This is an optimization exercise on Yosys and OpenROAD, whose aim is small area, not a production implementation. RTL that was checked went through simulation tests only; none was proved equivalent to the original. Some runs may be left out. An edit can pass the tests and still lose a function that they never use. The RTL of run 9 was laid out without a check of its function.

==> design/flow/design.v <==
module events_to_apb (
  input   logic         clk,
  input   logic         reset,
  input   logic         event_a_i,
  input   logic         event_b_i,
  input   logic         event_c_i,
  output  logic         apb_psel_o,
  output  logic         apb_penable_o,
  output  logic [31:0]  apb_paddr_o,
  output  logic         apb_pwrite_o,
  output  logic [31:0]  apb_pwdata_o,
  input   logic         apb_pready_i
);
  localparam CNT_W = 16;
  typedef enum logic[1:0] {IDLE, SETUP, ACCESS, ERR='X} state_t;
  state_t cs;
  state_t ns;
  always_ff @(posedge clk or posedge reset) begin
    if (reset)
      cs <= IDLE;
    else
      cs <= ns;
  end
  logic a_transaction;
  logic b_transaction;
  logic c_transaction;
  logic a_transaction_q;
  logic b_transaction_q;
  logic c_transaction_q;
  always_ff @(posedge clk or posedge reset) begin
    if (reset) begin
      a_transaction_q <= 1'b0;
      b_transaction_q <= 1'b0;
      c_transaction_q <= 1'b0;
    end else begin
      a_transaction_q <= a_transaction;
      b_transaction_q <= b_transaction;
      c_transaction_q <= c_transaction;
    end
  end
  logic a_pending;
  logic b_pending;
  logic c_pending;
  always_ff @(posedge clk or posedge reset) begin
    if (reset) begin
      a_pending <= 1'b0;
      b_pending <= 1'b0;
      c_pending <= 1'b0;
    end else if ((cs == SETUP) || (cs == ACCESS)) begin
      if (event_a_i) begin
        a_pending <= 1'b1;
      end else if (event_b_i) begin
        b_pending <= 1'b1;
      end else if (event_c_i) begin
        c_pending <= 1'b1;
      end
    end else if (cs == IDLE) begin
      if (a_transaction) begin
        a_pending <= 1'b0;
      end else if (b_transaction) begin
        b_pending <= 1'b0;
      end else if (c_transaction) begin
        c_pending <= 1'b0;
      end
    end
  end
  logic [CNT_W-1:0] a_events;
  logic [CNT_W-1:0] b_events;
  logic [CNT_W-1:0] c_events;
  always_ff @(posedge clk or posedge reset) begin
    if (reset) begin
      a_events <= '0;
      b_events <= '0;
      c_events <= '0;
    end else if (a_transaction) begin
      a_events <= '0;
    end else if (b_transaction) begin
      b_events <= '0;
    end else if (c_transaction) begin
      c_events <= '0;
    end else if (event_a_i) begin
      a_events <= a_events + 1'b1;
    end else if (event_b_i) begin
      b_events <= b_events + 1'b1;
    end else if (event_c_i) begin
      c_events <= c_events + 1'b1;
    end
  end
  logic [CNT_W-1:0] a_pending_events;
  logic [CNT_W-1:0] b_pending_events;
  logic [CNT_W-1:0] c_pending_events;
  always_ff @(posedge clk or posedge reset) begin
    if (reset) begin
      a_pending_events <= '0;
      b_pending_events <= '0;
      c_pending_events <= '0;
    end else if (a_transaction & event_a_i) begin
      a_pending_events <= a_events + 1'b1;
    end else if (b_transaction & event_b_i) begin
      b_pending_events <= b_events + 1'b1;
    end else if (c_transaction & event_c_i) begin
      c_pending_events <= c_events + 1'b1;
    end else if (a_transaction) begin
      a_pending_events <= a_events;
    end else if (b_transaction) begin
      b_pending_events <= b_events;
    end else if (c_transaction) begin
      c_pending_events <= c_events;
    end 
  end
  always_ff @(posedge clk or posedge reset) begin
    if (reset)
      apb_pwdata_o <= 32'h0;
    else if (cs == SETUP) begin
      if (a_transaction_q)
        apb_pwdata_o <= {{(32-CNT_W){1'b0}}, a_pending_events};
      else if (b_transaction_q)
        apb_pwdata_o <= {{(32-CNT_W){1'b0}}, b_pending_events};
      else if (c_transaction_q)
        apb_pwdata_o <= {{(32-CNT_W){1'b0}}, c_pending_events};
    end
  end
  logic [31:0] address;
  always_ff @(posedge clk or posedge reset) begin
    if (reset)
      address <= 32'h0;
    else if (a_transaction)
      address <= 32'habba0000;
    else if (b_transaction)
      address <= 32'hbaff0000;
    else if (c_transaction)
      address <= 32'hcafe0000;
  end
  always_comb begin
    if (cs == ACCESS)
      apb_paddr_o = address;
    else
      apb_paddr_o = 32'h0;
  end
  always_comb begin
    ns = IDLE;
    a_transaction = 1'b0;
    b_transaction = 1'b0;
    c_transaction = 1'b0;
    apb_psel_o = 1'b0;
    apb_penable_o = 1'b0;
    apb_pwrite_o = 1'b0;
    if (reset) begin
      ns = IDLE;
    end else begin
      case(cs)
        IDLE: begin
          if (event_a_i) begin
            ns = SETUP;
            a_transaction = 1'b1;
          end else if (event_b_i) begin
            ns = SETUP;
            b_transaction = 1'b1;
          end else if (event_c_i) begin
            ns = SETUP;
            c_transaction = 1'b1;
          end else if (a_pending) begin
            ns = SETUP;
            a_transaction = 1'b1;
          end else if (b_pending) begin
            ns = SETUP;
            b_transaction = 1'b1;
          end else if (c_pending) begin
            ns = SETUP;
            c_transaction = 1'b1;
          end
        end
        SETUP: begin
          ns = ACCESS;
          apb_psel_o = 1'b1;
        end
        ACCESS: begin
          if (apb_pready_i) begin
            ns = IDLE;
          end else begin
            ns = ACCESS;
          end
          apb_psel_o = 1'b1;
          apb_penable_o = 1'b1;
          apb_pwrite_o = 1'b1;
        end
        default: begin
          ns = IDLE;
        end
      endcase
    end
  end
endmodule
==> design/flow/run.sh <==
#!/bin/bash
# synth_recipe.tcl (not shown) runs the flow's synth.tcl, then flattens the netlist and writes it again
# the make line also repeats each setting of config.mk as NAME=value (left out here)
make -C /OpenROAD-flow-scripts/flow DESIGN_CONFIG=/design/flow/config.mk WORK_HOME=/design/flow/orfs CLKGATE_MAP_FILE= SYNTH_SCRIPT=/design/flow/synth_recipe.tcl finish
==> design/flow/config.mk <==
export PLATFORM = sky130hd
export DESIGN_NAME = events_to_apb
export DESIGN_NICKNAME = events_to_apb
export VERILOG_FILES = /design/flow/design.v
export SDC_FILE = /design/flow/constraint.sdc
export NUM_CORES = 4
export LEC_CHECK = 0
export CAP_MARGIN = 20
export CORE_MARGIN = 2
export CORE_UTILIZATION = 40
export SLEW_MARGIN = 20
==> design/flow/constraint.sdc <==
create_clock -name core_clock -period 5.0 [get_ports {clk}]
set_input_delay 1.0000 -clock core_clock [delete_from_list [all_inputs] [get_ports {clk}]]
set_output_delay 1.0000 -clock core_clock [all_outputs]
set_load 0.01 [all_outputs]
### The metal 1 layer, run 1

Scale bar: 50 um. Supply wires on this layer in gray.
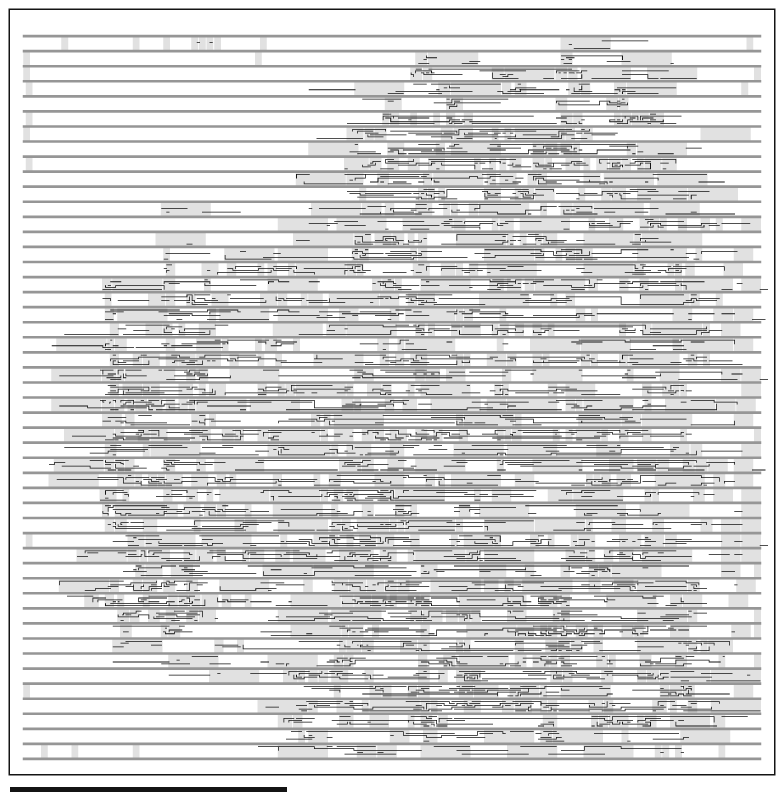
nets with wire on the layer: 715
main direction: horizontal
share of all routed wire: 49%
wire length on this layer: 9,100 um
overall via count from detail_route: 5,833
met1 Usage GRT: 0.307
final routed wirelength across all metal layers: 18.7 mm

### Signal wires by layer, run 1

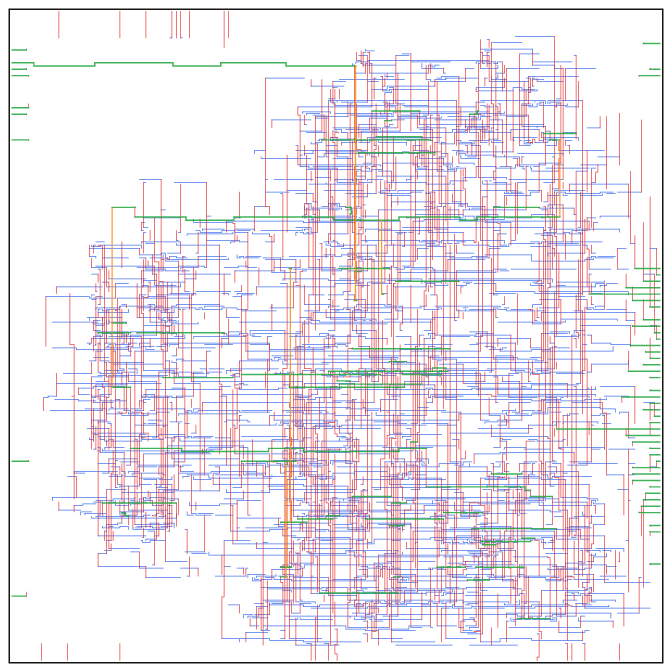
[red] metal 2 | wire length: 8,410 um
[blue] metal 1 | wire length: 9,100 um
[green] metal 3 | wire length: 943 um
[orange] metal 4 | wire length: 197 um

==> flow_summary.rst, run 1 <==
.. list-table::
   :header-rows: 1

   * - Metric
     - Value
   * - Result of the run
     - finished clean
   * - Initial antenna violation count
     - 0
   * - Synth top cells by count
     - 126 x sky130_fd_sc_hd__dfrtp_1, 84 x sky130_fd_sc_hd__nand2_1, 72 x sky130_fd_sc_hd__o21ai_0
   * - Critical path class
     - primary input to output port
   * - Proportion of cell area spent on the clock network
     - 0.0745
   * - Max Fclk
     - 0.275 GHz
   * - Xor/xnor cell area share of the yosys netlist
     - 0.0256
   * - Setup WS pre-CTS
     - 1220 ps
   * - Count of unresolved DRC violations after routing
     - 0
   * - Post-synth EDFFs
     - 0
   * - Share of flip-flops with an asynchronous set or reset after synthesis
     - 1.00
   * - Top_reg_cell synth
     - sky130_fd_sc_hd__dfrtp_1
   * - Share of synthesized area spent on multiplexers
     - 0.0321
   * - Yosys warns
     - 1
   * - Hold-fix buffers, CTS
     - 0
   * - Largest fanout of any net on the critical path
     - 13
   * - Summed negative setup slack over all endpoints
     - 0 ps
   * - Distinct cell type count after synthesis
     - 76
   * - Sink count of the clock tree
     - 126
   * - Slew headroom
     - 0.304
   * - Number of routed nets with antenna violations
     - 0
   * - Setup slack of the most critical reg-to-reg path
     - 2350 ps
   * - Post-synthesis instance total
     - 813
   * - Inverter count
     - 26
   * - Count of routing violations after the opening detailed-route iteration
     - 382
   * - Area-dominant class
     - multi-input gates
   * - Syn_area_per_cell
     - 8.83 um^2
   * - Maximum clock skew at final layout
     - 13.5 ps
   * - Die area
     - 0.0190 mm^2
   * - Effective utilization at floorplan
     - 0.412
   * - Worst-case setup margin in the final layout
     - 1370 ps
   * - Sequential area share after synthesis
     - 0.439
   * - Global-route usage over all layers
     - 0.207
   * - Measured slew at the worst slew-check pin
     - 1040 ps
   * - Post-synthesis share of cell area spent on full adders, half adders and majority gates
     - 0.0122
   * - Util after Layout
     - 0.465
   * - Number of buffers other than clock buffers in the final layout
     - 44
   * - Number of max-capacitance violations reported
     - 0
   * - Filler cells
     - 1,717
   * - Worst reg2reg startpoint
     - cs[0]$_DFF_PP0_
   * - Global route overflow
     - 0
   * - Total core area
     - 0.0174 mm^2
   * - Horizontal die dimension
     - 138 um
   * - Global-route wire length before repair
     - 30.2 mm
   * - Vertical die dimension
     - 138 um
   * - Clock tree from TritonCTS
     - built
   * - Footprint of the multi-input gates
     - 0.00351 mm^2
   * - Count of state elements after synthesis
     - 126
   * - Wire length on met1
     - 9.10 mm
   * - Post-layout minimum cycle time
     - 3630 ps
   * - Buffer count from post-CTS setup fixing
     - 0
   * - Sequential cell count
     - 126
   * - Setup crit start kind
     - primary input
   * - CP max stage cell
     - sky130_fd_sc_hd__clkdlybuf4s50_1
   * - Relative area of non-clock buffer cells in the final design
     - 0.0553
   * - Crit-path most repeated cell
     - sky130_fd_sc_hd__clkdlybuf4s50_1
   * - Number of port buffers
     - 39
   * - End point of the critical path
     - apb_pwrite_o
   * - Mapped cell area
     - 0.00718 mm^2
   * - GR met3 Demand/Resource
     - 0.0398
   * - Post-DR wirelength/cell
     - 17.8 um
   * - Path depth of the worst reg2reg path
     - 6
   * - Final setup violating endpoints
     - 0
   * - Clock buffers created by TritonCTS
     - 17
   * - Endpoint of the worst hold-timing path
     - address[24]$_DFFE_PP0P_
   * - Fraction of synthesized cell area taken by the top area cell type
     - 0.439
   * - Number of diodes added for antenna fixing
     - 0
   * - Half-perimeter wire length after detailed placement
     - 13.2 mm
   * - TAP cells
     - 225
   * - Maximum number of pins on one net before global-route repair
     - 68
   * - Required time of the critical path
     - 4000 ps
   * - Fraction of layout instances using a drive strength above 1
     - 0.0730
   * - Placed Cells incl. Taps
     - 1,015
   * - CP Depth
     - 3
   * - Top cells by area in the synthesized netlist
     - sky130_fd_sc_hd__dfrtp_1 44%, sky130_fd_sc_hd__o21ai_0 5.0%, sky130_fd_sc_hd__buf_4 4.7%, sky130_fd_sc_hd__nand2_1 4.4%, sky130_fd_sc_hd__a21oi_1 3.7%
   * - Placed Instance Area
     - 0.00746 mm^2
   * - Fin. max-slew vios
     - 0
   * - Critical R2R Capture
     - c_events[7]$_DFFE_PP0P_
   * - Largest stage delay on the critical path
     - 770 ps
   * - Kind of cell with the highest combined delay on the critical path
     - buffers and inverters
   * - Final hold vios
     - 0
   * - Worst hold-check path type
     - flip-flop to flip-flop
   * - Top Layer Used
     - met4
   * - Area occupied by registers
     - 0.00315 mm^2
### Metal 2, run 1

Scale bar: 50 um.
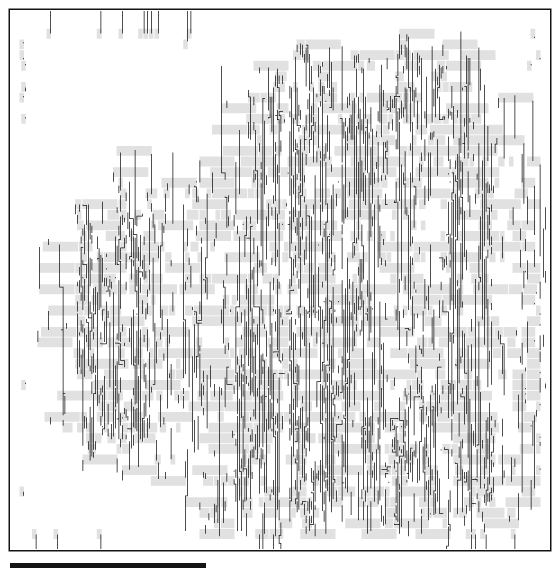
nets with wire on the layer: 640
wire length on this layer: 8,410 um
share of all routed wire: 45%
main direction: vertical
met2 GRT Util: 0.311

### M3 wires, run 1

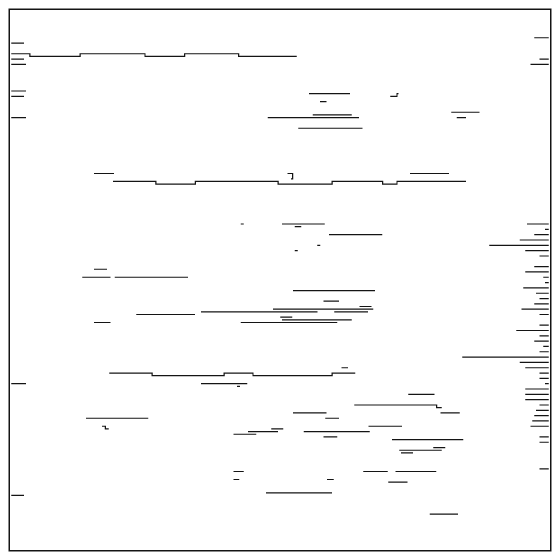

==> run 2, diff against run 1 <==
==> design/flow/design.v (replaced) <==
module events_to_apb (
  input   logic         clk,
  input   logic         reset,
  input   logic         event_a_i,
  input   logic         event_b_i,
  input   logic         event_c_i,
  output  logic         apb_psel_o,
  output  logic         apb_penable_o,
  output  logic [31:0]  apb_paddr_o,
  output  logic         apb_pwrite_o,
  output  logic [31:0]  apb_pwdata_o,
  input   logic         apb_pready_i
);
  localparam CNT_W = 16;
  logic sel_q;
  logic en_q;
  logic [1:0] src_q;
  logic a_pending, b_pending, c_pending;
  logic [CNT_W-1:0] a_events, b_events, c_events;
  logic [CNT_W-1:0] wdata;
  wire idle   = ~sel_q;
  wire setup  = sel_q & ~en_q;
  wire access = en_q;
  wire take_a = event_a_i;
  wire take_b = ~event_a_i & event_b_i;
  wire take_c = ~event_a_i & ~event_b_i & event_c_i;
  wire any_ev = event_a_i | event_b_i | event_c_i;
  wire tr_a = take_a | (~any_ev & a_pending);
  wire tr_b = take_b | (~any_ev & ~a_pending & b_pending);
  wire tr_c = take_c | (~any_ev & ~a_pending & ~b_pending & c_pending);
  wire start = any_ev | a_pending | b_pending | c_pending;
  wire clr_a = setup & (src_q == 2'd0);
  wire clr_b = setup & (src_q == 2'd1);
  wire clr_c = setup & (src_q == 2'd2);
  always_ff @(posedge clk or posedge reset) begin
    if (reset) begin
      sel_q <= 1'b0;
      en_q  <= 1'b0;
    end else if (idle) begin
      sel_q <= start;
    end else if (setup) begin
      en_q  <= 1'b1;
    end else if (apb_pready_i) begin
      sel_q <= 1'b0;
      en_q  <= 1'b0;
    end
  end
  always_ff @(posedge clk) begin
    if (idle)
      src_q <= tr_b ? 2'd1 : (tr_c ? 2'd2 : 2'd0);
  end
  always_ff @(posedge clk or posedge reset) begin
    if (reset) begin
      a_pending <= 1'b0;
      b_pending <= 1'b0;
      c_pending <= 1'b0;
    end else if (idle) begin
      a_pending <= a_pending & ~tr_a;
      b_pending <= b_pending & ~tr_b;
      c_pending <= c_pending & ~tr_c;
    end else begin
      a_pending <= a_pending | take_a;
      b_pending <= b_pending | take_b;
      c_pending <= c_pending | take_c;
    end
  end
  always_ff @(posedge clk or posedge reset) begin
    if (reset) begin
      a_events <= '0;
      b_events <= '0;
      c_events <= '0;
    end else begin
      a_events <= (clr_a ? '0 : a_events) + {{(CNT_W-1){1'b0}}, take_a};
      b_events <= (clr_b ? '0 : b_events) + {{(CNT_W-1){1'b0}}, take_b};
      c_events <= (clr_c ? '0 : c_events) + {{(CNT_W-1){1'b0}}, take_c};
    end
  end
  always_ff @(posedge clk or posedge reset) begin
    if (reset)
      wdata <= '0;
    else if (setup)
      wdata <= (src_q == 2'd0) ? a_events :
               (src_q == 2'd1) ? b_events : c_events;
  end
  assign apb_psel_o    = sel_q;
  assign apb_penable_o = en_q;
  assign apb_pwrite_o  = en_q;
  assign apb_pwdata_o  = {{(32-CNT_W){1'b0}}, wdata};
  always_comb begin
    if (!access)
      apb_paddr_o = 32'h0;
    else if (src_q == 2'd0)
      apb_paddr_o = 32'habba0000;
    else if (src_q == 2'd1)
      apb_paddr_o = 32'hbaff0000;
    else
      apb_paddr_o = 32'hcafe0000;
  end
endmodule
### M3 wires, run 2

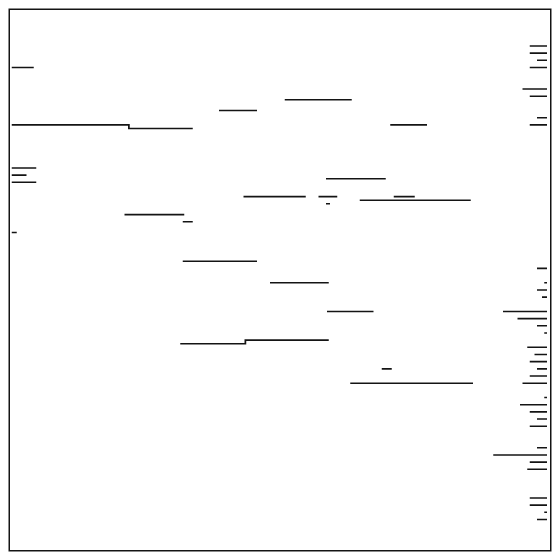
wire length on this layer: 324 um
longest straight run: 23.0 um
main direction: horizontal
GR met3 Demand/Resource: 0.0431
final routed wirelength across all metal layers: 8.09 mm

==> run 2 against run 1 <==
Non-clock buffer count did not move. Clock-buffer cell count down 8. Still clean on timing, DRC and antenna. Largest cell class unchanged. Critical endpoint is now b_events[15]$_DFF_PP0_. Die area decreased by 45%. Setup slack improved by 310 ps. Area after synthesis down 46%.
==> flow_summary.rst, run 2 <==
.. list-table::
   :header-rows: 1

   * - Metric
     - Value
   * - Area occupied by registers
     - 0.00179 mm^2
   * - Drt pass-1 iters
     - 4
   * - Commonest non-fill, non-tap cells in the layout
     - 69 x sky130_fd_sc_hd__dfrtp_1, 48 x sky130_fd_sc_hd__nor2_1, 39 x sky130_fd_sc_hd__clkdlybuf4s50_1, 33 x sky130_fd_sc_hd__conb_1, 32 x sky130_fd_sc_hd__nand2_1
   * - Fraction of area in registers
     - 0.404
   * - Sequential area share after synthesis
     - 0.462
   * - Maximum clock skew at final layout
     - 9.04 ps
   * - Worst-case setup margin in the final layout
     - 1670 ps
   * - Worst reg2reg startpoint
     - src_q[0]$_SDFFCE_PP1N_
   * - Kind of cell with the highest combined delay on the critical path
     - simple AND/OR/NAND/NOR gates
   * - Final hold vios
     - 0
   * - Post-DR wirelength/cell
     - 14.1 um
   * - Clock Latency Late Sink
     - 350 ps
   * - Yosys warns
     - 1
   * - End point of the critical path
     - b_events[15]$_DFF_PP0_
   * - Half-perimeter wire length after detailed placement
     - 5.92 mm
   * - Mapped cell area
     - 0.00387 mm^2
   * - Vertical die dimension
     - 102 um
   * - Cell accounting for the most synthesized area
     - sky130_fd_sc_hd__dfrtp_1
   * - Overall via count from detail_route
     - 2,832
   * - Inverter count
     - 7
   * - Routed vias/inst
     - 4.92
   * - Summed negative setup slack over all endpoints
     - 0 ps
   * - Global route overflow
     - 0
   * - Number of port buffers
     - 39
   * - CP Capture Type
     - flip-flop
   * - CP max stage cell
     - sky130_fd_sc_hd__edfxtp_1
   * - Top cells by area in the synthesized netlist
     - sky130_fd_sc_hd__dfrtp_1 45%, sky130_fd_sc_hd__buf_4 8.5%, sky130_fd_sc_hd__nor2_1 4.7%, sky130_fd_sc_hd__mux2i_1 3.9%, sky130_fd_sc_hd__xor2_1 3.8%
   * - Placed Instance Area
     - 0.00419 mm^2
   * - Number of routed nets with antenna violations
     - 0
   * - Worst hold-check path type
     - flip-flop to flip-flop
   * - Total core area
     - 0.00933 mm^2
   * - Post-synth EDFFs
     - 2
   * - Worst hold margin
     - 479 ps
   * - TAP cells
     - 129
   * - Critical R2R Capture
     - b_events[15]$_DFF_PP0_
   * - Post-synthesis share of cell area spent on full adders, half adders and majority gates
     - 0.0194
   * - Signed area change from the synthesized netlist to the final layout
     - 14.3%
   * - Total non-filler cell area in the finished layout
     - 0.00442 mm^2
   * - Cell-by-cell listing of the critical path
     - nor2b_1 > and2_0 > nor2b_1 > ha_1 > nand3_1 > or3_1 > or4_1 > nand2_1
   * - Setup WS pre-CTS
     - 1510 ps
   * - Startpoint of the lowest-slack hold path
     - wdata[8]$_DFFE_PP0P_
   * - Final setup violating endpoints
     - 0
   * - Result of the run
     - finished clean
   * - Setup crit start kind
     - flip-flop
   * - Proportion of cell area spent on the clock network
     - 0.0521
   * - Root buf cell
     - sky130_fd_sc_hd__clkbuf_8
   * - Fin. max-slew vios
     - 0
   * - Footprint of the multi-input gates
     - 0.00179 mm^2
   * - Setup slack of the most critical reg-to-reg path
     - 1670 ps
   * - Boundary pin count
     - 73
   * - Syn_area_per_cell
     - 9.37 um^2
   * - Critical path buffer and inverter count
     - 0
   * - Number of rows in the core area
     - 35
   * - Combinational family with the most area after synthesis
     - simple AND/OR/NAND/NOR gates
   * - Final worst path period share
     - 0.665
   * - Filler cells
     - 901
   * - Max Fclk
     - 0.301 GHz
   * - Count of state elements after synthesis
     - 71
   * - Util after Layout
     - 0.474
   * - Post-layout minimum cycle time
     - 3330 ps
   * - Share of the synthesized area in compound gates (AO/OA/AOI/OAI)
     - 0.0957
   * - Setup repair after global routing missed its margin
     - false
   * - Met2 GRT Util
     - 0.266
   * - Met1 Usage GRT
     - 0.234
   * - Number of max-capacitance violations reported
     - 0
   * - Fraction of layout instances using a drive strength above 1
     - 0.0649
   * - Effective utilization at floorplan
     - 0.415
   * - Horizontal die dimension
     - 102 um
   * - Finished Layout Cells
     - 576
   * - Buffer count from post-CTS setup fixing
     - 0
   * - Path depth of the worst reg2reg path
     - 8
   * - Top_reg_cell synth
     - sky130_fd_sc_hd__dfrtp_1
   * - Distinct cell type count after synthesis
     - 46
   * - Global-route wire length before repair
     - 13.5 mm
   * - Relative area of non-clock buffer cells in the final design
     - 0.0967
   * - Count of unresolved DRC violations after routing
     - 0
   * - Most used standard cell by instance count after synthesis
     - sky130_fd_sc_hd__dfrtp_1
   * - Hold-fix buffers, CTS
     - 0
   * - Metal2 WL
     - 3.84 mm
   * - Layout net count
     - 454
   * - Share of flip-flops with an asynchronous set or reset after synthesis
     - 0.972
   * - Sequential cell count
     - 71
   * - Number of diodes added for antenna fixing
     - 0
   * - Clock buffers created by TritonCTS
     - 9
   * - CP Depth
     - 8
   * - Required time of the critical path
     - 5280 ps
   * - Top Layer Used
     - met4
   * - GRT Max-Usage Layer
     - met2
   * - Detailed route wirelength on metal3
     - 323 um
   * - Multi-input combinational gate total
     - 309
   * - Number of stages on the worst hold path
     - 2
   * - Placed Cells incl. Taps
     - 560
   * - Fraction of synthesized cell area taken by the top area cell type
     - 0.446
   * - Clock buffers
     - 10
   * - Post-cts sizing count
     - 0
   * - Count of routing violations after the opening detailed-route iteration
     - 106
   * - Via count of the first global-routing pass
     - 2,682
   * - Global-route usage over all layers
     - 0.169
   * - Area-dominant class
     - multi-input gates
   * - Wire length on met1
     - 3.84 mm
   * - Sink count of the clock tree
     - 71
   * - Slew headroom
     - 0.336
   * - Multi-input gate share of total cell area
     - 0.405
   * - Synth top cells by count
     - 69 x sky130_fd_sc_hd__dfrtp_1, 48 x sky130_fd_sc_hd__nor2_1, 44 x sky130_fd_sc_hd__buf_4
   * - Most common cell after layout, fill and taps aside
     - sky130_fd_sc_hd__dfrtp_1
   * - Placer congestion estimate
     - 0.804
   * - Endpoint of the worst hold-timing path
     - wdata[8]$_DFFE_PP0P_
   * - Xor/xnor cell area share of the yosys netlist
     - 0.0679
   * - Measured slew at the worst slew-check pin
     - 996 ps
   * - Critical path class
     - flip-flop to flip-flop
   * - Buffer levels on the longest clock path
     - 2
   * - Simple-gate portion of the synthesized area
     - 0.209
   * - Initial antenna violation count
     - 0
   * - Number of buffers other than clock buffers in the final layout
     - 44
   * - CTS clock-pin slew for the worst setup and hold paths
     - 80 ps
   * - Die area
     - 0.0105 mm^2
   * - Crit-path most repeated cell
     - sky130_fd_sc_hd__nor2b_1
   * - Largest stage delay on the critical path
     - 790 ps
   * - Arrival @ worst endpoint
     - 3610 ps
   * - Clock tree from TritonCTS
     - built
   * - Deepest level of the CTS H-tree
     - 3
   * - Timing startpoint of the critical path
     - src_q[0]$_SDFFCE_PP1N_
   * - Share of synthesized area spent on multiplexers
     - 0.0388
   * - Maximum number of pins on one net before global-route repair
     - 41
   * - Post-synthesis instance total
     - 413
   * - Largest fanout of any net on the critical path
     - 20
### Signal wires by layer, run 2

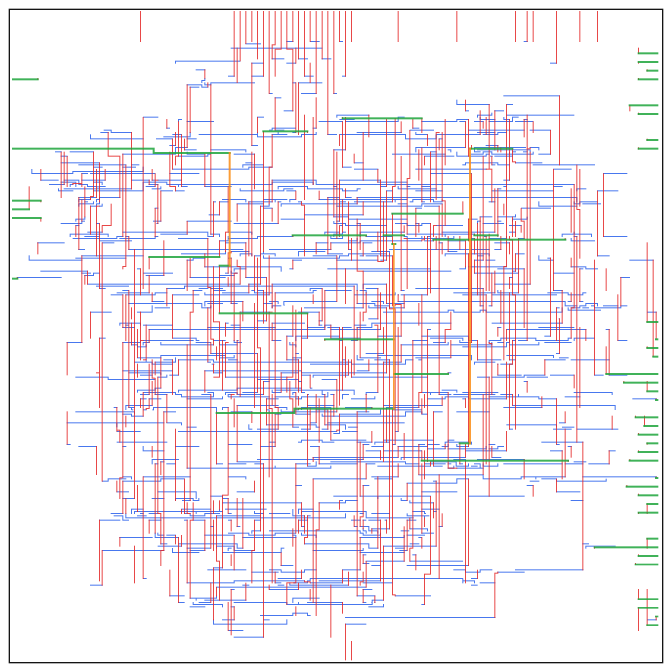
[blue] metal 1 | wire length: 3,840 um
[green] metal 3 | wire length: 324 um
[orange] metal 4 | wire length: 89.8 um
[red] metal 2 | wire length: 3,840 um

### The metal 1 layer, run 2

Scale bar: 20 um. Supply wires on this layer in gray.
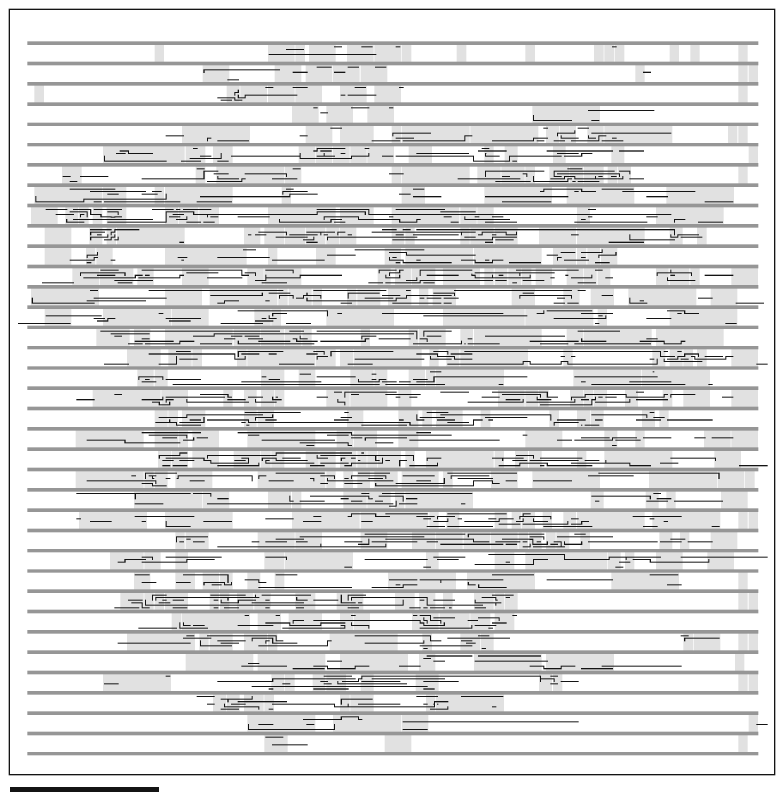

==> run 3, diff against run 2 <==
--- a/design/flow/design.v
+++ b/design/flow/design.v
@@ -33,5 +33,5 @@
   wire clr_b = setup & (src_q == 2'd1);
   wire clr_c = setup & (src_q == 2'd2);
-  always_ff @(posedge clk or posedge reset) begin
+  always_ff @(posedge clk) begin
     if (reset) begin
       sel_q <= 1'b0;
@@ -50,5 +50,5 @@
       src_q <= tr_b ? 2'd1 : (tr_c ? 2'd2 : 2'd0);
   end
-  always_ff @(posedge clk or posedge reset) begin
+  always_ff @(posedge clk) begin
     if (reset) begin
       a_pending <= 1'b0;
@@ -65,5 +65,5 @@
     end
   end
-  always_ff @(posedge clk or posedge reset) begin
+  always_ff @(posedge clk) begin
     if (reset) begin
       a_events <= '0;
@@ -76,5 +76,5 @@
     end
   end
-  always_ff @(posedge clk or posedge reset) begin
+  always_ff @(posedge clk) begin
     if (reset)
       wdata <= '0;
### The metal 1 layer, run 3

Scale bar: 20 um. Supply wires on this layer in gray.
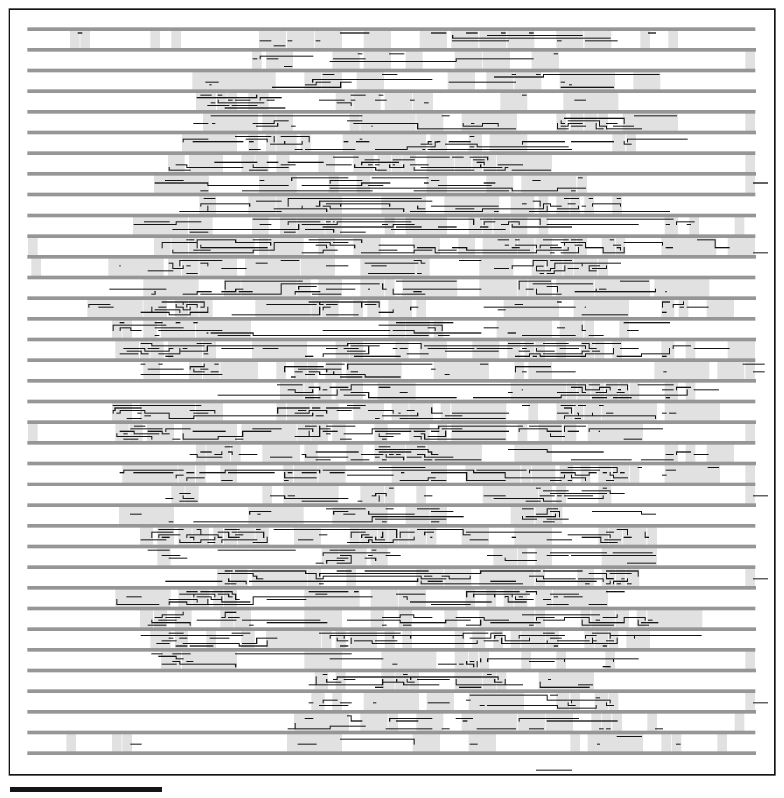
nets with wire on the layer: 442
longest straight run: 30.8 um

### Metal 2, run 3

Scale bar: 20 um.
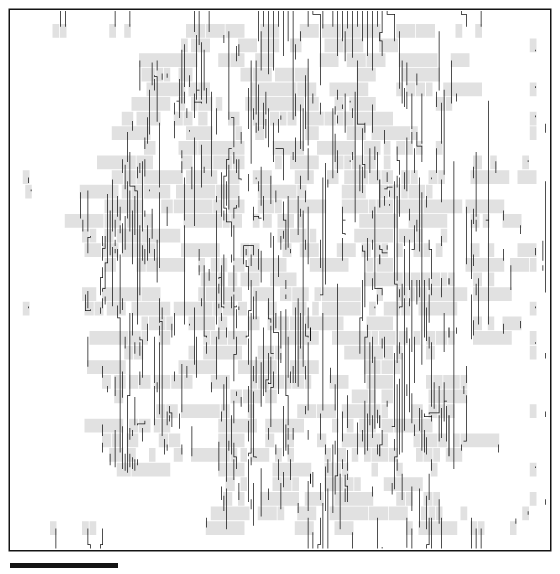
wire length on this layer: 3,270 um
longest straight run: 57.1 um
main direction: vertical

==> run 3 against run 2 <==
Still clean on timing, DRC and antenna. Die area shrank 3.7%. Global-route usage decreased by 1.3 points. Core utilization is 1.9 points lower. Clock skew decreased by 2.1 ps.
==> flow_summary.rst, run 3 <==
.. list-table::
   :header-rows: 1

   * - Metric
     - Value
   * - Result of the run
     - finished clean
   * - Sequential cell count
     - 71
   * - Slew headroom
     - 0.299
   * - Setup repair after global routing missed its margin
     - false
   * - Half-perimeter wire length after detailed placement
     - 5.33 mm
   * - Hold-fix buffers, CTS
     - 0
   * - Inverter count
     - 12
   * - Clock buffers
     - 15
   * - Worst reg2reg startpoint
     - src_q[0]$_SDFFCE_PP1N_
   * - Signed area change from the synthesized netlist to the final layout
     - 11.5%
   * - Maximum number of pins on one net before global-route repair
     - 38
   * - Fraction of synthesized cell area taken by the top area cell type
     - 0.371
   * - Sink count of the clock tree
     - 71
   * - Met1 Usage GRT
     - 0.209
   * - Routed vias/inst
     - 4.86
   * - Worst-case setup margin in the final layout
     - 1870 ps
   * - Summed negative setup slack over all endpoints
     - 0 ps
   * - Setup crit start kind
     - primary input
   * - Final setup violating endpoints
     - 0
   * - Post-synthesis share of cell area spent on full adders, half adders and majority gates
     - 0.0202
   * - Buffer count from post-CTS setup fixing
     - 0
   * - GRT Max-Usage Layer
     - met2
   * - Critical R2R Capture
     - b_events[12]$_SDFF_PP0_
   * - Startpoint of the lowest-slack hold path
     - wdata[4]$_SDFFE_PP0P_
   * - Syn_area_per_cell
     - 8.10 um^2
   * - Number of rows in the core area
     - 35
   * - Overall via count from detail_route
     - 2,884
   * - GR met3 Demand/Resource
     - 0.0292
   * - Yosys warns
     - 1
   * - Wire length on met1
     - 3.84 mm
   * - Util after Layout
     - 0.455
   * - CP Depth
     - 8
   * - Distinct cell type count after synthesis
     - 40
   * - Boundary pin count
     - 73
   * - Critical path buffer and inverter count
     - 1
   * - Critical path class
     - primary input to flip-flop
   * - Initial antenna violation count
     - 0
   * - Number of stages on the worst hold path
     - 2
   * - Measured slew at the worst slew-check pin
     - 1050 ps
   * - Fraction of layout instances using a drive strength above 1
     - 0.0477
   * - Endpoint of the worst hold-timing path
     - wdata[4]$_SDFFE_PP0P_
   * - Top Layer Used
     - met4
   * - Share of the synthesized area in compound gates (AO/OA/AOI/OAI)
     - 0.104
   * - Proportion of cell area spent on the clock network
     - 0.0425
   * - Setup slack of the most critical reg-to-reg path
     - 2060 ps
   * - Clock tree from TritonCTS
     - built
   * - Via count of the first global-routing pass
     - 2,596
   * - Root buf cell
     - sky130_fd_sc_hd__clkbuf_8
   * - Required time of the critical path
     - 5290 ps
   * - Layout net count
     - 490
   * - Number of diodes added for antenna fixing
     - 0
   * - Clock Latency Late Sink
     - 340 ps
   * - Post-synth EDFFs
     - 2
   * - Worst hold margin
     - 454 ps
   * - Final routed wirelength across all metal layers
     - 7.49 mm
   * - Final hold vios
     - 0
   * - Total core area
     - 0.00911 mm^2
   * - Mapped cell area
     - 0.00372 mm^2
   * - Buffer levels on the longest clock path
     - 2
   * - Filler cells
     - 897
### M3 wires, run 3

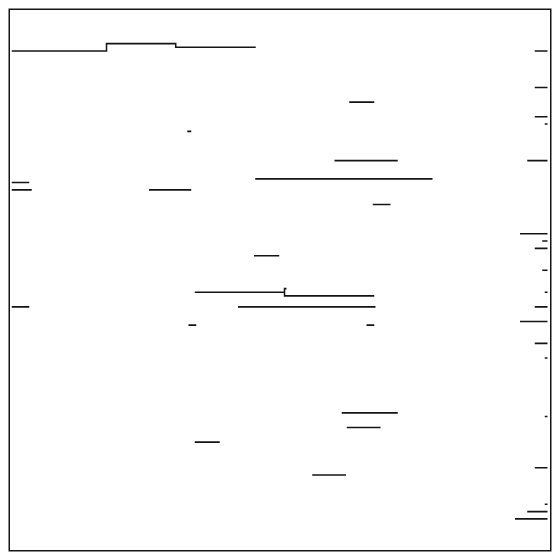

==> run 4, diff against run 3 <==
==> design/flow/flow/run.sh (new file) <==
#!/bin/bash
# Standard ORFS layout with small port buffers and a clock tree without
# dummy load cells. Synthesis is the standard synthesis, unchanged.
set -euo pipefail
export BUFFER_PORTS_ARGS="-buffer_cell sky130_fd_sc_hd__buf_1"
export CTS_ARGS="-sink_clustering_enable -repair_clock_nets -dont_use_dummy_load"
bash standard.sh finish > flow_make.log 2>&1
==> design/flow/standard.sh (new file) <==
#!/bin/bash
# synth_recipe.tcl (not shown) runs the flow's synth.tcl, then flattens the netlist and writes it again
# the make line also repeats each setting of config.mk as NAME=value (left out here)
make -C /OpenROAD-flow-scripts/flow DESIGN_CONFIG=/design/flow/config.mk WORK_HOME=/design/flow/orfs CLKGATE_MAP_FILE= SYNTH_SCRIPT=/design/flow/synth_recipe.tcl "${@:-finish}"
removed: design/flow/run.sh
### M3 wires, run 4

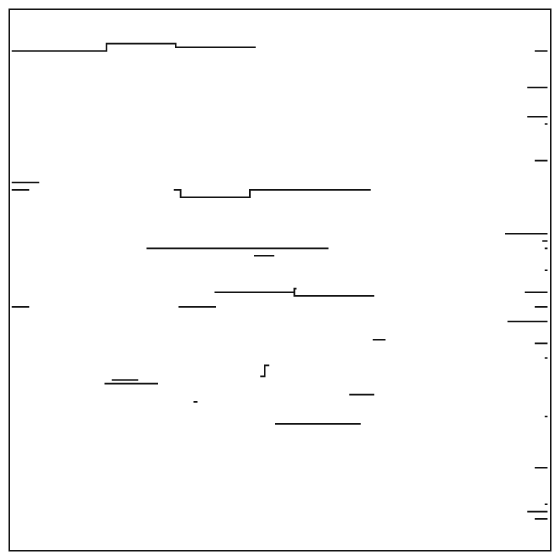
longest straight run: 33.6 um
main direction: horizontal
share of all routed wire: 3.6%
nets with wire on the layer: 29
wire length on this layer: 255 um

==> run 4 against run 3 <==
Synthesized cell count unchanged. Wire length down 4.1%. Sequential share of layout area up 2.7 points. Clock-buffer cell count down 6. Area after synthesis unchanged. First-iteration DRC count down 12%. Register-to-register slack worse by 150 ps. Via count down 1.1%. Critical path type is now flip-flop to flip-flop. Highest routed layer unchanged.
==> flow_summary.rst, run 4 <==
.. list-table::
   :header-rows: 1

   * - Metric
     - Value
   * - Post-synthesis share of cell area spent on full adders, half adders and majority gates
     - 0.0202
   * - Filler cells
     - 901
   * - Setup repair after global routing missed its margin
     - false
   * - Signed area change from the synthesized netlist to the final layout
     - 3.36%
   * - Worst-case setup margin in the final layout
     - 1910 ps
   * - CP max stage cell
     - sky130_fd_sc_hd__edfxtp_1
   * - Horizontal die dimension
     - 100 um
   * - Initial antenna violation count
     - 0
   * - Number of buffers other than clock buffers in the final layout
     - 41
   * - Final routed wirelength across all metal layers
     - 7.19 mm
   * - Fraction of layout instances using a drive strength above 1
     - 0.0400
   * - Wire length on met1
     - 3.59 mm
   * - Post-DR wirelength/cell
     - 12.3 um
   * - Sequential area share after synthesis
     - 0.387
   * - Post-synthesis instance total
     - 459
   * - Met2 GRT Util
     - 0.234
   * - Setup crit start kind
     - flip-flop
   * - TAP cells
     - 111
   * - Effective utilization at floorplan
     - 0.408
   * - Detailed route wirelength on metal3
     - 255 um
   * - Inverter count
     - 12
   * - Measured slew at the worst slew-check pin
     - 1100 ps
   * - Top cells by area in the synthesized netlist
     - sky130_fd_sc_hd__dfxtp_1 37%, sky130_fd_sc_hd__buf_4 9.3%, sky130_fd_sc_hd__nand2_1 6.6%, sky130_fd_sc_hd__mux2i_1 4.6%, sky130_fd_sc_hd__a21oi_1 4.4%
   * - Distinct cell type count after synthesis
     - 40
   * - Buffer count from post-CTS setup fixing
     - 0
   * - Footprint of the multi-input gates
     - 0.00193 mm^2
   * - Buffer levels on the longest clock path
     - 2
   * - Commonest non-fill, non-tap cells in the layout
     - 69 x sky130_fd_sc_hd__dfxtp_1, 65 x sky130_fd_sc_hd__nand2_1, 39 x sky130_fd_sc_hd__buf_1, 35 x sky130_fd_sc_hd__nor2_1
   * - Placed Cells incl. Taps
     - 576
   * - Post-layout minimum cycle time
     - 3090 ps
   * - Cell-by-cell listing of the critical path
     - nor4bb_2 > nor2b_1 > ha_1 > ha_1 > nand2_1 > or4_4 > or4_1 > nand2_1
   * - Arrival @ worst endpoint
     - 3370 ps
   * - Worst hold-check path type
     - flip-flop to flip-flop
   * - CP Depth
     - 8
   * - Half-perimeter wire length after detailed placement
     - 5.19 mm
   * - Largest fanout of any net on the critical path
     - 22
   * - CTS clock-pin slew for the worst setup and hold paths
     - 70 ps
   * - Clock buffers
     - 9
   * - Cell accounting for the most synthesized area
     - sky130_fd_sc_hd__dfxtp_1
   * - Synth top cells by count
     - 69 x sky130_fd_sc_hd__dfxtp_1, 65 x sky130_fd_sc_hd__nand2_1, 46 x sky130_fd_sc_hd__buf_4
   * - Metal2 WL
     - 3.25 mm
   * - Sequential cell count
     - 71
   * - Number of stages on the worst hold path
     - 2
   * - Util after Layout
     - 0.422
   * - Startpoint of the lowest-slack hold path
     - wdata[12]$_SDFFE_PP0P_
   * - Sink count of the clock tree
     - 71
   * - Summed negative setup slack over all endpoints
     - 0 ps
   * - Drt pass-1 iters
     - 4
   * - Fraction of area in registers
     - 0.375
   * - Top Layer Used
     - met4
   * - GR met3 Demand/Resource
     - 0.0397
   * - Maximum clock skew at final layout
     - 18.2 ps
   * - Root buf cell
     - sky130_fd_sc_hd__clkbuf_8
   * - Required time of the critical path
     - 5290 ps
   * - Post-cts sizing count
     - 0
   * - Maximum number of pins on one net before global-route repair
     - 39
   * - Top_reg_cell synth
     - sky130_fd_sc_hd__dfxtp_1
   * - Multi-input gate share of total cell area
     - 0.501
   * - Timing startpoint of the critical path
     - src_q[0]$_SDFFCE_PP1N_
   * - Fin. max-slew vios
     - 0
   * - Placed Instance Area
     - 0.00371 mm^2
   * - Count of routing violations after the opening detailed-route iteration
     - 150
   * - GRT Max-Usage Layer
     - met2
   * - Yosys warns
     - 1
   * - Most used standard cell by instance count after synthesis
     - sky130_fd_sc_hd__dfxtp_1
   * - Area occupied by registers
     - 0.00144 mm^2
   * - Kind of cell with the highest combined delay on the critical path
     - simple AND/OR/NAND/NOR gates
   * - CP Capture Type
     - flip-flop
   * - Path depth of the worst reg2reg path
     - 8
   * - Number of routed nets with antenna violations
     - 0
   * - Endpoint of the worst hold-timing path
     - wdata[12]$_SDFFE_PP0P_
   * - Worst reg2reg startpoint
     - src_q[0]$_SDFFCE_PP1N_
   * - Clock Latency Late Sink
     - 340 ps
   * - Result of the run
     - finished clean
   * - Global route overflow
     - 0
   * - Finished Layout Cells
     - 586
   * - Multi-input combinational gate total
     - 342
   * - Area-dominant class
     - multi-input gates
   * - Critical path class
     - flip-flop to flip-flop
   * - Setup slack of the most critical reg-to-reg path
     - 1910 ps
   * - Fraction of synthesized cell area taken by the top area cell type
     - 0.371
   * - Met1 Usage GRT
     - 0.203
   * - Simple-gate portion of the synthesized area
     - 0.256
   * - Clock buffers created by TritonCTS
     - 9
   * - Final worst path period share
     - 0.617
   * - Combinational family with the most area after synthesis
     - simple AND/OR/NAND/NOR gates
   * - Deepest level of the CTS H-tree
     - 3
   * - Vertical die dimension
     - 100 um
   * - Relative area of non-clock buffer cells in the final design
     - 0.0439
   * - Share of synthesized area spent on multiplexers
     - 0.0457
   * - Most common cell after layout, fill and taps aside
     - sky130_fd_sc_hd__dfxtp_1
   * - Number of max-capacitance violations reported
     - 0
   * - Routed vias/inst
     - 4.87
   * - Setup WS pre-CTS
     - 1800 ps
   * - Syn_area_per_cell
     - 8.10 um^2
   * - Hold-fix buffers, CTS
     - 0
   * - Via count of the first global-routing pass
     - 2,602
   * - Share of flip-flops with an asynchronous set or reset after synthesis
     - 0
   * - Critical R2R Capture
     - b_events[12]$_SDFF_PP0_
   * - Total core area
     - 0.00911 mm^2
   * - Proportion of cell area spent on the clock network
     - 0.0322
   * - Die area
     - 0.0101 mm^2
   * - End point of the critical path
     - b_events[12]$_SDFF_PP0_
   * - Share of the synthesized area in compound gates (AO/OA/AOI/OAI)
     - 0.104
   * - Critical path buffer and inverter count
     - 0
   * - Total non-filler cell area in the finished layout
     - 0.00384 mm^2
   * - Layout net count
     - 489
   * - Xor/xnor cell area share of the yosys netlist
     - 0.0589
   * - Largest stage delay on the critical path
     - 820 ps
   * - Final hold vios
     - 0
   * - Post-synth EDFFs
     - 2
   * - Worst hold margin
     - 458 ps
   * - Placer congestion estimate
     - 0.791
   * - Count of unresolved DRC violations after routing
     - 0
   * - Max Fclk
     - 0.324 GHz
   * - Slew headroom
     - 0.268
   * - Clock tree from TritonCTS
     - built
   * - Mapped cell area
     - 0.00372 mm^2
   * - Number of port buffers
     - 39
   * - Number of rows in the core area
     - 35
   * - Final setup violating endpoints
     - 0
   * - Count of state elements after synthesis
     - 71
   * - Boundary pin count
     - 73
   * - Global-route usage over all layers
     - 0.151
   * - Overall via count from detail_route
     - 2,853
   * - Global-route wire length before repair
     - 12.1 mm
   * - Number of diodes added for antenna fixing
     - 0
### Signal wires by layer, run 4

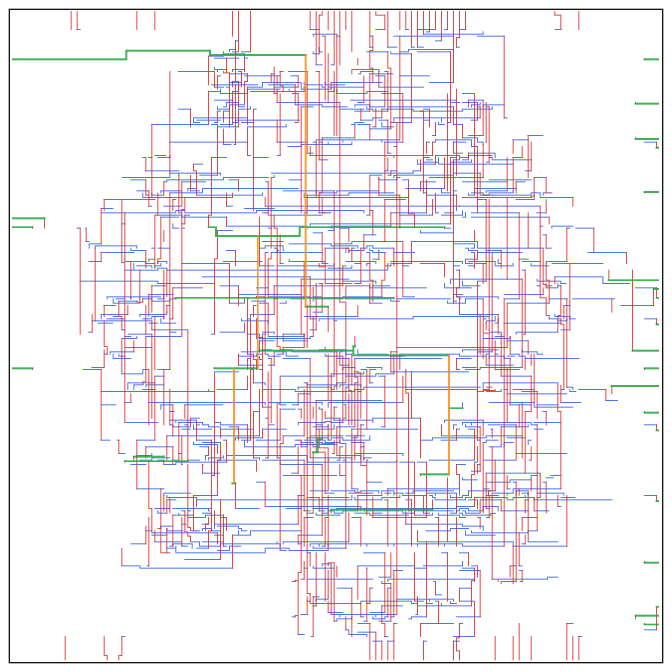
[red] metal 2 | wire length: 3,250 um
[green] metal 3 | wire length: 255 um
[orange] metal 4 | wire length: 95.2 um
[blue] metal 1 | wire length: 3,590 um

### Metal 2, run 4

Scale bar: 20 um.
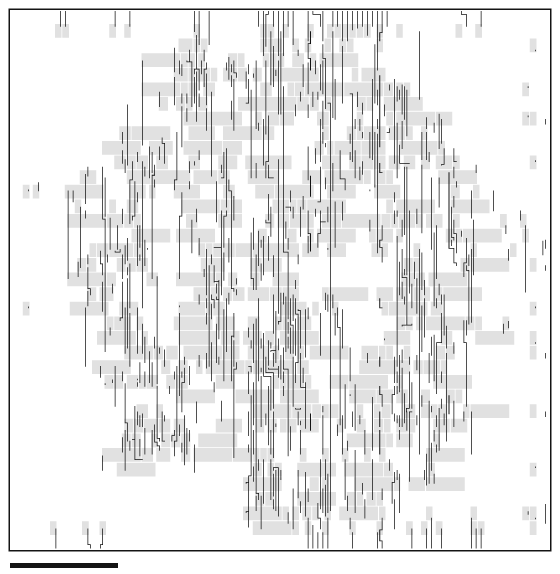

==> run 5, diff against run 4 <==
==> design/flow/flow/run.sh (replaced) <==
#!/bin/bash
set -euo pipefail
export BUFFER_PORTS_ARGS="-buffer_cell sky130_fd_sc_hd__buf_1"
export CTS_ARGS="-sink_clustering_enable -repair_clock_nets -dont_use_dummy_load -buf_list {sky130_fd_sc_hd__clkbuf_2 sky130_fd_sc_hd__clkbuf_4} -root_buf sky130_fd_sc_hd__clkbuf_4 -sink_clustering_size 20 -sink_clustering_max_diameter 60"
bash standard.sh finish > flow_make.log 2>&1
### Metal 2, run 5

Scale bar: 20 um.
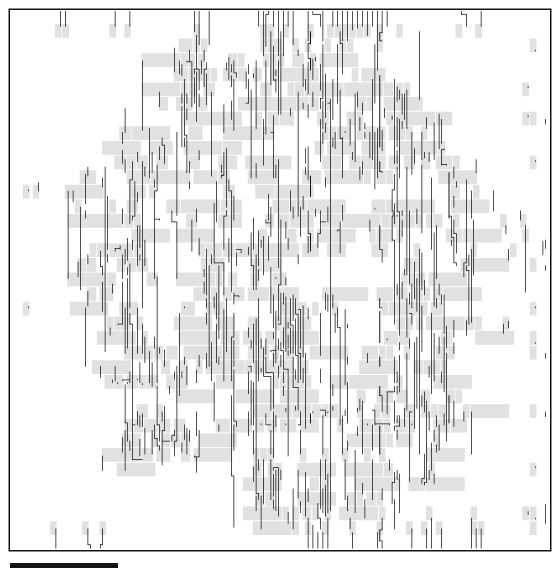
met2 GRT Util: 0.231
final routed wirelength across all metal layers: 7.18 mm

### M3 wires, run 5

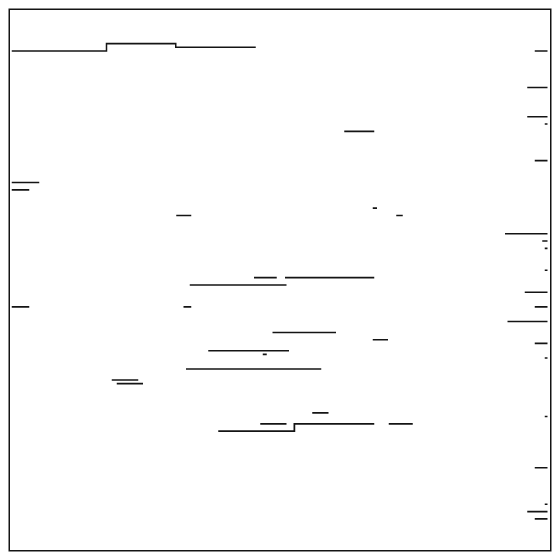
share of all routed wire: 3.5%
longest straight run: 24.8 um

==> run 5 against run 4 <==
Area after synthesis unchanged. Register-to-register slack about the same. Hold slack better by 4.5 ps. Global-route usage did not move. Critical endpoint is now a_events[10]$_SDFF_PP0_.
==> flow_summary.rst, run 5 <==
.. list-table::
   :header-rows: 1

   * - Metric
     - Value
   * - Result of the run
     - finished clean
   * - End point of the critical path
     - a_events[10]$_SDFF_PP0_
   * - Sequential cell count
     - 71
   * - Maximum number of pins on one net before global-route repair
     - 39
   * - Post-cts sizing count
     - 0
   * - Routed vias/inst
     - 4.91
   * - Measured slew at the worst slew-check pin
     - 1090 ps
   * - GRT Max-Usage Layer
     - met2
   * - Syn_area_per_cell
     - 8.10 um^2
   * - Sink count of the clock tree
     - 71
   * - Setup WS pre-CTS
     - 1800 ps
   * - Number of buffers other than clock buffers in the final layout
     - 41
   * - Util after Layout
     - 0.416
   * - Clock Latency Late Sink
     - 400 ps
   * - Layout net count
     - 489
   * - Overall via count from detail_route
     - 2,879
   * - Number of max-capacitance violations reported
     - 0
   * - Fraction of synthesized cell area taken by the top area cell type
     - 0.371
   * - Buffer levels on the longest clock path
     - 2
   * - Maximum clock skew at final layout
     - 28.1 ps
   * - Relative area of non-clock buffer cells in the final design
     - 0.0446
   * - Global-route wire length before repair
     - 12.1 mm
   * - Share of synthesized area spent on multiplexers
     - 0.0457
   * - Buffer count from post-CTS setup fixing
     - 0
   * - Count of state elements after synthesis
     - 71
   * - Post-synthesis instance total
     - 459
   * - Final setup violating endpoints
     - 0
   * - GR met3 Demand/Resource
     - 0.0383
   * - Proportion of cell area spent on the clock network
     - 0.0178
   * - Via count of the first global-routing pass
     - 2,593
   * - Post-synthesis share of cell area spent on full adders, half adders and majority gates
     - 0.0202
   * - Combinational family with the most area after synthesis
     - simple AND/OR/NAND/NOR gates
   * - Half-perimeter wire length after detailed placement
     - 5.19 mm
   * - Vertical die dimension
     - 100 um
   * - Count of routing violations after the opening detailed-route iteration
     - 177
   * - Area occupied by registers
     - 0.00144 mm^2
   * - Wire length on met1
     - 3.56 mm
   * - Multi-input combinational gate total
     - 342
   * - Worst-case setup margin in the final layout
     - 1910 ps
   * - Largest fanout of any net on the critical path
     - 22
   * - Total core area
     - 0.00911 mm^2
   * - Inverter count
     - 12
   * - Post-synth EDFFs
     - 2
   * - Placer congestion estimate
     - 0.791
   * - Placed Instance Area
     - 0.00371 mm^2
   * - Area-dominant class
     - multi-input gates
   * - CTS clock-pin slew for the worst setup and hold paths
     - 90 ps
   * - Top Layer Used
     - met4
   * - Number of routed nets with antenna violations
     - 0
   * - Global-route usage over all layers
     - 0.151
   * - Deepest level of the CTS H-tree
     - 3
   * - Total non-filler cell area in the finished layout
     - 0.00379 mm^2
   * - Fin. max-slew vios
     - 0
   * - Critical R2R Capture
     - a_events[10]$_SDFF_PP0_
   * - Xor/xnor cell area share of the yosys netlist
     - 0.0589
   * - Most used standard cell by instance count after synthesis
     - sky130_fd_sc_hd__dfxtp_1
   * - Yosys warns
     - 1
   * - Crit-path most repeated cell
     - sky130_fd_sc_hd__ha_1
   * - Cell accounting for the most synthesized area
     - sky130_fd_sc_hd__dfxtp_1
   * - Commonest non-fill, non-tap cells in the layout
     - 69 x sky130_fd_sc_hd__dfxtp_1, 65 x sky130_fd_sc_hd__nand2_1, 39 x sky130_fd_sc_hd__buf_1, 35 x sky130_fd_sc_hd__nor2_1
   * - Global route overflow
     - 0
   * - Worst hold margin
     - 463 ps
   * - Final worst path period share
     - 0.617
   * - Count of unresolved DRC violations after routing
     - 0
   * - Fraction of area in registers
     - 0.380
   * - Summed negative setup slack over all endpoints
     - 0 ps
   * - Number of rows in the core area
     - 35
   * - Arrival @ worst endpoint
     - 3410 ps
   * - Setup crit start kind
     - flip-flop
   * - Horizontal die dimension
     - 100 um
   * - Simple-gate portion of the synthesized area
     - 0.256
   * - Hold-fix buffers, CTS
     - 0
   * - Share of flip-flops with an asynchronous set or reset after synthesis
     - 0
   * - Critical path class
     - flip-flop to flip-flop
   * - Synth top cells by count
     - 69 x sky130_fd_sc_hd__dfxtp_1, 65 x sky130_fd_sc_hd__nand2_1, 46 x sky130_fd_sc_hd__buf_4
   * - Final hold vios
     - 0
   * - Finished Layout Cells
     - 586
   * - Max Fclk
     - 0.324 GHz
   * - Clock buffers created by TritonCTS
     - 9
   * - Filler cells
     - 905
   * - Boundary pin count
     - 73
   * - Share of the synthesized area in compound gates (AO/OA/AOI/OAI)
     - 0.104
   * - Setup slack of the most critical reg-to-reg path
     - 1910 ps
   * - Top_reg_cell synth
     - sky130_fd_sc_hd__dfxtp_1
   * - Signed area change from the synthesized netlist to the final layout
     - 1.85%
   * - Die area
     - 0.0101 mm^2
   * - Placed Cells incl. Taps
     - 576
   * - Cell-by-cell listing of the critical path
     - nor4b_4 > nor2b_1 > ha_1 > ha_1 > nand2_1 > or4b_1 > or3_1 > a21oi_1
   * - Detailed route wirelength on metal3
     - 254 um
   * - Drt pass-1 iters
     - 4
   * - Clock buffers
     - 9
   * - Critical path buffer and inverter count
     - 0
   * - Most common cell after layout, fill and taps aside
     - sky130_fd_sc_hd__dfxtp_1
   * - CP Capture Type
     - flip-flop
   * - Root buf cell
     - sky130_fd_sc_hd__clkbuf_4
   * - Top cells by area in the synthesized netlist
     - sky130_fd_sc_hd__dfxtp_1 37%, sky130_fd_sc_hd__buf_4 9.3%, sky130_fd_sc_hd__nand2_1 6.6%, sky130_fd_sc_hd__mux2i_1 4.6%, sky130_fd_sc_hd__a21oi_1 4.4%
   * - Sequential area share after synthesis
     - 0.387
   * - Clock tree from TritonCTS
     - built
   * - Worst reg2reg startpoint
     - src_q[0]$_SDFFCE_PP1N_
   * - Fraction of layout instances using a drive strength above 1
     - 0.0400
   * - Mapped cell area
     - 0.00372 mm^2
   * - Slew headroom
     - 0.275
   * - CP max stage cell
     - sky130_fd_sc_hd__edfxtp_1
   * - Startpoint of the lowest-slack hold path
     - wdata[12]$_SDFFE_PP0P_
   * - Post-DR wirelength/cell
     - 12.3 um
   * - Number of stages on the worst hold path
     - 2
   * - Worst hold-check path type
     - flip-flop to flip-flop
   * - Number of port buffers
     - 39
   * - Setup repair after global routing missed its margin
     - false
   * - Effective utilization at floorplan
     - 0.408
   * - Multi-input gate share of total cell area
     - 0.509
   * - Endpoint of the worst hold-timing path
     - wdata[12]$_SDFFE_PP0P_
==> run 6, diff against run 5 <==
==> design/flow/flow/run.sh (replaced) <==
#!/bin/bash
set -euo pipefail
export BUFFER_PORTS_ARGS="-buffer_cell sky130_fd_sc_hd__buf_1"
export CTS_ARGS="-sink_clustering_enable -repair_clock_nets -dont_use_dummy_load -buf_list {sky130_fd_sc_hd__clkbuf_4} -root_buf sky130_fd_sc_hd__clkbuf_4 -sink_clustering_size 30 -sink_clustering_max_diameter 100"
bash standard.sh finish > flow_make.log 2>&1
### Metal 4, run 6

Scale bar: 20 um. Supply wires on this layer in gray.
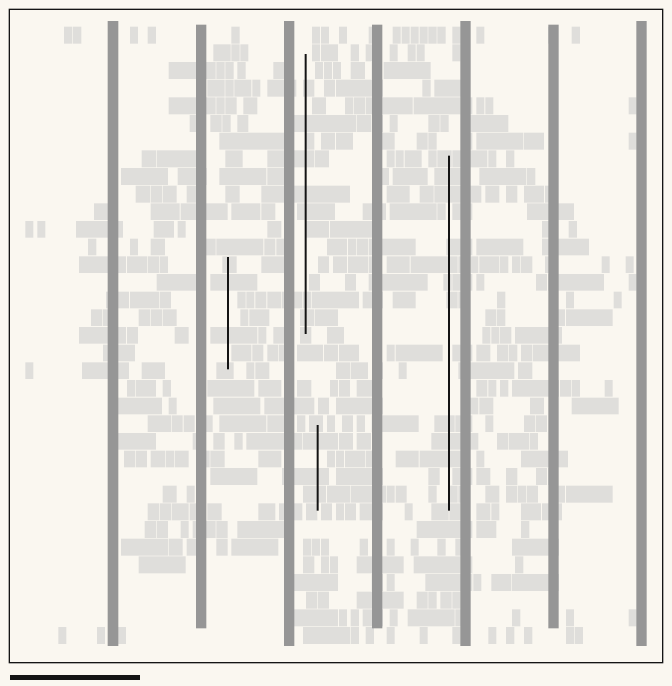
share of all routed wire: 1.8%
wire length on this layer: 127 um

### Top view of the die, run 6

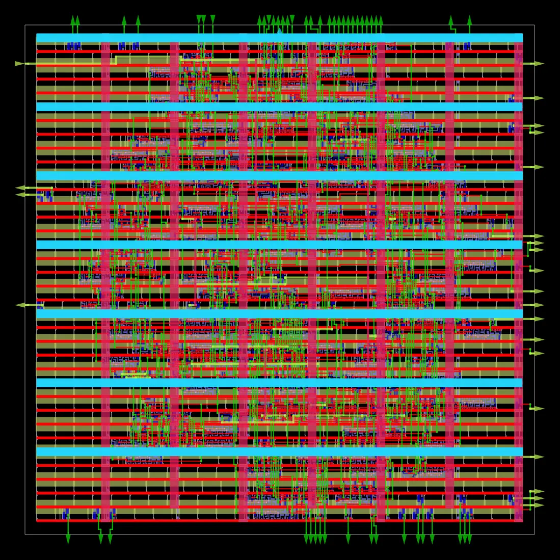
Util after Layout: 0.416
number of rows in the core area: 35
die area: 0.0101 mm^2
horizontal die dimension: 100 um
vertical die dimension: 100 um

==> run 6 against run 5 <==
Flip-flop and latch count unchanged. First-iteration DRC count unchanged. Setup slack unchanged. Clock skew unchanged. Maximum frequency unchanged. Synthesized cell count unchanged. Hold slack unchanged. Core utilization unchanged. Highest routed layer unchanged.
==> flow_summary.rst, run 6 <==
.. list-table::
   :header-rows: 1

   * - Metric
     - Value
   * - Largest fanout of any net on the critical path
     - 22
   * - GRT Max-Usage Layer
     - met2
   * - Critical path buffer and inverter count
     - 0
   * - Layout net count
     - 489
   * - Met2 GRT Util
     - 0.231
   * - Number of port buffers
     - 39
   * - Number of stages on the worst hold path
     - 2
   * - Post-synthesis instance total
     - 459
   * - Cell-by-cell listing of the critical path
     - nor4b_4 > nor2b_1 > ha_1 > ha_1 > nand2_1 > or4b_1 > or3_1 > a21oi_1
   * - End point of the critical path
     - a_events[10]$_SDFF_PP0_
   * - Mapped cell area
     - 0.00372 mm^2
   * - Commonest non-fill, non-tap cells in the layout
     - 69 x sky130_fd_sc_hd__dfxtp_1, 65 x sky130_fd_sc_hd__nand2_1, 39 x sky130_fd_sc_hd__buf_1, 35 x sky130_fd_sc_hd__nor2_1
   * - Top cells by area in the synthesized netlist
     - sky130_fd_sc_hd__dfxtp_1 37%, sky130_fd_sc_hd__buf_4 9.3%, sky130_fd_sc_hd__nand2_1 6.6%, sky130_fd_sc_hd__mux2i_1 4.6%, sky130_fd_sc_hd__a21oi_1 4.4%
   * - Fin. max-slew vios
     - 0
   * - Sink count of the clock tree
     - 71
   * - Setup crit start kind
     - flip-flop
   * - Simple-gate portion of the synthesized area
     - 0.256
   * - Multi-input gate share of total cell area
     - 0.509
   * - Top Layer Used
     - met4
   * - CTS clock-pin slew for the worst setup and hold paths
     - 90 ps
   * - Largest stage delay on the critical path
     - 1080 ps
   * - Fraction of synthesized cell area taken by the top area cell type
     - 0.371
   * - Placed Instance Area
     - 0.00371 mm^2
   * - Area occupied by registers
     - 0.00144 mm^2
   * - Post-DR wirelength/cell
     - 12.3 um
   * - Cell accounting for the most synthesized area
     - sky130_fd_sc_hd__dfxtp_1
   * - Drt pass-1 iters
     - 4
   * - Arrival @ worst endpoint
     - 3410 ps
   * - Global-route wire length before repair
     - 12.1 mm
   * - Kind of cell with the highest combined delay on the critical path
     - simple AND/OR/NAND/NOR gates
   * - Deepest level of the CTS H-tree
     - 3
   * - Timing startpoint of the critical path
     - src_q[0]$_SDFFCE_PP1N_
   * - Placer congestion estimate
     - 0.791
   * - Root buf cell
     - sky130_fd_sc_hd__clkbuf_4
   * - Worst reg2reg startpoint
     - src_q[0]$_SDFFCE_PP1N_
   * - Filler cells
     - 905
   * - Required time of the critical path
     - 5320 ps
   * - Measured slew at the worst slew-check pin
     - 1090 ps
   * - Footprint of the multi-input gates
     - 0.00193 mm^2
   * - Buffer levels on the longest clock path
     - 2
   * - Global-route usage over all layers
     - 0.151
   * - Crit-path most repeated cell
     - sky130_fd_sc_hd__ha_1
   * - Final setup violating endpoints
     - 0
   * - Combinational family with the most area after synthesis
     - simple AND/OR/NAND/NOR gates
   * - Signed area change from the synthesized netlist to the final layout
     - 1.85%
   * - Count of state elements after synthesis
     - 71
   * - Fraction of layout instances using a drive strength above 1
     - 0.0400
   * - Distinct cell type count after synthesis
     - 40
   * - Number of max-capacitance violations reported
     - 0
   * - Overall via count from detail_route
     - 2,879
   * - Multi-input combinational gate total
     - 342
   * - Buffer count from post-CTS setup fixing
     - 0
   * - Critical R2R Capture
     - a_events[10]$_SDFF_PP0_
   * - Maximum number of pins on one net before global-route repair
     - 39
   * - Placed Cells incl. Taps
     - 576
   * - Detailed route wirelength on metal3
     - 254 um
   * - Sequential cell count
     - 71
   * - Metal2 WL
     - 3.24 mm
   * - GR met3 Demand/Resource
     - 0.0383
   * - Share of flip-flops with an asynchronous set or reset after synthesis
     - 0
   * - Routed vias/inst
     - 4.91
   * - Setup slack of the most critical reg-to-reg path
     - 1910 ps
   * - CP Capture Type
     - flip-flop
   * - Setup WS pre-CTS
     - 1800 ps
   * - Top_reg_cell synth
     - sky130_fd_sc_hd__dfxtp_1
   * - Via count of the first global-routing pass
     - 2,593
   * - Synth top cells by count
     - 69 x sky130_fd_sc_hd__dfxtp_1, 65 x sky130_fd_sc_hd__nand2_1, 46 x sky130_fd_sc_hd__buf_4
   * - Hold-fix buffers, CTS
     - 0
   * - Summed negative setup slack over all endpoints
     - 0 ps
   * - Boundary pin count
     - 73
   * - Half-perimeter wire length after detailed placement
     - 5.19 mm
   * - Number of diodes added for antenna fixing
     - 0
   * - Clock tree from TritonCTS
     - built
   * - Inverter count
     - 12
   * - Count of unresolved DRC violations after routing
     - 0
   * - Share of synthesized area spent on multiplexers
     - 0.0457
   * - Max Fclk
     - 0.324 GHz
   * - Area-dominant class
     - multi-input gates
   * - Endpoint of the worst hold-timing path
     - wdata[12]$_SDFFE_PP0P_
   * - Clock buffers created by TritonCTS
     - 9
   * - Finished Layout Cells
     - 586
   * - Post-synth EDFFs
     - 2
   * - Final routed wirelength across all metal layers
     - 7.18 mm
   * - Post-synthesis share of cell area spent on full adders, half adders and majority gates
     - 0.0202
   * - Xor/xnor cell area share of the yosys netlist
     - 0.0589
   * - Fraction of area in registers
     - 0.380
   * - Clock buffers
     - 9
   * - Maximum clock skew at final layout
     - 28.1 ps
   * - Number of routed nets with antenna violations
     - 0
   * - Most used standard cell by instance count after synthesis
     - sky130_fd_sc_hd__dfxtp_1
   * - Setup repair after global routing missed its margin
     - false
   * - Global route overflow
     - 0
   * - Total non-filler cell area in the finished layout
     - 0.00379 mm^2
   * - Sequential area share after synthesis
     - 0.387
   * - TAP cells
     - 111
   * - Relative area of non-clock buffer cells in the final design
     - 0.0446
   * - Worst-case setup margin in the final layout
     - 1910 ps
   * - Total core area
     - 0.00911 mm^2
   * - Post-cts sizing count
     - 0
   * - CP max stage cell
     - sky130_fd_sc_hd__edfxtp_1
   * - Post-layout minimum cycle time
     - 3090 ps
   * - Most common cell after layout, fill and taps aside
     - sky130_fd_sc_hd__dfxtp_1
   * - Startpoint of the lowest-slack hold path
     - wdata[12]$_SDFFE_PP0P_
   * - Share of the synthesized area in compound gates (AO/OA/AOI/OAI)
     - 0.104
   * - Wire length on met1
     - 3.56 mm
   * - Critical path class
     - flip-flop to flip-flop
   * - Proportion of cell area spent on the clock network
     - 0.0178
   * - Count of routing violations after the opening detailed-route iteration
     - 177
   * - Yosys warns
     - 1
   * - Worst hold-check path type
     - flip-flop to flip-flop
   * - Worst hold margin
     - 463 ps
   * - Number of buffers other than clock buffers in the final layout
     - 41
   * - Path depth of the worst reg2reg path
     - 8
   * - Clock Latency Late Sink
     - 400 ps
   * - Effective utilization at floorplan
     - 0.408
   * - Initial antenna violation count
     - 0
   * - Slew headroom
     - 0.275
   * - Syn_area_per_cell
     - 8.10 um^2
   * - Met1 Usage GRT
     - 0.204
   * - Result of the run
     - finished clean
   * - Final worst path period share
     - 0.617
   * - Final hold vios
     - 0
   * - CP Depth
     - 8
### The metal 1 layer, run 6

Scale bar: 20 um. Supply wires on this layer in gray.
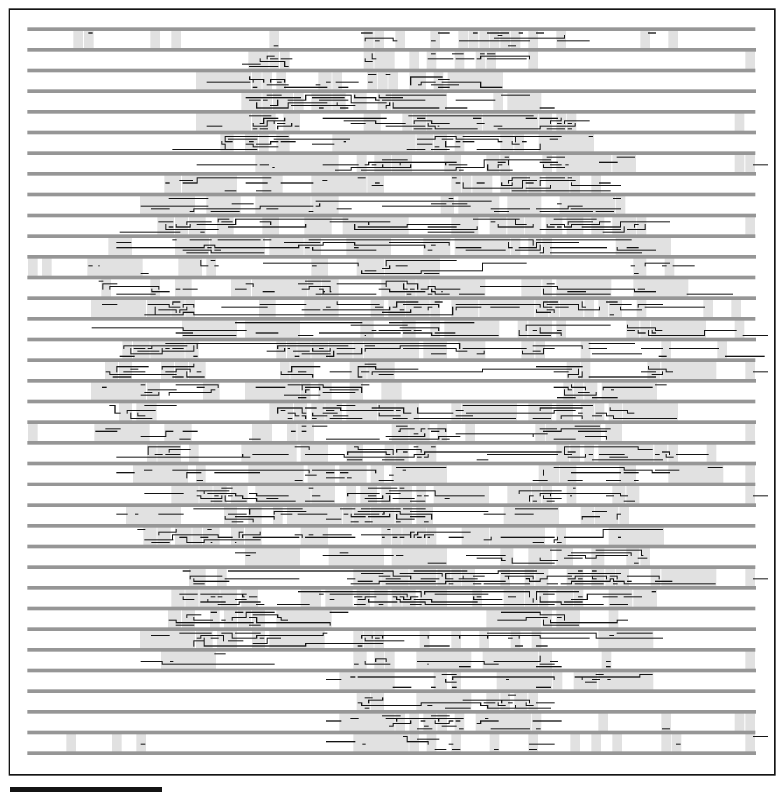

==> run 7, diff against run 6 <==
--- a/design/flow/design.v
+++ b/design/flow/design.v
@@ -30,7 +30,46 @@
   wire tr_c = take_c | (~any_ev & ~a_pending & ~b_pending & c_pending);
   wire start = any_ev | a_pending | b_pending | c_pending;
-  wire clr_a = setup & (src_q == 2'd0);
-  wire clr_b = setup & (src_q == 2'd1);
-  wire clr_c = setup & (src_q == 2'd2);
+  wire src_a = (src_q == 2'd0);
+  wire src_b = (src_q == 2'd1);
+  wire src_c = (src_q == 2'd2);
+  wire za = reset | (setup & src_a);
+  wire zb = reset | (setup & src_b);
+  wire zc = reset | (setup & src_c);
+  wire ia = ~reset & take_a;
+  wire ib = ~reset & take_b;
+  wire ic = ~reset & take_c;
+  logic [CNT_W-1:0] ta, tb, tc;
+  logic [CNT_W-1:0] na, nb, nc;
+  always_comb begin
+    ta[0] = ia;
+    tb[0] = ib;
+    tc[0] = ic;
+    for (int k = 1; k < CNT_W; k++) begin
+      ta[k] = ta[k-1] & a_events[k-1];
+      tb[k] = tb[k-1] & b_events[k-1];
+      tc[k] = tc[k-1] & c_events[k-1];
+    end
+    na[0] = za ? ia : (a_events[0] ^ ia);
+    nb[0] = zb ? ib : (b_events[0] ^ ib);
+    nc[0] = zc ? ic : (c_events[0] ^ ic);
+    for (int k = 1; k < CNT_W; k++) begin
+      na[k] = ~za & (a_events[k] ^ ta[k]);
+      nb[k] = ~zb & (b_events[k] ^ tb[k]);
+      nc[k] = ~zc & (c_events[k] ^ tc[k]);
+    end
+  end
+  wire ld    = ~reset & setup;
+  wire la    = ld & src_a;
+  wire lb    = ld & src_b;
+  wire lc    = ld & src_c;
+  wire hold  = ~reset & ~setup;
+  wire [CNT_W-1:0] nw = ({CNT_W{la}} & a_events) | ({CNT_W{lb}} & b_events) |
+                        ({CNT_W{lc}} & c_events) | ({CNT_W{hold}} & wdata);
+  always_ff @(posedge clk) begin
+    a_events <= na;
+    b_events <= nb;
+    c_events <= nc;
+    wdata    <= nw;
+  end
   always_ff @(posedge clk) begin
     if (reset) begin
@@ -65,22 +104,4 @@
     end
   end
-  always_ff @(posedge clk) begin
-    if (reset) begin
-      a_events <= '0;
-      b_events <= '0;
-      c_events <= '0;
-    end else begin
-      a_events <= (clr_a ? '0 : a_events) + {{(CNT_W-1){1'b0}}, take_a};
-      b_events <= (clr_b ? '0 : b_events) + {{(CNT_W-1){1'b0}}, take_b};
-      c_events <= (clr_c ? '0 : c_events) + {{(CNT_W-1){1'b0}}, take_c};
-    end
-  end
-  always_ff @(posedge clk) begin
-    if (reset)
-      wdata <= '0;
-    else if (setup)
-      wdata <= (src_q == 2'd0) ? a_events :
-               (src_q == 2'd1) ? b_events : c_events;
-  end
   assign apb_psel_o    = sel_q;
   assign apb_penable_o = en_q;
@@ -90,7 +111,7 @@
     if (!access)
       apb_paddr_o = 32'h0;
-    else if (src_q == 2'd0)
+    else if (src_a)
       apb_paddr_o = 32'habba0000;
-    else if (src_q == 2'd1)
+    else if (src_b)
       apb_paddr_o = 32'hbaff0000;
     else
--- a/design/flow/config.mk
+++ b/design/flow/config.mk
@@ -6,4 +6,5 @@
 export NUM_CORES = 4
 export LEC_CHECK = 0
+export ABC_AREA = 1
 export CAP_MARGIN = 20
 export CORE_MARGIN = 2
### The metal 1 layer, run 7

Scale bar: 20 um. Supply wires on this layer in gray.
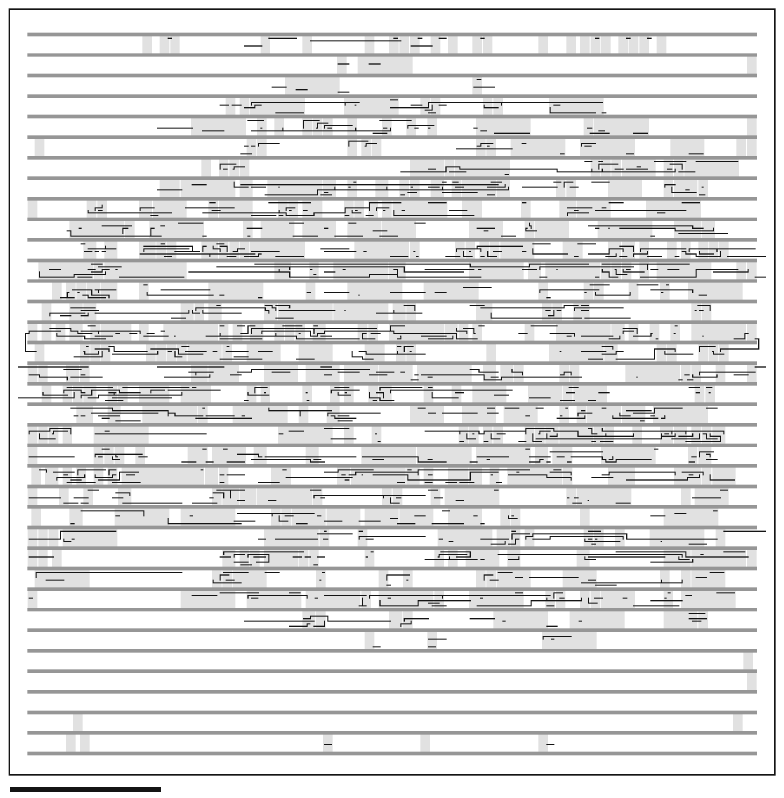
final routed wirelength across all metal layers: 6.38 mm
met1 Usage GRT: 0.147
overall via count from detail_route: 2,671

==> run 7 against run 6 <==
Still clean on timing, DRC and antenna. Final area is 0.36% higher. Wire length down 11%. Area after synthesis increased by 1.5%. Global-route usage is 1.5 points lower. Core utilization is 0.25 points lower. First-iteration DRC count shrank 68%. Sequential share of layout area fell by 0.14 points. Hold slack improved by 76 ps. Highest routed layer unchanged.
==> flow_summary.rst, run 7 <==
.. list-table::
   :header-rows: 1

   * - Metric
     - Value
   * - Count of unresolved DRC violations after routing
     - 0
   * - Required time of the critical path
     - 5310 ps
   * - GR met3 Demand/Resource
     - 0.0421
   * - Commonest non-fill, non-tap cells in the layout
     - 83 x sky130_fd_sc_hd__nand2_1, 81 x sky130_fd_sc_hd__inv_1, 69 x sky130_fd_sc_hd__dfxtp_1, 53 x sky130_fd_sc_hd__nor2_1, 45 x sky130_fd_sc_hd__ha_1
   * - Fraction of synthesized cell area taken by the top area cell type
     - 0.366
   * - Detailed route wirelength on metal3
     - 316 um
   * - Routed vias/inst
     - 4.40
   * - Maximum clock skew at final layout
     - 38.3 ps
   * - Post-layout minimum cycle time
     - 4080 ps
   * - Multi-input gate share of total cell area
     - 0.444
   * - Path depth of the worst reg2reg path
     - 17
   * - Kind of cell with the highest combined delay on the critical path
     - adder cells
   * - Number of max-capacitance violations reported
     - 0
   * - Global-route wire length before repair
     - 10.9 mm
   * - Mapped cell area
     - 0.00378 mm^2
   * - Worst hold-check path type
     - flip-flop to flip-flop
   * - Clock buffers created by TritonCTS
     - 9
   * - Initial antenna violation count
     - 0
   * - Count of state elements after synthesis
     - 71
   * - Footprint of the multi-input gates
     - 0.00169 mm^2
   * - Most used standard cell by instance count after synthesis
     - sky130_fd_sc_hd__nand2_1
   * - Summed negative setup slack over all endpoints
     - 0 ps
   * - Buffer levels on the longest clock path
     - 2
   * - CTS clock-pin slew for the worst setup and hold paths
     - 110 ps
   * - Cell accounting for the most synthesized area
     - sky130_fd_sc_hd__dfxtp_1
   * - Signed area change from the synthesized netlist to the final layout
     - 0.696%
   * - Largest stage delay on the critical path
     - 310 ps
   * - Clock tree from TritonCTS
     - built
   * - Number of diodes added for antenna fixing
     - 0
   * - Global route overflow
     - 0
   * - Clock buffers
     - 9
   * - Endpoint of the worst hold-timing path
     - wdata[2]$_DFF_P_
   * - Syn_area_per_cell
     - 7.98 um^2
   * - Setup WS pre-CTS
     - 450 ps
   * - Multi-input combinational gate total
     - 292
   * - Setup crit start kind
     - primary input
   * - Global-route usage over all layers
     - 0.136
   * - Finished Layout Cells
     - 607
   * - Top_reg_cell synth
     - sky130_fd_sc_hd__dfxtp_1
   * - Count of routing violations after the opening detailed-route iteration
     - 56
   * - Fraction of layout instances using a drive strength above 1
     - 0.0565
   * - Root buf cell
     - sky130_fd_sc_hd__clkbuf_4
   * - GRT Max-Usage Layer
     - met2
   * - Post-synth EDFFs
     - 2
   * - Half-perimeter wire length after detailed placement
     - 4.77 mm
   * - Fin. max-slew vios
     - 0
   * - Result of the run
     - finished clean
   * - Simple-gate portion of the synthesized area
     - 0.248
   * - Setup slack of the most critical reg-to-reg path
     - 1670 ps
   * - Placed Instance Area
     - 0.00373 mm^2
   * - CP Capture Type
     - flip-flop
   * - Critical path buffer and inverter count
     - 1
   * - Proportion of cell area spent on the clock network
     - 0.0178
   * - End point of the critical path
     - b_events[15]$_DFF_P_
   * - Drt pass-1 iters
     - 6
   * - Share of synthesized area spent on multiplexers
     - 0
   * - Total non-filler cell area in the finished layout
     - 0.00380 mm^2
   * - Sequential cell count
     - 71
   * - Share of flip-flops with an asynchronous set or reset after synthesis
     - 0
   * - Wire length on met1
     - 2.72 mm
   * - Number of routed nets with antenna violations
     - 0
   * - Metal2 WL
     - 3.22 mm
   * - Sequential area share after synthesis
     - 0.382
   * - Final worst path period share
     - 0.816
   * - Worst-case setup margin in the final layout
     - 920 ps
   * - Layout net count
     - 549
   * - Top cells by area in the synthesized netlist
     - sky130_fd_sc_hd__dfxtp_1 37%, sky130_fd_sc_hd__ha_1 15%, sky130_fd_sc_hd__buf_4 9.3%, sky130_fd_sc_hd__nand2_1 8.3%, sky130_fd_sc_hd__inv_1 8.1%
   * - Hold-fix buffers, CTS
     - 0
   * - Placer congestion estimate
     - 0.732
   * - Cell-by-cell listing of the critical path
     - buf_1 > nor2_1 > ha_1 > ha_1 > ha_1 > ha_1 > ha_1 > ha_1 > ha_1 > ha_1 > ha_1 > ha_1 > ha_1 > ha_1 > ha_1 > ha_1 > ha_1 > xnor2_1 > nor2_1
   * - Final setup violating endpoints
     - 0
   * - Buffer count from post-CTS setup fixing
     - 0
   * - Crit-path most repeated cell
     - sky130_fd_sc_hd__ha_1
   * - Critical R2R Capture
     - b_events[15]$_DFF_P_
   * - Distinct cell type count after synthesis
     - 21
   * - Setup repair after global routing missed its margin
     - false
   * - Post-cts sizing count
     - 0
   * - Measured slew at the worst slew-check pin
     - 998 ps
   * - Xor/xnor cell area share of the yosys netlist
     - 0.00696
   * - Number of rows in the core area
     - 35
   * - CP Depth
     - 19
   * - Number of stages on the worst hold path
     - 4
   * - Relative area of non-clock buffer cells in the final design
     - 0.0385
   * - Area-dominant class
     - multi-input gates
   * - Via count of the first global-routing pass
     - 2,508
   * - Synth top cells by count
     - 83 x sky130_fd_sc_hd__nand2_1, 81 x sky130_fd_sc_hd__inv_1, 69 x sky130_fd_sc_hd__dfxtp_1
   * - Area occupied by registers
     - 0.00144 mm^2
   * - Sink count of the clock tree
     - 71
   * - Effective utilization at floorplan
     - 0.411
   * - Filler cells
     - 974
   * - CP max stage cell
     - sky130_fd_sc_hd__buf_1
   * - Slew headroom
     - 0.333
   * - Inverter count
     - 85
   * - Final hold vios
     - 0
   * - Critical path class
     - primary input to flip-flop
   * - Max Fclk
     - 0.245 GHz
   * - Largest fanout of any net on the critical path
     - 6
   * - Number of port buffers
     - 39
   * - Deepest level of the CTS H-tree
     - 3
   * - Most common cell after layout, fill and taps aside
     - sky130_fd_sc_hd__nand2_1
   * - Worst reg2reg startpoint
     - b_events[0]$_DFF_P_
   * - Yosys warns
     - 1
   * - Post-DR wirelength/cell
     - 10.5 um
   * - Top Layer Used
     - met4
   * - Met2 GRT Util
     - 0.248
   * - Combinational family with the most area after synthesis
     - simple AND/OR/NAND/NOR gates
   * - Placed Cells incl. Taps
     - 598
   * - Maximum number of pins on one net before global-route repair
     - 43
   * - Total core area
     - 0.00920 mm^2
   * - Timing startpoint of the critical path
     - reset
   * - TAP cells
     - 111
   * - Startpoint of the lowest-slack hold path
     - wdata[2]$_DFF_P_
   * - Share of the synthesized area in compound gates (AO/OA/AOI/OAI)
     - 0.0106
   * - Post-synthesis instance total
     - 473
   * - Post-synthesis share of cell area spent on full adders, half adders and majority gates
     - 0.149
   * - Number of buffers other than clock buffers in the final layout
     - 39
   * - Worst hold margin
     - 539 ps
   * - Fraction of area in registers
     - 0.379
### Top view of the die, run 7

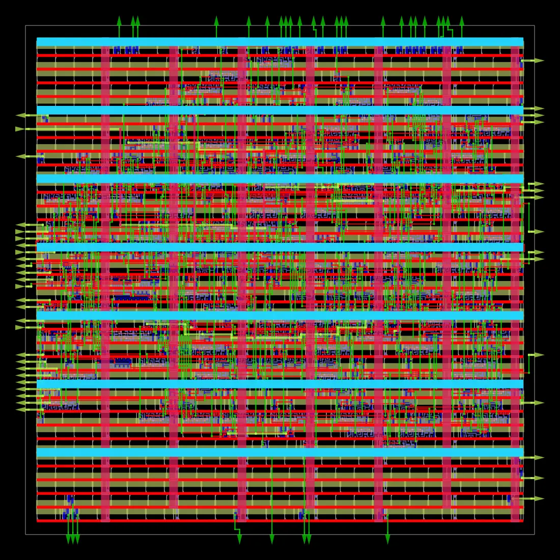
horizontal die dimension: 101 um
Util after Layout: 0.413

### Metal 2, run 7

Scale bar: 20 um.
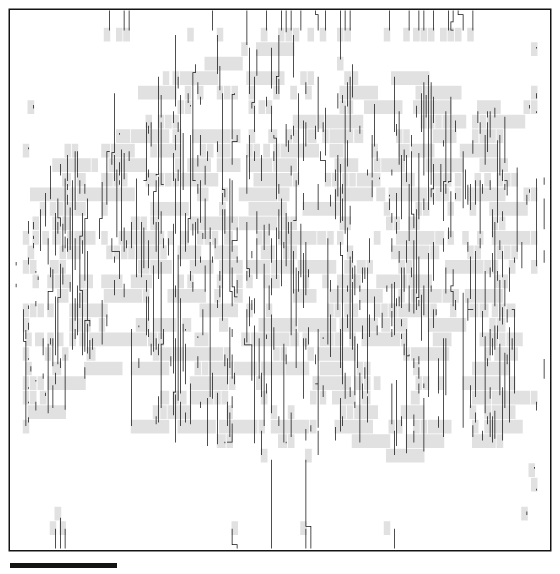

==> run 8, diff against run 7 <==
--- a/design/flow/config.mk
+++ b/design/flow/config.mk
@@ -6,5 +6,4 @@
 export NUM_CORES = 4
 export LEC_CHECK = 0
-export ABC_AREA = 1
 export CAP_MARGIN = 20
 export CORE_MARGIN = 2
### Metal 2, run 8

Scale bar: 20 um.
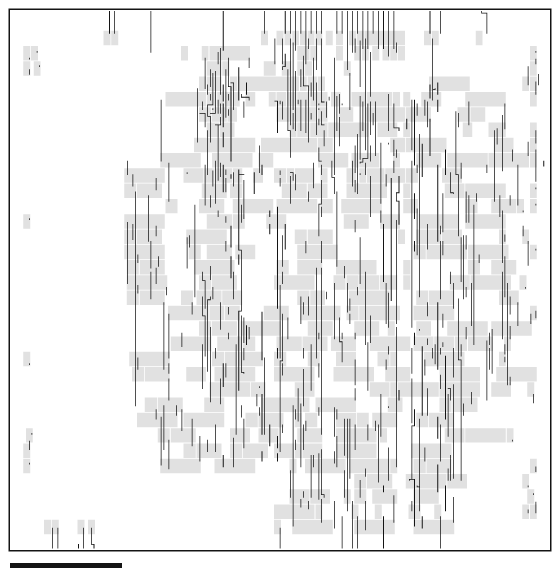
met2 GRT Util: 0.196
overall via count from detail_route: 2,121
final routed wirelength across all metal layers: 5.48 mm

### Top view of the die, run 8

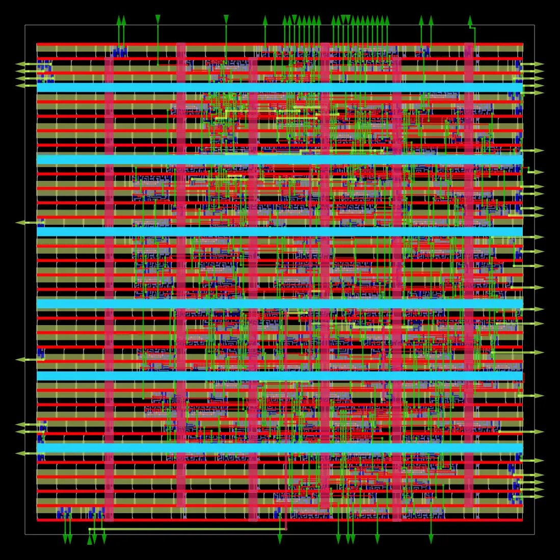
Finished Layout Cells: 452
horizontal die dimension: 96.1 um

==> run 8 against run 7 <==
Still clean. Wire length is 14% lower. Die area shrank 9.7%. Via count down 21%. Maximum frequency down 5.5%. Core utilization up 1.3 points. Sequential share of layout area rose by 3.2 points. Critical endpoint is now c_events[15]$_DFF_P_. Highest routed layer unchanged.
==> flow_summary.rst, run 8 <==
.. list-table::
   :header-rows: 1

   * - Metric
     - Value
   * - Fin. max-slew vios
     - 0
   * - Critical path buffer and inverter count
     - 2
   * - Root buf cell
     - sky130_fd_sc_hd__clkbuf_4
   * - Number of rows in the core area
     - 33
   * - Drt pass-1 iters
     - 4
   * - Worst reg2reg startpoint
     - c_events[0]$_DFF_P_
   * - Maximum number of pins on one net before global-route repair
     - 25
   * - Worst hold-check path type
     - flip-flop to flip-flop
   * - Util after Layout
     - 0.427
   * - Number of max-capacitance violations reported
     - 0
   * - Fraction of layout instances using a drive strength above 1
     - 0.0519
   * - Share of flip-flops with an asynchronous set or reset after synthesis
     - 0
   * - Hold-fix buffers, CTS
     - 0
   * - Half-perimeter wire length after detailed placement
     - 4.06 mm
   * - Count of unresolved DRC violations after routing
     - 0
   * - Setup repair after global routing missed its margin
     - false
   * - CP max stage cell
     - sky130_fd_sc_hd__buf_1
   * - Relative area of non-clock buffer cells in the final design
     - 0.0582
   * - Inverter count
     - 3
   * - Routed vias/inst
     - 4.69
   * - Post-DR wirelength/cell
     - 12.1 um
   * - Post-synthesis instance total
     - 321
   * - Mapped cell area
     - 0.00339 mm^2
   * - Placer congestion estimate
     - 0.729
   * - Share of synthesized area spent on multiplexers
     - 0.0501
   * - Cell accounting for the most synthesized area
     - sky130_fd_sc_hd__dfxtp_1
   * - Largest stage delay on the critical path
     - 320 ps
   * - Fraction of synthesized cell area taken by the top area cell type
     - 0.407
   * - Final hold vios
     - 0
   * - Proportion of cell area spent on the clock network
     - 0.0193
   * - Post-synth EDFFs
     - 2
   * - Boundary pin count
     - 73
   * - Number of diodes added for antenna fixing
     - 0
   * - Combinational family with the most area after synthesis
     - adder cells
   * - Number of stages on the worst hold path
     - 1
   * - Fraction of area in registers
     - 0.411
   * - Layout net count
     - 400
   * - Commonest non-fill, non-tap cells in the layout
     - 69 x sky130_fd_sc_hd__dfxtp_1, 45 x sky130_fd_sc_hd__and2_1, 45 x sky130_fd_sc_hd__ha_1, 39 x sky130_fd_sc_hd__buf_1, 33 x sky130_fd_sc_hd__conb_1
   * - Number of port buffers
     - 39
   * - Timing startpoint of the critical path
     - reset
   * - Post-layout minimum cycle time
     - 4320 ps
   * - Top Layer Used
     - met4
   * - Number of buffers other than clock buffers in the final layout
     - 44
   * - CP Depth
     - 20
   * - Result of the run
     - finished clean
   * - Total non-filler cell area in the finished layout
     - 0.00351 mm^2
   * - Kind of cell with the highest combined delay on the critical path
     - adder cells
   * - Endpoint of the worst hold-timing path
     - wdata[13]$_DFF_P_
   * - Buffer levels on the longest clock path
     - 2
   * - Simple-gate portion of the synthesized area
     - 0.146
   * - Arrival @ worst endpoint
     - 4610 ps
   * - Area occupied by registers
     - 0.00144 mm^2
   * - Signed area change from the synthesized netlist to the final layout
     - 3.36%
   * - Via count of the first global-routing pass
     - 1,910
   * - Clock buffers
     - 9
   * - Most used standard cell by instance count after synthesis
     - sky130_fd_sc_hd__dfxtp_1
   * - TAP cells
     - 105
   * - Metal2 WL
     - 2.45 mm
   * - Worst hold margin
     - 477 ps
   * - Clock Latency Late Sink
     - 400 ps
   * - Startpoint of the lowest-slack hold path
     - c_events[13]$_DFF_P_
   * - Summed negative setup slack over all endpoints
     - 0 ps
   * - End point of the critical path
     - c_events[15]$_DFF_P_
   * - Clock tree from TritonCTS
     - built
   * - Slew headroom
     - 0.447
   * - Wire length on met1
     - 2.63 mm
   * - Required time of the critical path
     - 5290 ps
   * - GRT Max-Usage Layer
     - met2
   * - Number of routed nets with antenna violations
     - 0
   * - Post-cts sizing count
     - 0
   * - Xor/xnor cell area share of the yosys netlist
     - 0.00774
   * - Syn_area_per_cell
     - 10.6 um^2
   * - Share of the synthesized area in compound gates (AO/OA/AOI/OAI)
     - 0.0800
   * - Sink count of the clock tree
     - 71
   * - CTS clock-pin slew for the worst setup and hold paths
     - 110 ps
   * - Die area
     - 0.00924 mm^2
   * - Count of routing violations after the opening detailed-route iteration
     - 74
   * - Placed Cells incl. Taps
     - 442
   * - Global-route wire length before repair
     - 8.94 mm
   * - Post-synthesis share of cell area spent on full adders, half adders and majority gates
     - 0.166
   * - Sequential cell count
     - 71
   * - Critical path class
     - primary input to flip-flop
   * - Distinct cell type count after synthesis
     - 35
   * - GR met3 Demand/Resource
     - 0.0446
   * - Setup WS pre-CTS
     - 246 ps
   * - Total core area
     - 0.00822 mm^2
   * - Effective utilization at floorplan
     - 0.413
   * - Crit-path most repeated cell
     - sky130_fd_sc_hd__ha_1
   * - Area-dominant class
     - multi-input gates
   * - Count of state elements after synthesis
     - 71
   * - Top cells by area in the synthesized netlist
     - sky130_fd_sc_hd__dfxtp_1 41%, sky130_fd_sc_hd__ha_1 17%, sky130_fd_sc_hd__buf_4 9.7%, sky130_fd_sc_hd__and2_1 8.3%, sky130_fd_sc_hd__mux2i_1 5.0%
   * - Most common cell after layout, fill and taps aside
     - sky130_fd_sc_hd__dfxtp_1
   * - Deepest level of the CTS H-tree
     - 3
   * - Measured slew at the worst slew-check pin
     - 829 ps
   * - Detailed route wirelength on metal3
     - 296 um
   * - Critical R2R Capture
     - c_events[15]$_DFF_P_
### The metal 1 layer, run 8

Scale bar: 20 um. Supply wires on this layer in gray.
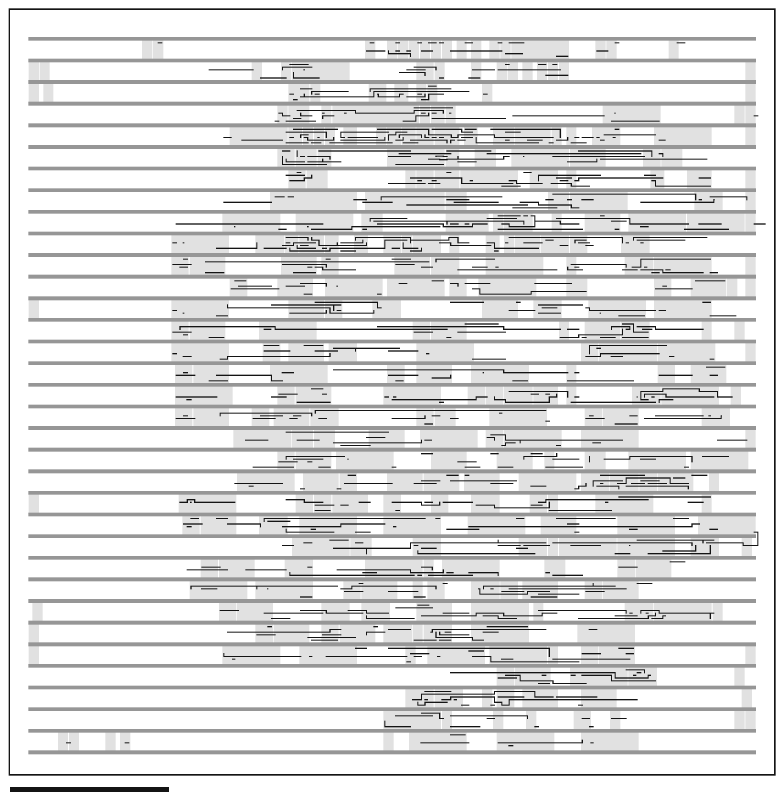

==> run 9, diff against run 8 <==
--- a/design/flow/design.v
+++ b/design/flow/design.v
@@ -54,7 +54,7 @@
     nc[0] = zc ? ic : (c_events[0] ^ ic);
     for (int k = 1; k < CNT_W; k++) begin
-      na[k] = ~za & (a_events[k] ^ ta[k]);
-      nb[k] = ~zb & (b_events[k] ^ tb[k]);
-      nc[k] = ~zc & (c_events[k] ^ tc[k]);
+      na[k] = (~za & a_events[k]) ^ (~za & ta[k]);
+      nb[k] = (~zb & b_events[k]) ^ (~zb & tb[k]);
+      nc[k] = (~zc & c_events[k]) ^ (~zc & tc[k]);
     end
   end
### The metal 1 layer, run 9

Scale bar: 20 um. Supply wires on this layer in gray.
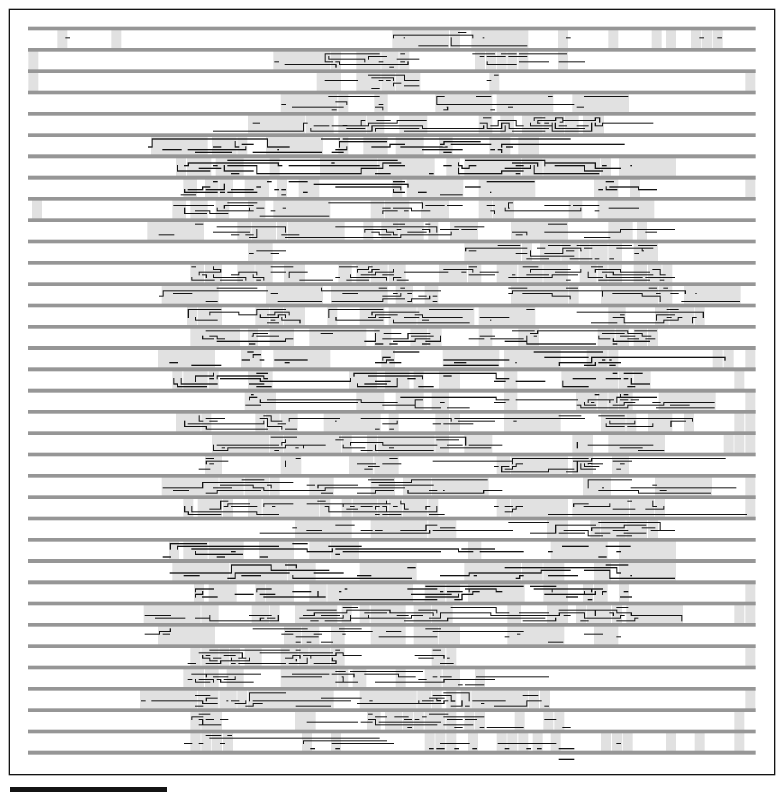
met1 Usage GRT: 0.187
overall via count from detail_route: 2,539
final routed wirelength across all metal layers: 6.50 mm

### M3 wires, run 9

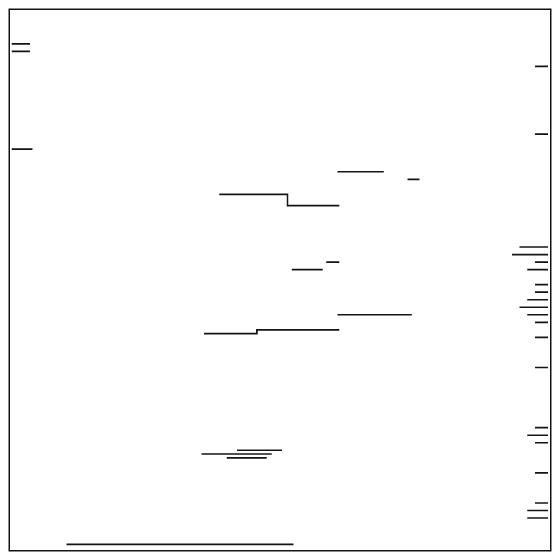
longest straight run: 40.7 um
wire length on this layer: 217 um
share of all routed wire: 3.3%
nets with wire on the layer: 30

==> run 9 against run 8 <==
Highest routed layer unchanged. Clock-buffer cell count did not move. Critical path depth shrank 11. Maximum frequency rose by 48%. Final cell count grew 15%. Area after synthesis is 3.2% higher. Core utilization decreased by 1.1 points. Final area is 1.8% higher.
==> flow_summary.rst, run 9 <==
.. list-table::
   :header-rows: 1

   * - Metric
     - Value
   * - Result of the run
     - finished clean
   * - Initial antenna violation count
     - 0
   * - Final setup violating endpoints
     - 0
   * - CTS clock-pin slew for the worst setup and hold paths
     - 110 ps
   * - Setup WS pre-CTS
     - 1650 ps
   * - Effective utilization at floorplan
     - 0.408
   * - Global route overflow
     - 0
   * - Clock tree from TritonCTS
     - built
   * - Final worst path period share
     - 0.585
   * - Deepest level of the CTS H-tree
     - 3
   * - Clock buffers created by TritonCTS
     - 9
   * - Maximum number of pins on one net before global-route repair
     - 23
   * - Number of routed nets with antenna violations
     - 0
   * - Top cells by area in the synthesized netlist
     - sky130_fd_sc_hd__dfxtp_1 39%, sky130_fd_sc_hd__buf_4 9.9%, sky130_fd_sc_hd__nor2_1 5.3%, sky130_fd_sc_hd__mux2i_1 5.1%, sky130_fd_sc_hd__xor2_1 5.0%
   * - Drt pass-1 iters
     - 4
   * - Critical R2R Capture
     - c_events[15]$_DFF_P_
   * - Largest fanout of any net on the critical path
     - 12
   * - Clock Latency Late Sink
     - 400 ps
   * - Via count of the first global-routing pass
     - 2,321
   * - GRT Max-Usage Layer
     - met2
   * - Met2 GRT Util
     - 0.222
   * - Multi-input combinational gate total
     - 285
   * - Total non-filler cell area in the finished layout
     - 0.00357 mm^2
   * - Post-DR wirelength/cell
     - 12.4 um
   * - Count of routing violations after the opening detailed-route iteration
     - 125
   * - Layout net count
     - 425
   * - Post-synthesis instance total
     - 394
   * - Sink count of the clock tree
     - 71
   * - Buffer levels on the longest clock path
     - 2
   * - Xor/xnor cell area share of the yosys netlist
     - 0.0875
   * - Post-synthesis share of cell area spent on full adders, half adders and majority gates
     - 0.0107
   * - Global-route wire length before repair
     - 11.0 mm
   * - Fin. max-slew vios
     - 0
   * - Final hold vios
     - 0
   * - Worst reg2reg startpoint
     - c_events[0]$_DFF_P_
   * - Vertical die dimension
     - 97.6 um
   * - Yosys warns
     - 1
   * - GR met3 Demand/Resource
     - 0.0388
   * - Clock buffers
     - 9
   * - Fraction of synthesized cell area taken by the top area cell type
     - 0.394
   * - Critical path class
     - primary input to flip-flop
   * - Footprint of the multi-input gates
     - 0.00173 mm^2
   * - Critical path buffer and inverter count
     - 1
   * - Area-dominant class
     - multi-input gates
   * - Count of unresolved DRC violations after routing
     - 0
   * - Required time of the critical path
     - 5290 ps
   * - Arrival @ worst endpoint
     - 3210 ps
   * - Number of diodes added for antenna fixing
     - 0
   * - Total core area
     - 0.00859 mm^2
   * - Placer congestion estimate
     - 0.799
   * - Setup repair after global routing missed its margin
     - false
   * - Measured slew at the worst slew-check pin
     - 671 ps
   * - CP max stage cell
     - sky130_fd_sc_hd__nor4_1
   * - Share of the synthesized area in compound gates (AO/OA/AOI/OAI)
     - 0.105
   * - Setup crit start kind
     - primary input
   * - Syn_area_per_cell
     - 8.89 um^2
   * - Worst hold-check path type
     - flip-flop to flip-flop
   * - Inverter count
     - 8
   * - Root buf cell
     - sky130_fd_sc_hd__clkbuf_4
   * - Fraction of layout instances using a drive strength above 1
     - 0.0556
   * - Metal2 WL
     - 2.95 mm
   * - Cell accounting for the most synthesized area
     - sky130_fd_sc_hd__dfxtp_1
   * - Synth top cells by count
     - 69 x sky130_fd_sc_hd__dfxtp_1, 49 x sky130_fd_sc_hd__nor2_1, 46 x sky130_fd_sc_hd__buf_4
   * - Simple-gate portion of the synthesized area
     - 0.205
   * - Signed area change from the synthesized netlist to the final layout
     - 1.93%
   * - Worst-case setup margin in the final layout
     - 2080 ps
   * - Buffer count from post-CTS setup fixing
     - 0
   * - Number of rows in the core area
     - 34
   * - Sequential area share after synthesis
     - 0.412
   * - End point of the critical path
     - c_events[15]$_DFF_P_
   * - Area occupied by registers
     - 0.00144 mm^2
   * - Timing startpoint of the critical path
     - event_a_i
   * - Half-perimeter wire length after detailed placement
     - 4.84 mm
   * - Post-layout minimum cycle time
     - 2920 ps
   * - Horizontal die dimension
     - 97.6 um
   * - Global-route usage over all layers
     - 0.142
   * - Setup slack of the most critical reg-to-reg path
     - 2880 ps
   * - Most common cell after layout, fill and taps aside
     - sky130_fd_sc_hd__dfxtp_1
   * - Placed Cells incl. Taps
     - 513
   * - Fraction of area in registers
     - 0.404
   * - CP Capture Type
     - flip-flop
   * - Placed Instance Area
     - 0.00350 mm^2
   * - TAP cells
     - 108
   * - Filler cells
     - 876
   * - Kind of cell with the highest combined delay on the critical path
     - simple AND/OR/NAND/NOR gates
   * - Number of port buffers
     - 39
   * - Number of buffers other than clock buffers in the final layout
     - 41
   * - Summed negative setup slack over all endpoints
     - 0 ps
   * - Top Layer Used
     - met4
   * - Detailed route wirelength on metal3
     - 217 um
   * - Post-synth EDFFs
     - 2
   * - Hold-fix buffers, CTS
     - 0
   * - Combinational family with the most area after synthesis
     - simple AND/OR/NAND/NOR gates
   * - Proportion of cell area spent on the clock network
     - 0.0189
   * - Share of flip-flops with an asynchronous set or reset after synthesis
     - 0
   * - Die area
     - 0.00952 mm^2
   * - Top_reg_cell synth
     - sky130_fd_sc_hd__dfxtp_1
   * - Slew headroom
     - 0.553
   * - Finished Layout Cells
     - 522
   * - Cell-by-cell listing of the critical path
     - buf_1 > nor2_1 > nand2_1 > nor2_1 > ha_1 > nand4_1 > nor4_1 > a211oi_1 > a31o_2
   * - Largest stage delay on the critical path
     - 620 ps
   * - Max Fclk
     - 0.342 GHz
   * - Commonest non-fill, non-tap cells in the layout
     - 69 x sky130_fd_sc_hd__dfxtp_1, 49 x sky130_fd_sc_hd__nor2_1, 39 x sky130_fd_sc_hd__buf_1, 33 x sky130_fd_sc_hd__conb_1, 25 x sky130_fd_sc_hd__o21ai_0
   * - Multi-input gate share of total cell area
     - 0.486
   * - Crit-path most repeated cell
     - sky130_fd_sc_hd__nor2_1
   * - Share of synthesized area spent on multiplexers
     - 0.0514
   * - Routed vias/inst
     - 4.86
   * - Endpoint of the worst hold-timing path
     - c_pending$_SDFF_PP0_
   * - Boundary pin count
     - 73
   * - Count of state elements after synthesis
     - 71
   * - Path depth of the worst reg2reg path
     - 5
   * - Sequential cell count
     - 71
### Metal 2, run 9

Scale bar: 20 um.
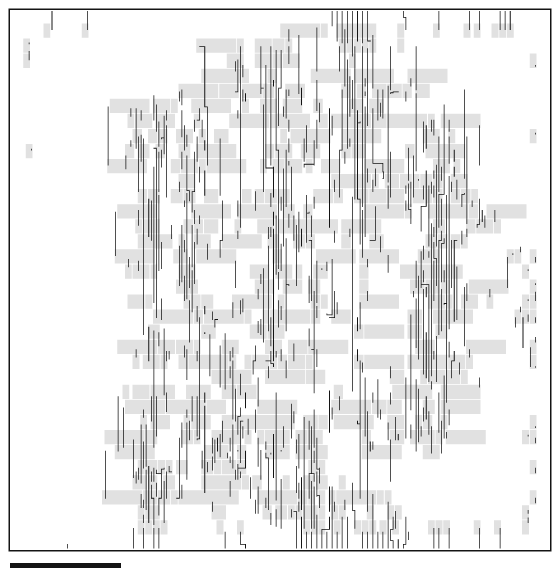

==> run 10, diff against run 9 <==
--- a/design/flow/design.v
+++ b/design/flow/design.v
@@ -54,7 +54,7 @@
     nc[0] = zc ? ic : (c_events[0] ^ ic);
     for (int k = 1; k < CNT_W; k++) begin
-      na[k] = (~za & a_events[k]) ^ (~za & ta[k]);
-      nb[k] = (~zb & b_events[k]) ^ (~zb & tb[k]);
-      nc[k] = (~zc & c_events[k]) ^ (~zc & tc[k]);
+      na[k] = ~za & (a_events[k] ^ ta[k]);
+      nb[k] = ~zb & (b_events[k] ^ tb[k]);
+      nc[k] = ~zc & (c_events[k] ^ tc[k]);
     end
   end
==> design/flow/flow/run.sh (replaced) <==
#!/bin/bash
# Layout flow: the standard ORFS flow with
#  - synthesis through synth_recipe.tcl with an area-oriented ABC script,
#  - sky130_fd_sc_hd__buf_1 as the port buffer cell,
#  - a clock tree built from clkbuf_4 cells, without dummy load cells.
# Each tool's log stays in orfs/logs/; make's own output goes to flow_make.log.
set -euo pipefail
W=$(pwd)
export OWN_WORK="$W"
export OWN_ABC_SCRIPT="$W/flow/abc_area.script"
export BUFFER_PORTS_ARGS="-buffer_cell sky130_fd_sc_hd__buf_1"
export CTS_ARGS="-sink_clustering_enable -repair_clock_nets -dont_use_dummy_load -buf_list {sky130_fd_sc_hd__clkbuf_4} -root_buf sky130_fd_sc_hd__clkbuf_4 -sink_clustering_size 30 -sink_clustering_max_diameter 100"
bash standard.sh SYNTH_SCRIPT="$W/flow/own_synth.tcl" finish > "$W/flow_make.log" 2>&1
==> design/flow/flow/abc_area.script (new file) <==
&get -n
&st
&syn2
&dch -f
&nf -R 1000
&put
topo
==> design/flow/flow/own_synth.tcl (new file) <==
# The standard synthesis (synth_recipe.tcl, unchanged), except that the
# ABC mapping step reads an area-oriented ABC script. Flip-flops are mapped
# before ABC runs, so the registers are the standard synthesis's.
proc abc {args} {
  set i [lsearch -exact $args -script]
  if {$i >= 0} {
    set args [lreplace $args [expr {$i + 1}] [expr {$i + 1}] $::env(OWN_ABC_SCRIPT)]
  }
  yosys abc {*}$args
}
source $::env(OWN_WORK)/synth_recipe.tcl
### Metal 2, run 10

Scale bar: 20 um.
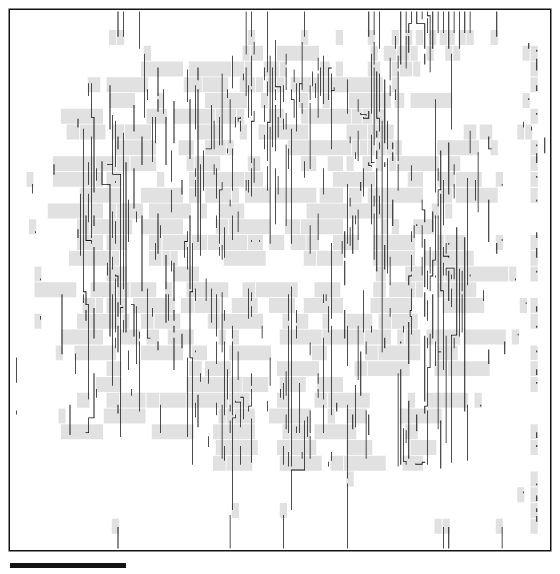
main direction: vertical
wire length on this layer: 2,530 um
share of all routed wire: 46%
nets with wire on the layer: 321

### Signal wires by layer, run 10

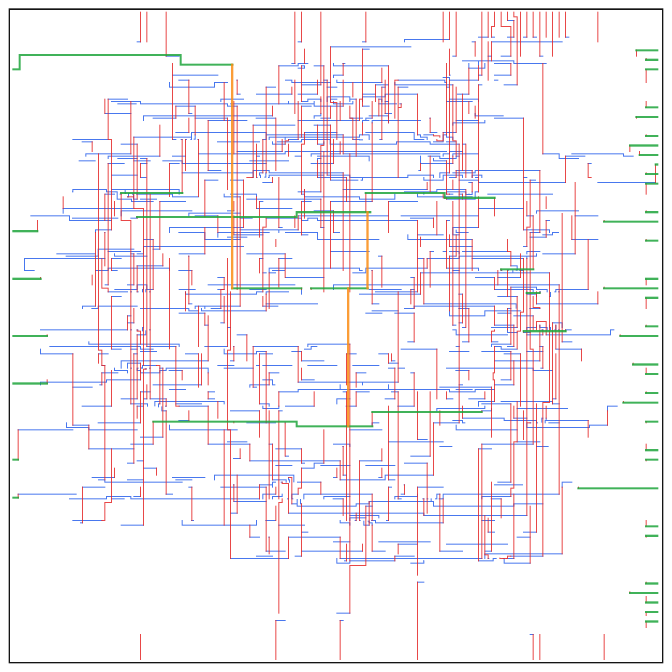
post-DR wirelength/cell: 12.3 um
overall via count from detail_route: 2,094

==> run 10 against run 9 <==
Setup slack lost 1300 ps. Synthesized cell count fell by 22%. Area after synthesis shrank 9.3%. Register-to-register slack worse by 1400 ps. Die area down 8.9%. Flip-flop and latch count is the same.
==> flow_summary.rst, run 10 <==
.. list-table::
   :header-rows: 1

   * - Metric
     - Value
   * - Commonest non-fill, non-tap cells in the layout
     - 69 x sky130_fd_sc_hd__dfxtp_1, 47 x sky130_fd_sc_hd__and2_0, 45 x sky130_fd_sc_hd__ha_1, 39 x sky130_fd_sc_hd__buf_1, 36 x sky130_fd_sc_hd__nand2_1
   * - Yosys warns
     - 1
   * - Initial antenna violation count
     - 0
   * - Area occupied by registers
     - 0.00144 mm^2
   * - Critical path buffer and inverter count
     - 1
   * - Post-synthesis instance total
     - 306
   * - Util after Layout
     - 0.436
   * - Clock Latency Late Sink
     - 400 ps
   * - Cell accounting for the most synthesized area
     - sky130_fd_sc_hd__dfxtp_1
   * - Count of unresolved DRC violations after routing
     - 0
   * - Finished Layout Cells
     - 450
   * - Post-cts sizing count
     - 0
   * - Proportion of cell area spent on the clock network
     - 0.0201
   * - Placed Cells incl. Taps
     - 441
   * - Timing startpoint of the critical path
     - event_a_i
   * - Sink count of the clock tree
     - 71
   * - Sequential area share after synthesis
     - 0.454
   * - Number of buffers other than clock buffers in the final layout
     - 45
   * - Number of stages on the worst hold path
     - 2
   * - Required time of the critical path
     - 5290 ps
   * - Relative area of non-clock buffer cells in the final design
     - 0.0579
   * - Crit-path most repeated cell
     - sky130_fd_sc_hd__ha_1
   * - Multi-input gate share of total cell area
     - 0.455
   * - Simple-gate portion of the synthesized area
     - 0.181
   * - Critical path class
     - primary input to flip-flop
   * - Footprint of the multi-input gates
     - 0.00153 mm^2
   * - Half-perimeter wire length after detailed placement
     - 4.10 mm
   * - Final hold vios
     - 0
   * - Hold-fix buffers, CTS
     - 0
   * - Result of the run
     - finished clean
   * - Slew headroom
     - 0.339
   * - Boundary pin count
     - 73
   * - End point of the critical path
     - b_events[15]$_DFF_P_
   * - Met1 Usage GRT
     - 0.172
   * - Synth top cells by count
     - 69 x sky130_fd_sc_hd__dfxtp_1, 47 x sky130_fd_sc_hd__and2_0, 45 x sky130_fd_sc_hd__ha_1
   * - Post-synthesis share of cell area spent on full adders, half adders and majority gates
     - 0.177
   * - Critical R2R Capture
     - a_events[15]$_DFF_P_
   * - Sequential cell count
     - 71
   * - Setup WS pre-CTS
     - 400 ps
   * - Share of synthesized area spent on multiplexers
     - 0
   * - Worst hold-check path type
     - flip-flop to flip-flop
   * - Inverter count
     - 1
   * - Syn_area_per_cell
     - 10.4 um^2
   * - Post-layout minimum cycle time
     - 4180 ps
   * - CTS clock-pin slew for the worst setup and hold paths
     - 100 ps
   * - Final worst path period share
     - 0.835
   * - Path depth of the worst reg2reg path
     - 17
   * - Worst reg2reg startpoint
     - a_events[0]$_DFF_P_
   * - GRT Max-Usage Layer
     - met2
   * - Clock buffers created by TritonCTS
     - 9
   * - Combinational family with the most area after synthesis
     - simple AND/OR/NAND/NOR gates
   * - Multi-input combinational gate total
     - 222
   * - Maximum number of pins on one net before global-route repair
     - 19
   * - Setup slack of the most critical reg-to-reg path
     - 1500 ps
   * - Signed area change from the synthesized netlist to the final layout
     - 6.02%
   * - Final routed wirelength across all metal layers
     - 5.54 mm
   * - Count of routing violations after the opening detailed-route iteration
     - 148
   * - Buffer count from post-CTS setup fixing
     - 0
   * - Worst hold margin
     - 447 ps
   * - Fraction of synthesized cell area taken by the top area cell type
     - 0.435
   * - Number of rows in the core area
     - 32
   * - Global-route usage over all layers
     - 0.136
### Top view of the die, run 10

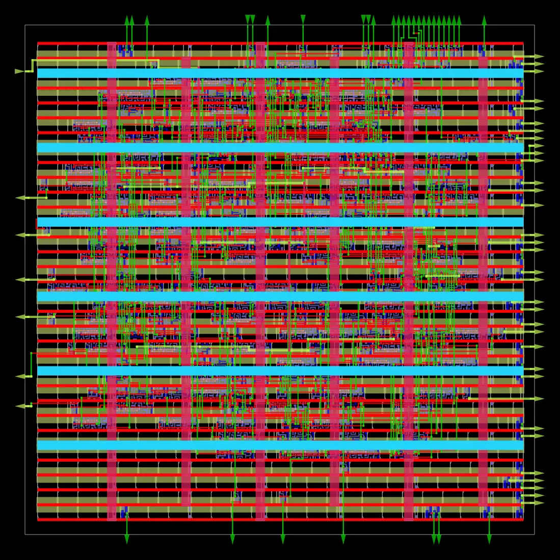

==> run 11, diff against run 10 <==
==> design/flow/design.v (replaced) <==
module events_to_apb (
  input   logic         clk,
  input   logic         reset,
  input   logic         event_a_i,
  input   logic         event_b_i,
  input   logic         event_c_i,
  output  logic         apb_psel_o,
  output  logic         apb_penable_o,
  output  logic [31:0]  apb_paddr_o,
  output  logic         apb_pwrite_o,
  output  logic [31:0]  apb_pwdata_o,
  input   logic         apb_pready_i
);
  localparam CNT_W = 16;
  logic sa, sb, sc;
  logic acc_q;
  logic a_pending, b_pending, c_pending;
  logic [CNT_W-1:0] a_events, b_events, c_events;
  logic [CNT_W-1:0] wdata;
  wire busy  = sa | sb | sc;
  wire idle  = ~busy;
  wire take_a = event_a_i;
  wire take_b = ~event_a_i & event_b_i;
  wire take_c = ~event_a_i & ~event_b_i & event_c_i;
  wire any_ev = event_a_i | event_b_i | event_c_i;
  wire tr_a = take_a | (~any_ev & a_pending);
  wire tr_b = take_b | (~any_ev & ~a_pending & b_pending);
  wire tr_c = take_c | (~any_ev & ~a_pending & ~b_pending & c_pending);
  wire set_a = sa & ~acc_q;
  wire set_b = sb & ~acc_q;
  wire set_c = sc & ~acc_q;
  wire za = reset | set_a;
  wire zb = reset | set_b;
  wire zc = reset | set_c;
  wire ia = ~reset & take_a;
  wire ib = ~reset & take_b;
  wire ic = ~reset & take_c;
  logic [CNT_W-1:0] ta, tb, tc;
  logic [CNT_W-1:0] na, nb, nc;
  always_comb begin
    ta[0] = ia;
    tb[0] = ib;
    tc[0] = ic;
    for (int k = 1; k < CNT_W; k++) begin
      ta[k] = ta[k-1] & a_events[k-1];
      tb[k] = tb[k-1] & b_events[k-1];
      tc[k] = tc[k-1] & c_events[k-1];
    end
    na[0] = za ? ia : (a_events[0] ^ ia);
    nb[0] = zb ? ib : (b_events[0] ^ ib);
    nc[0] = zc ? ic : (c_events[0] ^ ic);
    for (int k = 1; k < CNT_W; k++) begin
      na[k] = ~za & (a_events[k] ^ ta[k]);
      nb[k] = ~zb & (b_events[k] ^ tb[k]);
      nc[k] = ~zc & (c_events[k] ^ tc[k]);
    end
  end
  wire la    = ~reset & set_a;
  wire lb    = ~reset & set_b;
  wire lc    = ~reset & set_c;
  wire hold  = ~reset & ~(set_a | set_b | set_c);
  wire [CNT_W-1:0] nw = ({CNT_W{la}} & a_events) | ({CNT_W{lb}} & b_events) |
                        ({CNT_W{lc}} & c_events) | ({CNT_W{hold}} & wdata);
  always_ff @(posedge clk) begin
    a_events <= na;
    b_events <= nb;
    c_events <= nc;
    wdata    <= nw;
  end
  wire done = acc_q & apb_pready_i;
  always_ff @(posedge clk) begin
    if (reset) begin
      sa    <= 1'b0;
      sb    <= 1'b0;
      sc    <= 1'b0;
      acc_q <= 1'b0;
    end else if (idle) begin
      sa    <= tr_a;
      sb    <= tr_b;
      sc    <= tr_c;
    end else begin
      sa    <= sa & ~done;
      sb    <= sb & ~done;
      sc    <= sc & ~done;
      acc_q <= ~done;
    end
  end
  always_ff @(posedge clk) begin
    if (reset) begin
      a_pending <= 1'b0;
      b_pending <= 1'b0;
      c_pending <= 1'b0;
    end else begin
      a_pending <= (a_pending & ~set_a) | (busy & take_a);
      b_pending <= (b_pending & ~set_b) | (busy & take_b);
      c_pending <= (c_pending & ~set_c) | (busy & take_c);
    end
  end
  assign apb_psel_o    = busy;
  assign apb_penable_o = acc_q;
  assign apb_pwrite_o  = acc_q;
  assign apb_pwdata_o  = {{(32-CNT_W){1'b0}}, wdata};
  always_comb begin
    if (!acc_q)
      apb_paddr_o = 32'h0;
    else if (sa)
      apb_paddr_o = 32'habba0000;
    else if (sb)
      apb_paddr_o = 32'hbaff0000;
    else
      apb_paddr_o = 32'hcafe0000;
  end
endmodule
--- a/design/flow/flow/run.sh
+++ b/design/flow/flow/run.sh
@@ -11,3 +11,4 @@
 export BUFFER_PORTS_ARGS="-buffer_cell sky130_fd_sc_hd__buf_1"
 export CTS_ARGS="-sink_clustering_enable -repair_clock_nets -dont_use_dummy_load -buf_list {sky130_fd_sc_hd__clkbuf_4} -root_buf sky130_fd_sc_hd__clkbuf_4 -sink_clustering_size 30 -sink_clustering_max_diameter 100"
+export SKIP_REPAIR_TIE_FANOUT=1
 bash standard.sh SYNTH_SCRIPT="$W/flow/own_synth.tcl" finish > "$W/flow_make.log" 2>&1
### Top view of the die, run 11

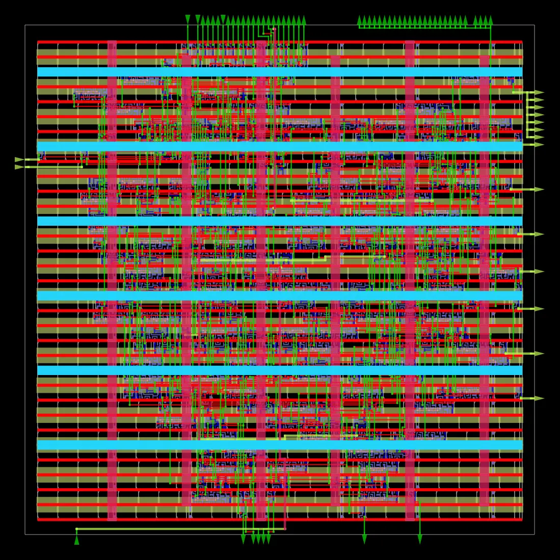
vertical die dimension: 92.9 um
Finished Layout Cells: 408
boundary pin count: 73

==> run 11 against run 10 <==
Highest routed layer unchanged. Critical endpoint unchanged. Final cell count is 9.3% lower. First-iteration DRC count is 44% lower. Synthesized cell count is 2.9% lower. Maximum frequency is 1.8% higher. Core utilization is 1.8 points lower. Sequential share of layout area is 1.5 points higher. Hold slack better by 4.9 ps.
==> flow_summary.rst, run 11 <==
.. list-table::
   :header-rows: 1

   * - Metric
     - Value
   * - Share of the synthesized area in compound gates (AO/OA/AOI/OAI)
     - 0.103
   * - Total non-filler cell area in the finished layout
     - 0.00321 mm^2
   * - Post-synth EDFFs
     - 0
   * - Drt pass-1 iters
     - 5
   * - Fin. max-slew vios
     - 0
   * - Synth top cells by count
     - 71 x sky130_fd_sc_hd__dfxtp_1, 47 x sky130_fd_sc_hd__and2_0, 45 x sky130_fd_sc_hd__ha_1
   * - Kind of cell with the highest combined delay on the critical path
     - adder cells
   * - Fraction of layout instances using a drive strength above 1
     - 0.0490
   * - Count of unresolved DRC violations after routing
     - 0
   * - Clock Latency Late Sink
     - 390 ps
   * - Area-dominant class
     - flip-flops and latches
   * - Clock tree from TritonCTS
     - built
   * - Number of diodes added for antenna fixing
     - 0
   * - Setup WS pre-CTS
     - 460 ps
   * - Setup repair after global routing missed its margin
     - false
   * - Xor/xnor cell area share of the yosys netlist
     - 0.00832
   * - Routed vias/inst
     - 4.89
   * - Critical R2R Capture
     - b_events[15]$_DFF_P_
   * - Buffer levels on the longest clock path
     - 2
   * - Initial antenna violation count
     - 0
   * - Share of synthesized area spent on multiplexers
     - 0.0107
   * - Global-route usage over all layers
     - 0.140
   * - Top Layer Used
     - met4
   * - Hold-fix buffers, CTS
     - 0
   * - Number of port buffers
     - 39
   * - Placed Instance Area
     - 0.00314 mm^2
   * - Number of max-capacitance violations reported
     - 0
   * - Arrival @ worst endpoint
     - 4400 ps
   * - Half-perimeter wire length after detailed placement
     - 3.89 mm
   * - Post-cts sizing count
     - 0
   * - Top_reg_cell synth
     - sky130_fd_sc_hd__dfxtp_1
   * - Number of routed nets with antenna violations
     - 0
   * - Signed area change from the synthesized netlist to the final layout
     - 1.66%
   * - Sink count of the clock tree
     - 71
   * - Metal2 WL
     - 2.69 mm
   * - Most used standard cell by instance count after synthesis
     - sky130_fd_sc_hd__dfxtp_1
   * - Filler cells
     - 776
   * - Summed negative setup slack over all endpoints
     - 0 ps
   * - Required time of the critical path
     - 5300 ps
   * - CP max stage cell
     - sky130_fd_sc_hd__ha_1
   * - Simple-gate portion of the synthesized area
     - 0.142
   * - CP Depth
     - 19
   * - Util after Layout
     - 0.418
   * - Max Fclk
     - 0.244 GHz
   * - Count of routing violations after the opening detailed-route iteration
     - 83
   * - Sequential area share after synthesis
     - 0.450
   * - Proportion of cell area spent on the clock network
     - 0.0210
   * - End point of the critical path
     - b_events[15]$_DFF_P_
   * - Result of the run
     - finished clean
   * - Met1 Usage GRT
     - 0.169
   * - Timing startpoint of the critical path
     - event_b_i
   * - Largest fanout of any net on the critical path
     - 5
   * - Number of stages on the worst hold path
     - 2
   * - Fraction of area in registers
     - 0.443
   * - Clock buffers created by TritonCTS
     - 9
   * - Die area
     - 0.00862 mm^2
   * - Cell-by-cell listing of the critical path
     - buf_1 > nor3b_1 > ha_1 > ha_1 > ha_1 > ha_1 > ha_1 > ha_1 > ha_1 > ha_1 > ha_1 > ha_1 > ha_1 > ha_1 > ha_1 > ha_1 > ha_1 > xor2_1 > and2_0
   * - Path depth of the worst reg2reg path
     - 17
   * - Startpoint of the lowest-slack hold path
     - wdata[2]$_DFF_P_
   * - Distinct cell type count after synthesis
     - 21
   * - Deepest level of the CTS H-tree
     - 3
   * - Commonest non-fill, non-tap cells in the layout
     - 71 x sky130_fd_sc_hd__dfxtp_1, 47 x sky130_fd_sc_hd__and2_0, 45 x sky130_fd_sc_hd__ha_1, 39 x sky130_fd_sc_hd__buf_1, 18 x sky130_fd_sc_hd__nand2_1
   * - Area occupied by registers
     - 0.00142 mm^2
   * - Final hold vios
     - 0
### Signal wires by layer, run 11

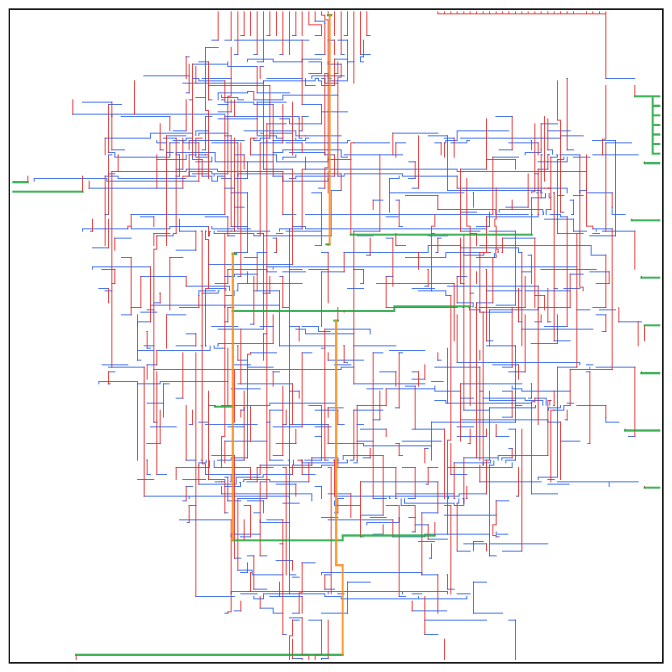
overall via count from detail_route: 1,997
final routed wirelength across all metal layers: 5.52 mm

## port drivers added, routing unchanged
The results above use ideal ports. As a check the final layouts listed here were re-extracted and re-timed, cells and wires unchanged.
Step 1 sets driving cells, clkbuf_16 on the clock port and buf_2 on the other inputs (assumed; they add their load-dependent delay and slew).
Step 2 times the ports against the registers' clock, not the clock port: input delays grow and output delays shrink by t, the midpoint of the rising clock arrivals with the driver on.
Three values: ideal ports, drivers, drivers and shift; two values: the first two.
run | shift t [ns] | setup WS [ns] | worst data-port slew with drivers (ns)
run 1 | 0.464 | 1.368 / 1.345 / 1.254 | 0.05
run 2 | 0.371 | 1.673 / 1.647 / 1.501 | 0.03
run 3 | 0.372 | 1.872 / 1.882 / 1.510 | 0.04
run 4 | 0.363 | 1.914 / 1.914 / 1.914 | 0.03
run 5 | 0.419 | 1.915 / 1.915 / 1.915 | 0.03
run 6 | 0.419 | 1.915 / 1.915 / 1.915 | 0.03
run 7 | 0.419 | 0.920 / 0.920 / 0.501 | 0.03
run 8 | 0.417 | 0.683 / 0.683 / 0.266 | 0.03
run 9 | 0.412 | 2.075 / 2.085 / 1.672 | 0.03
run 10 | 0.415 | 0.823 / 0.829 / 0.414 | 0.03
run 11 | 0.405 | 0.897 / 0.905 / 0.500 | 0.03
After both steps every run listed still meets setup and hold. The setup slack of run 7, which loses most, moves by 0.000 ns with the drivers and by -0.419 ns with both steps.
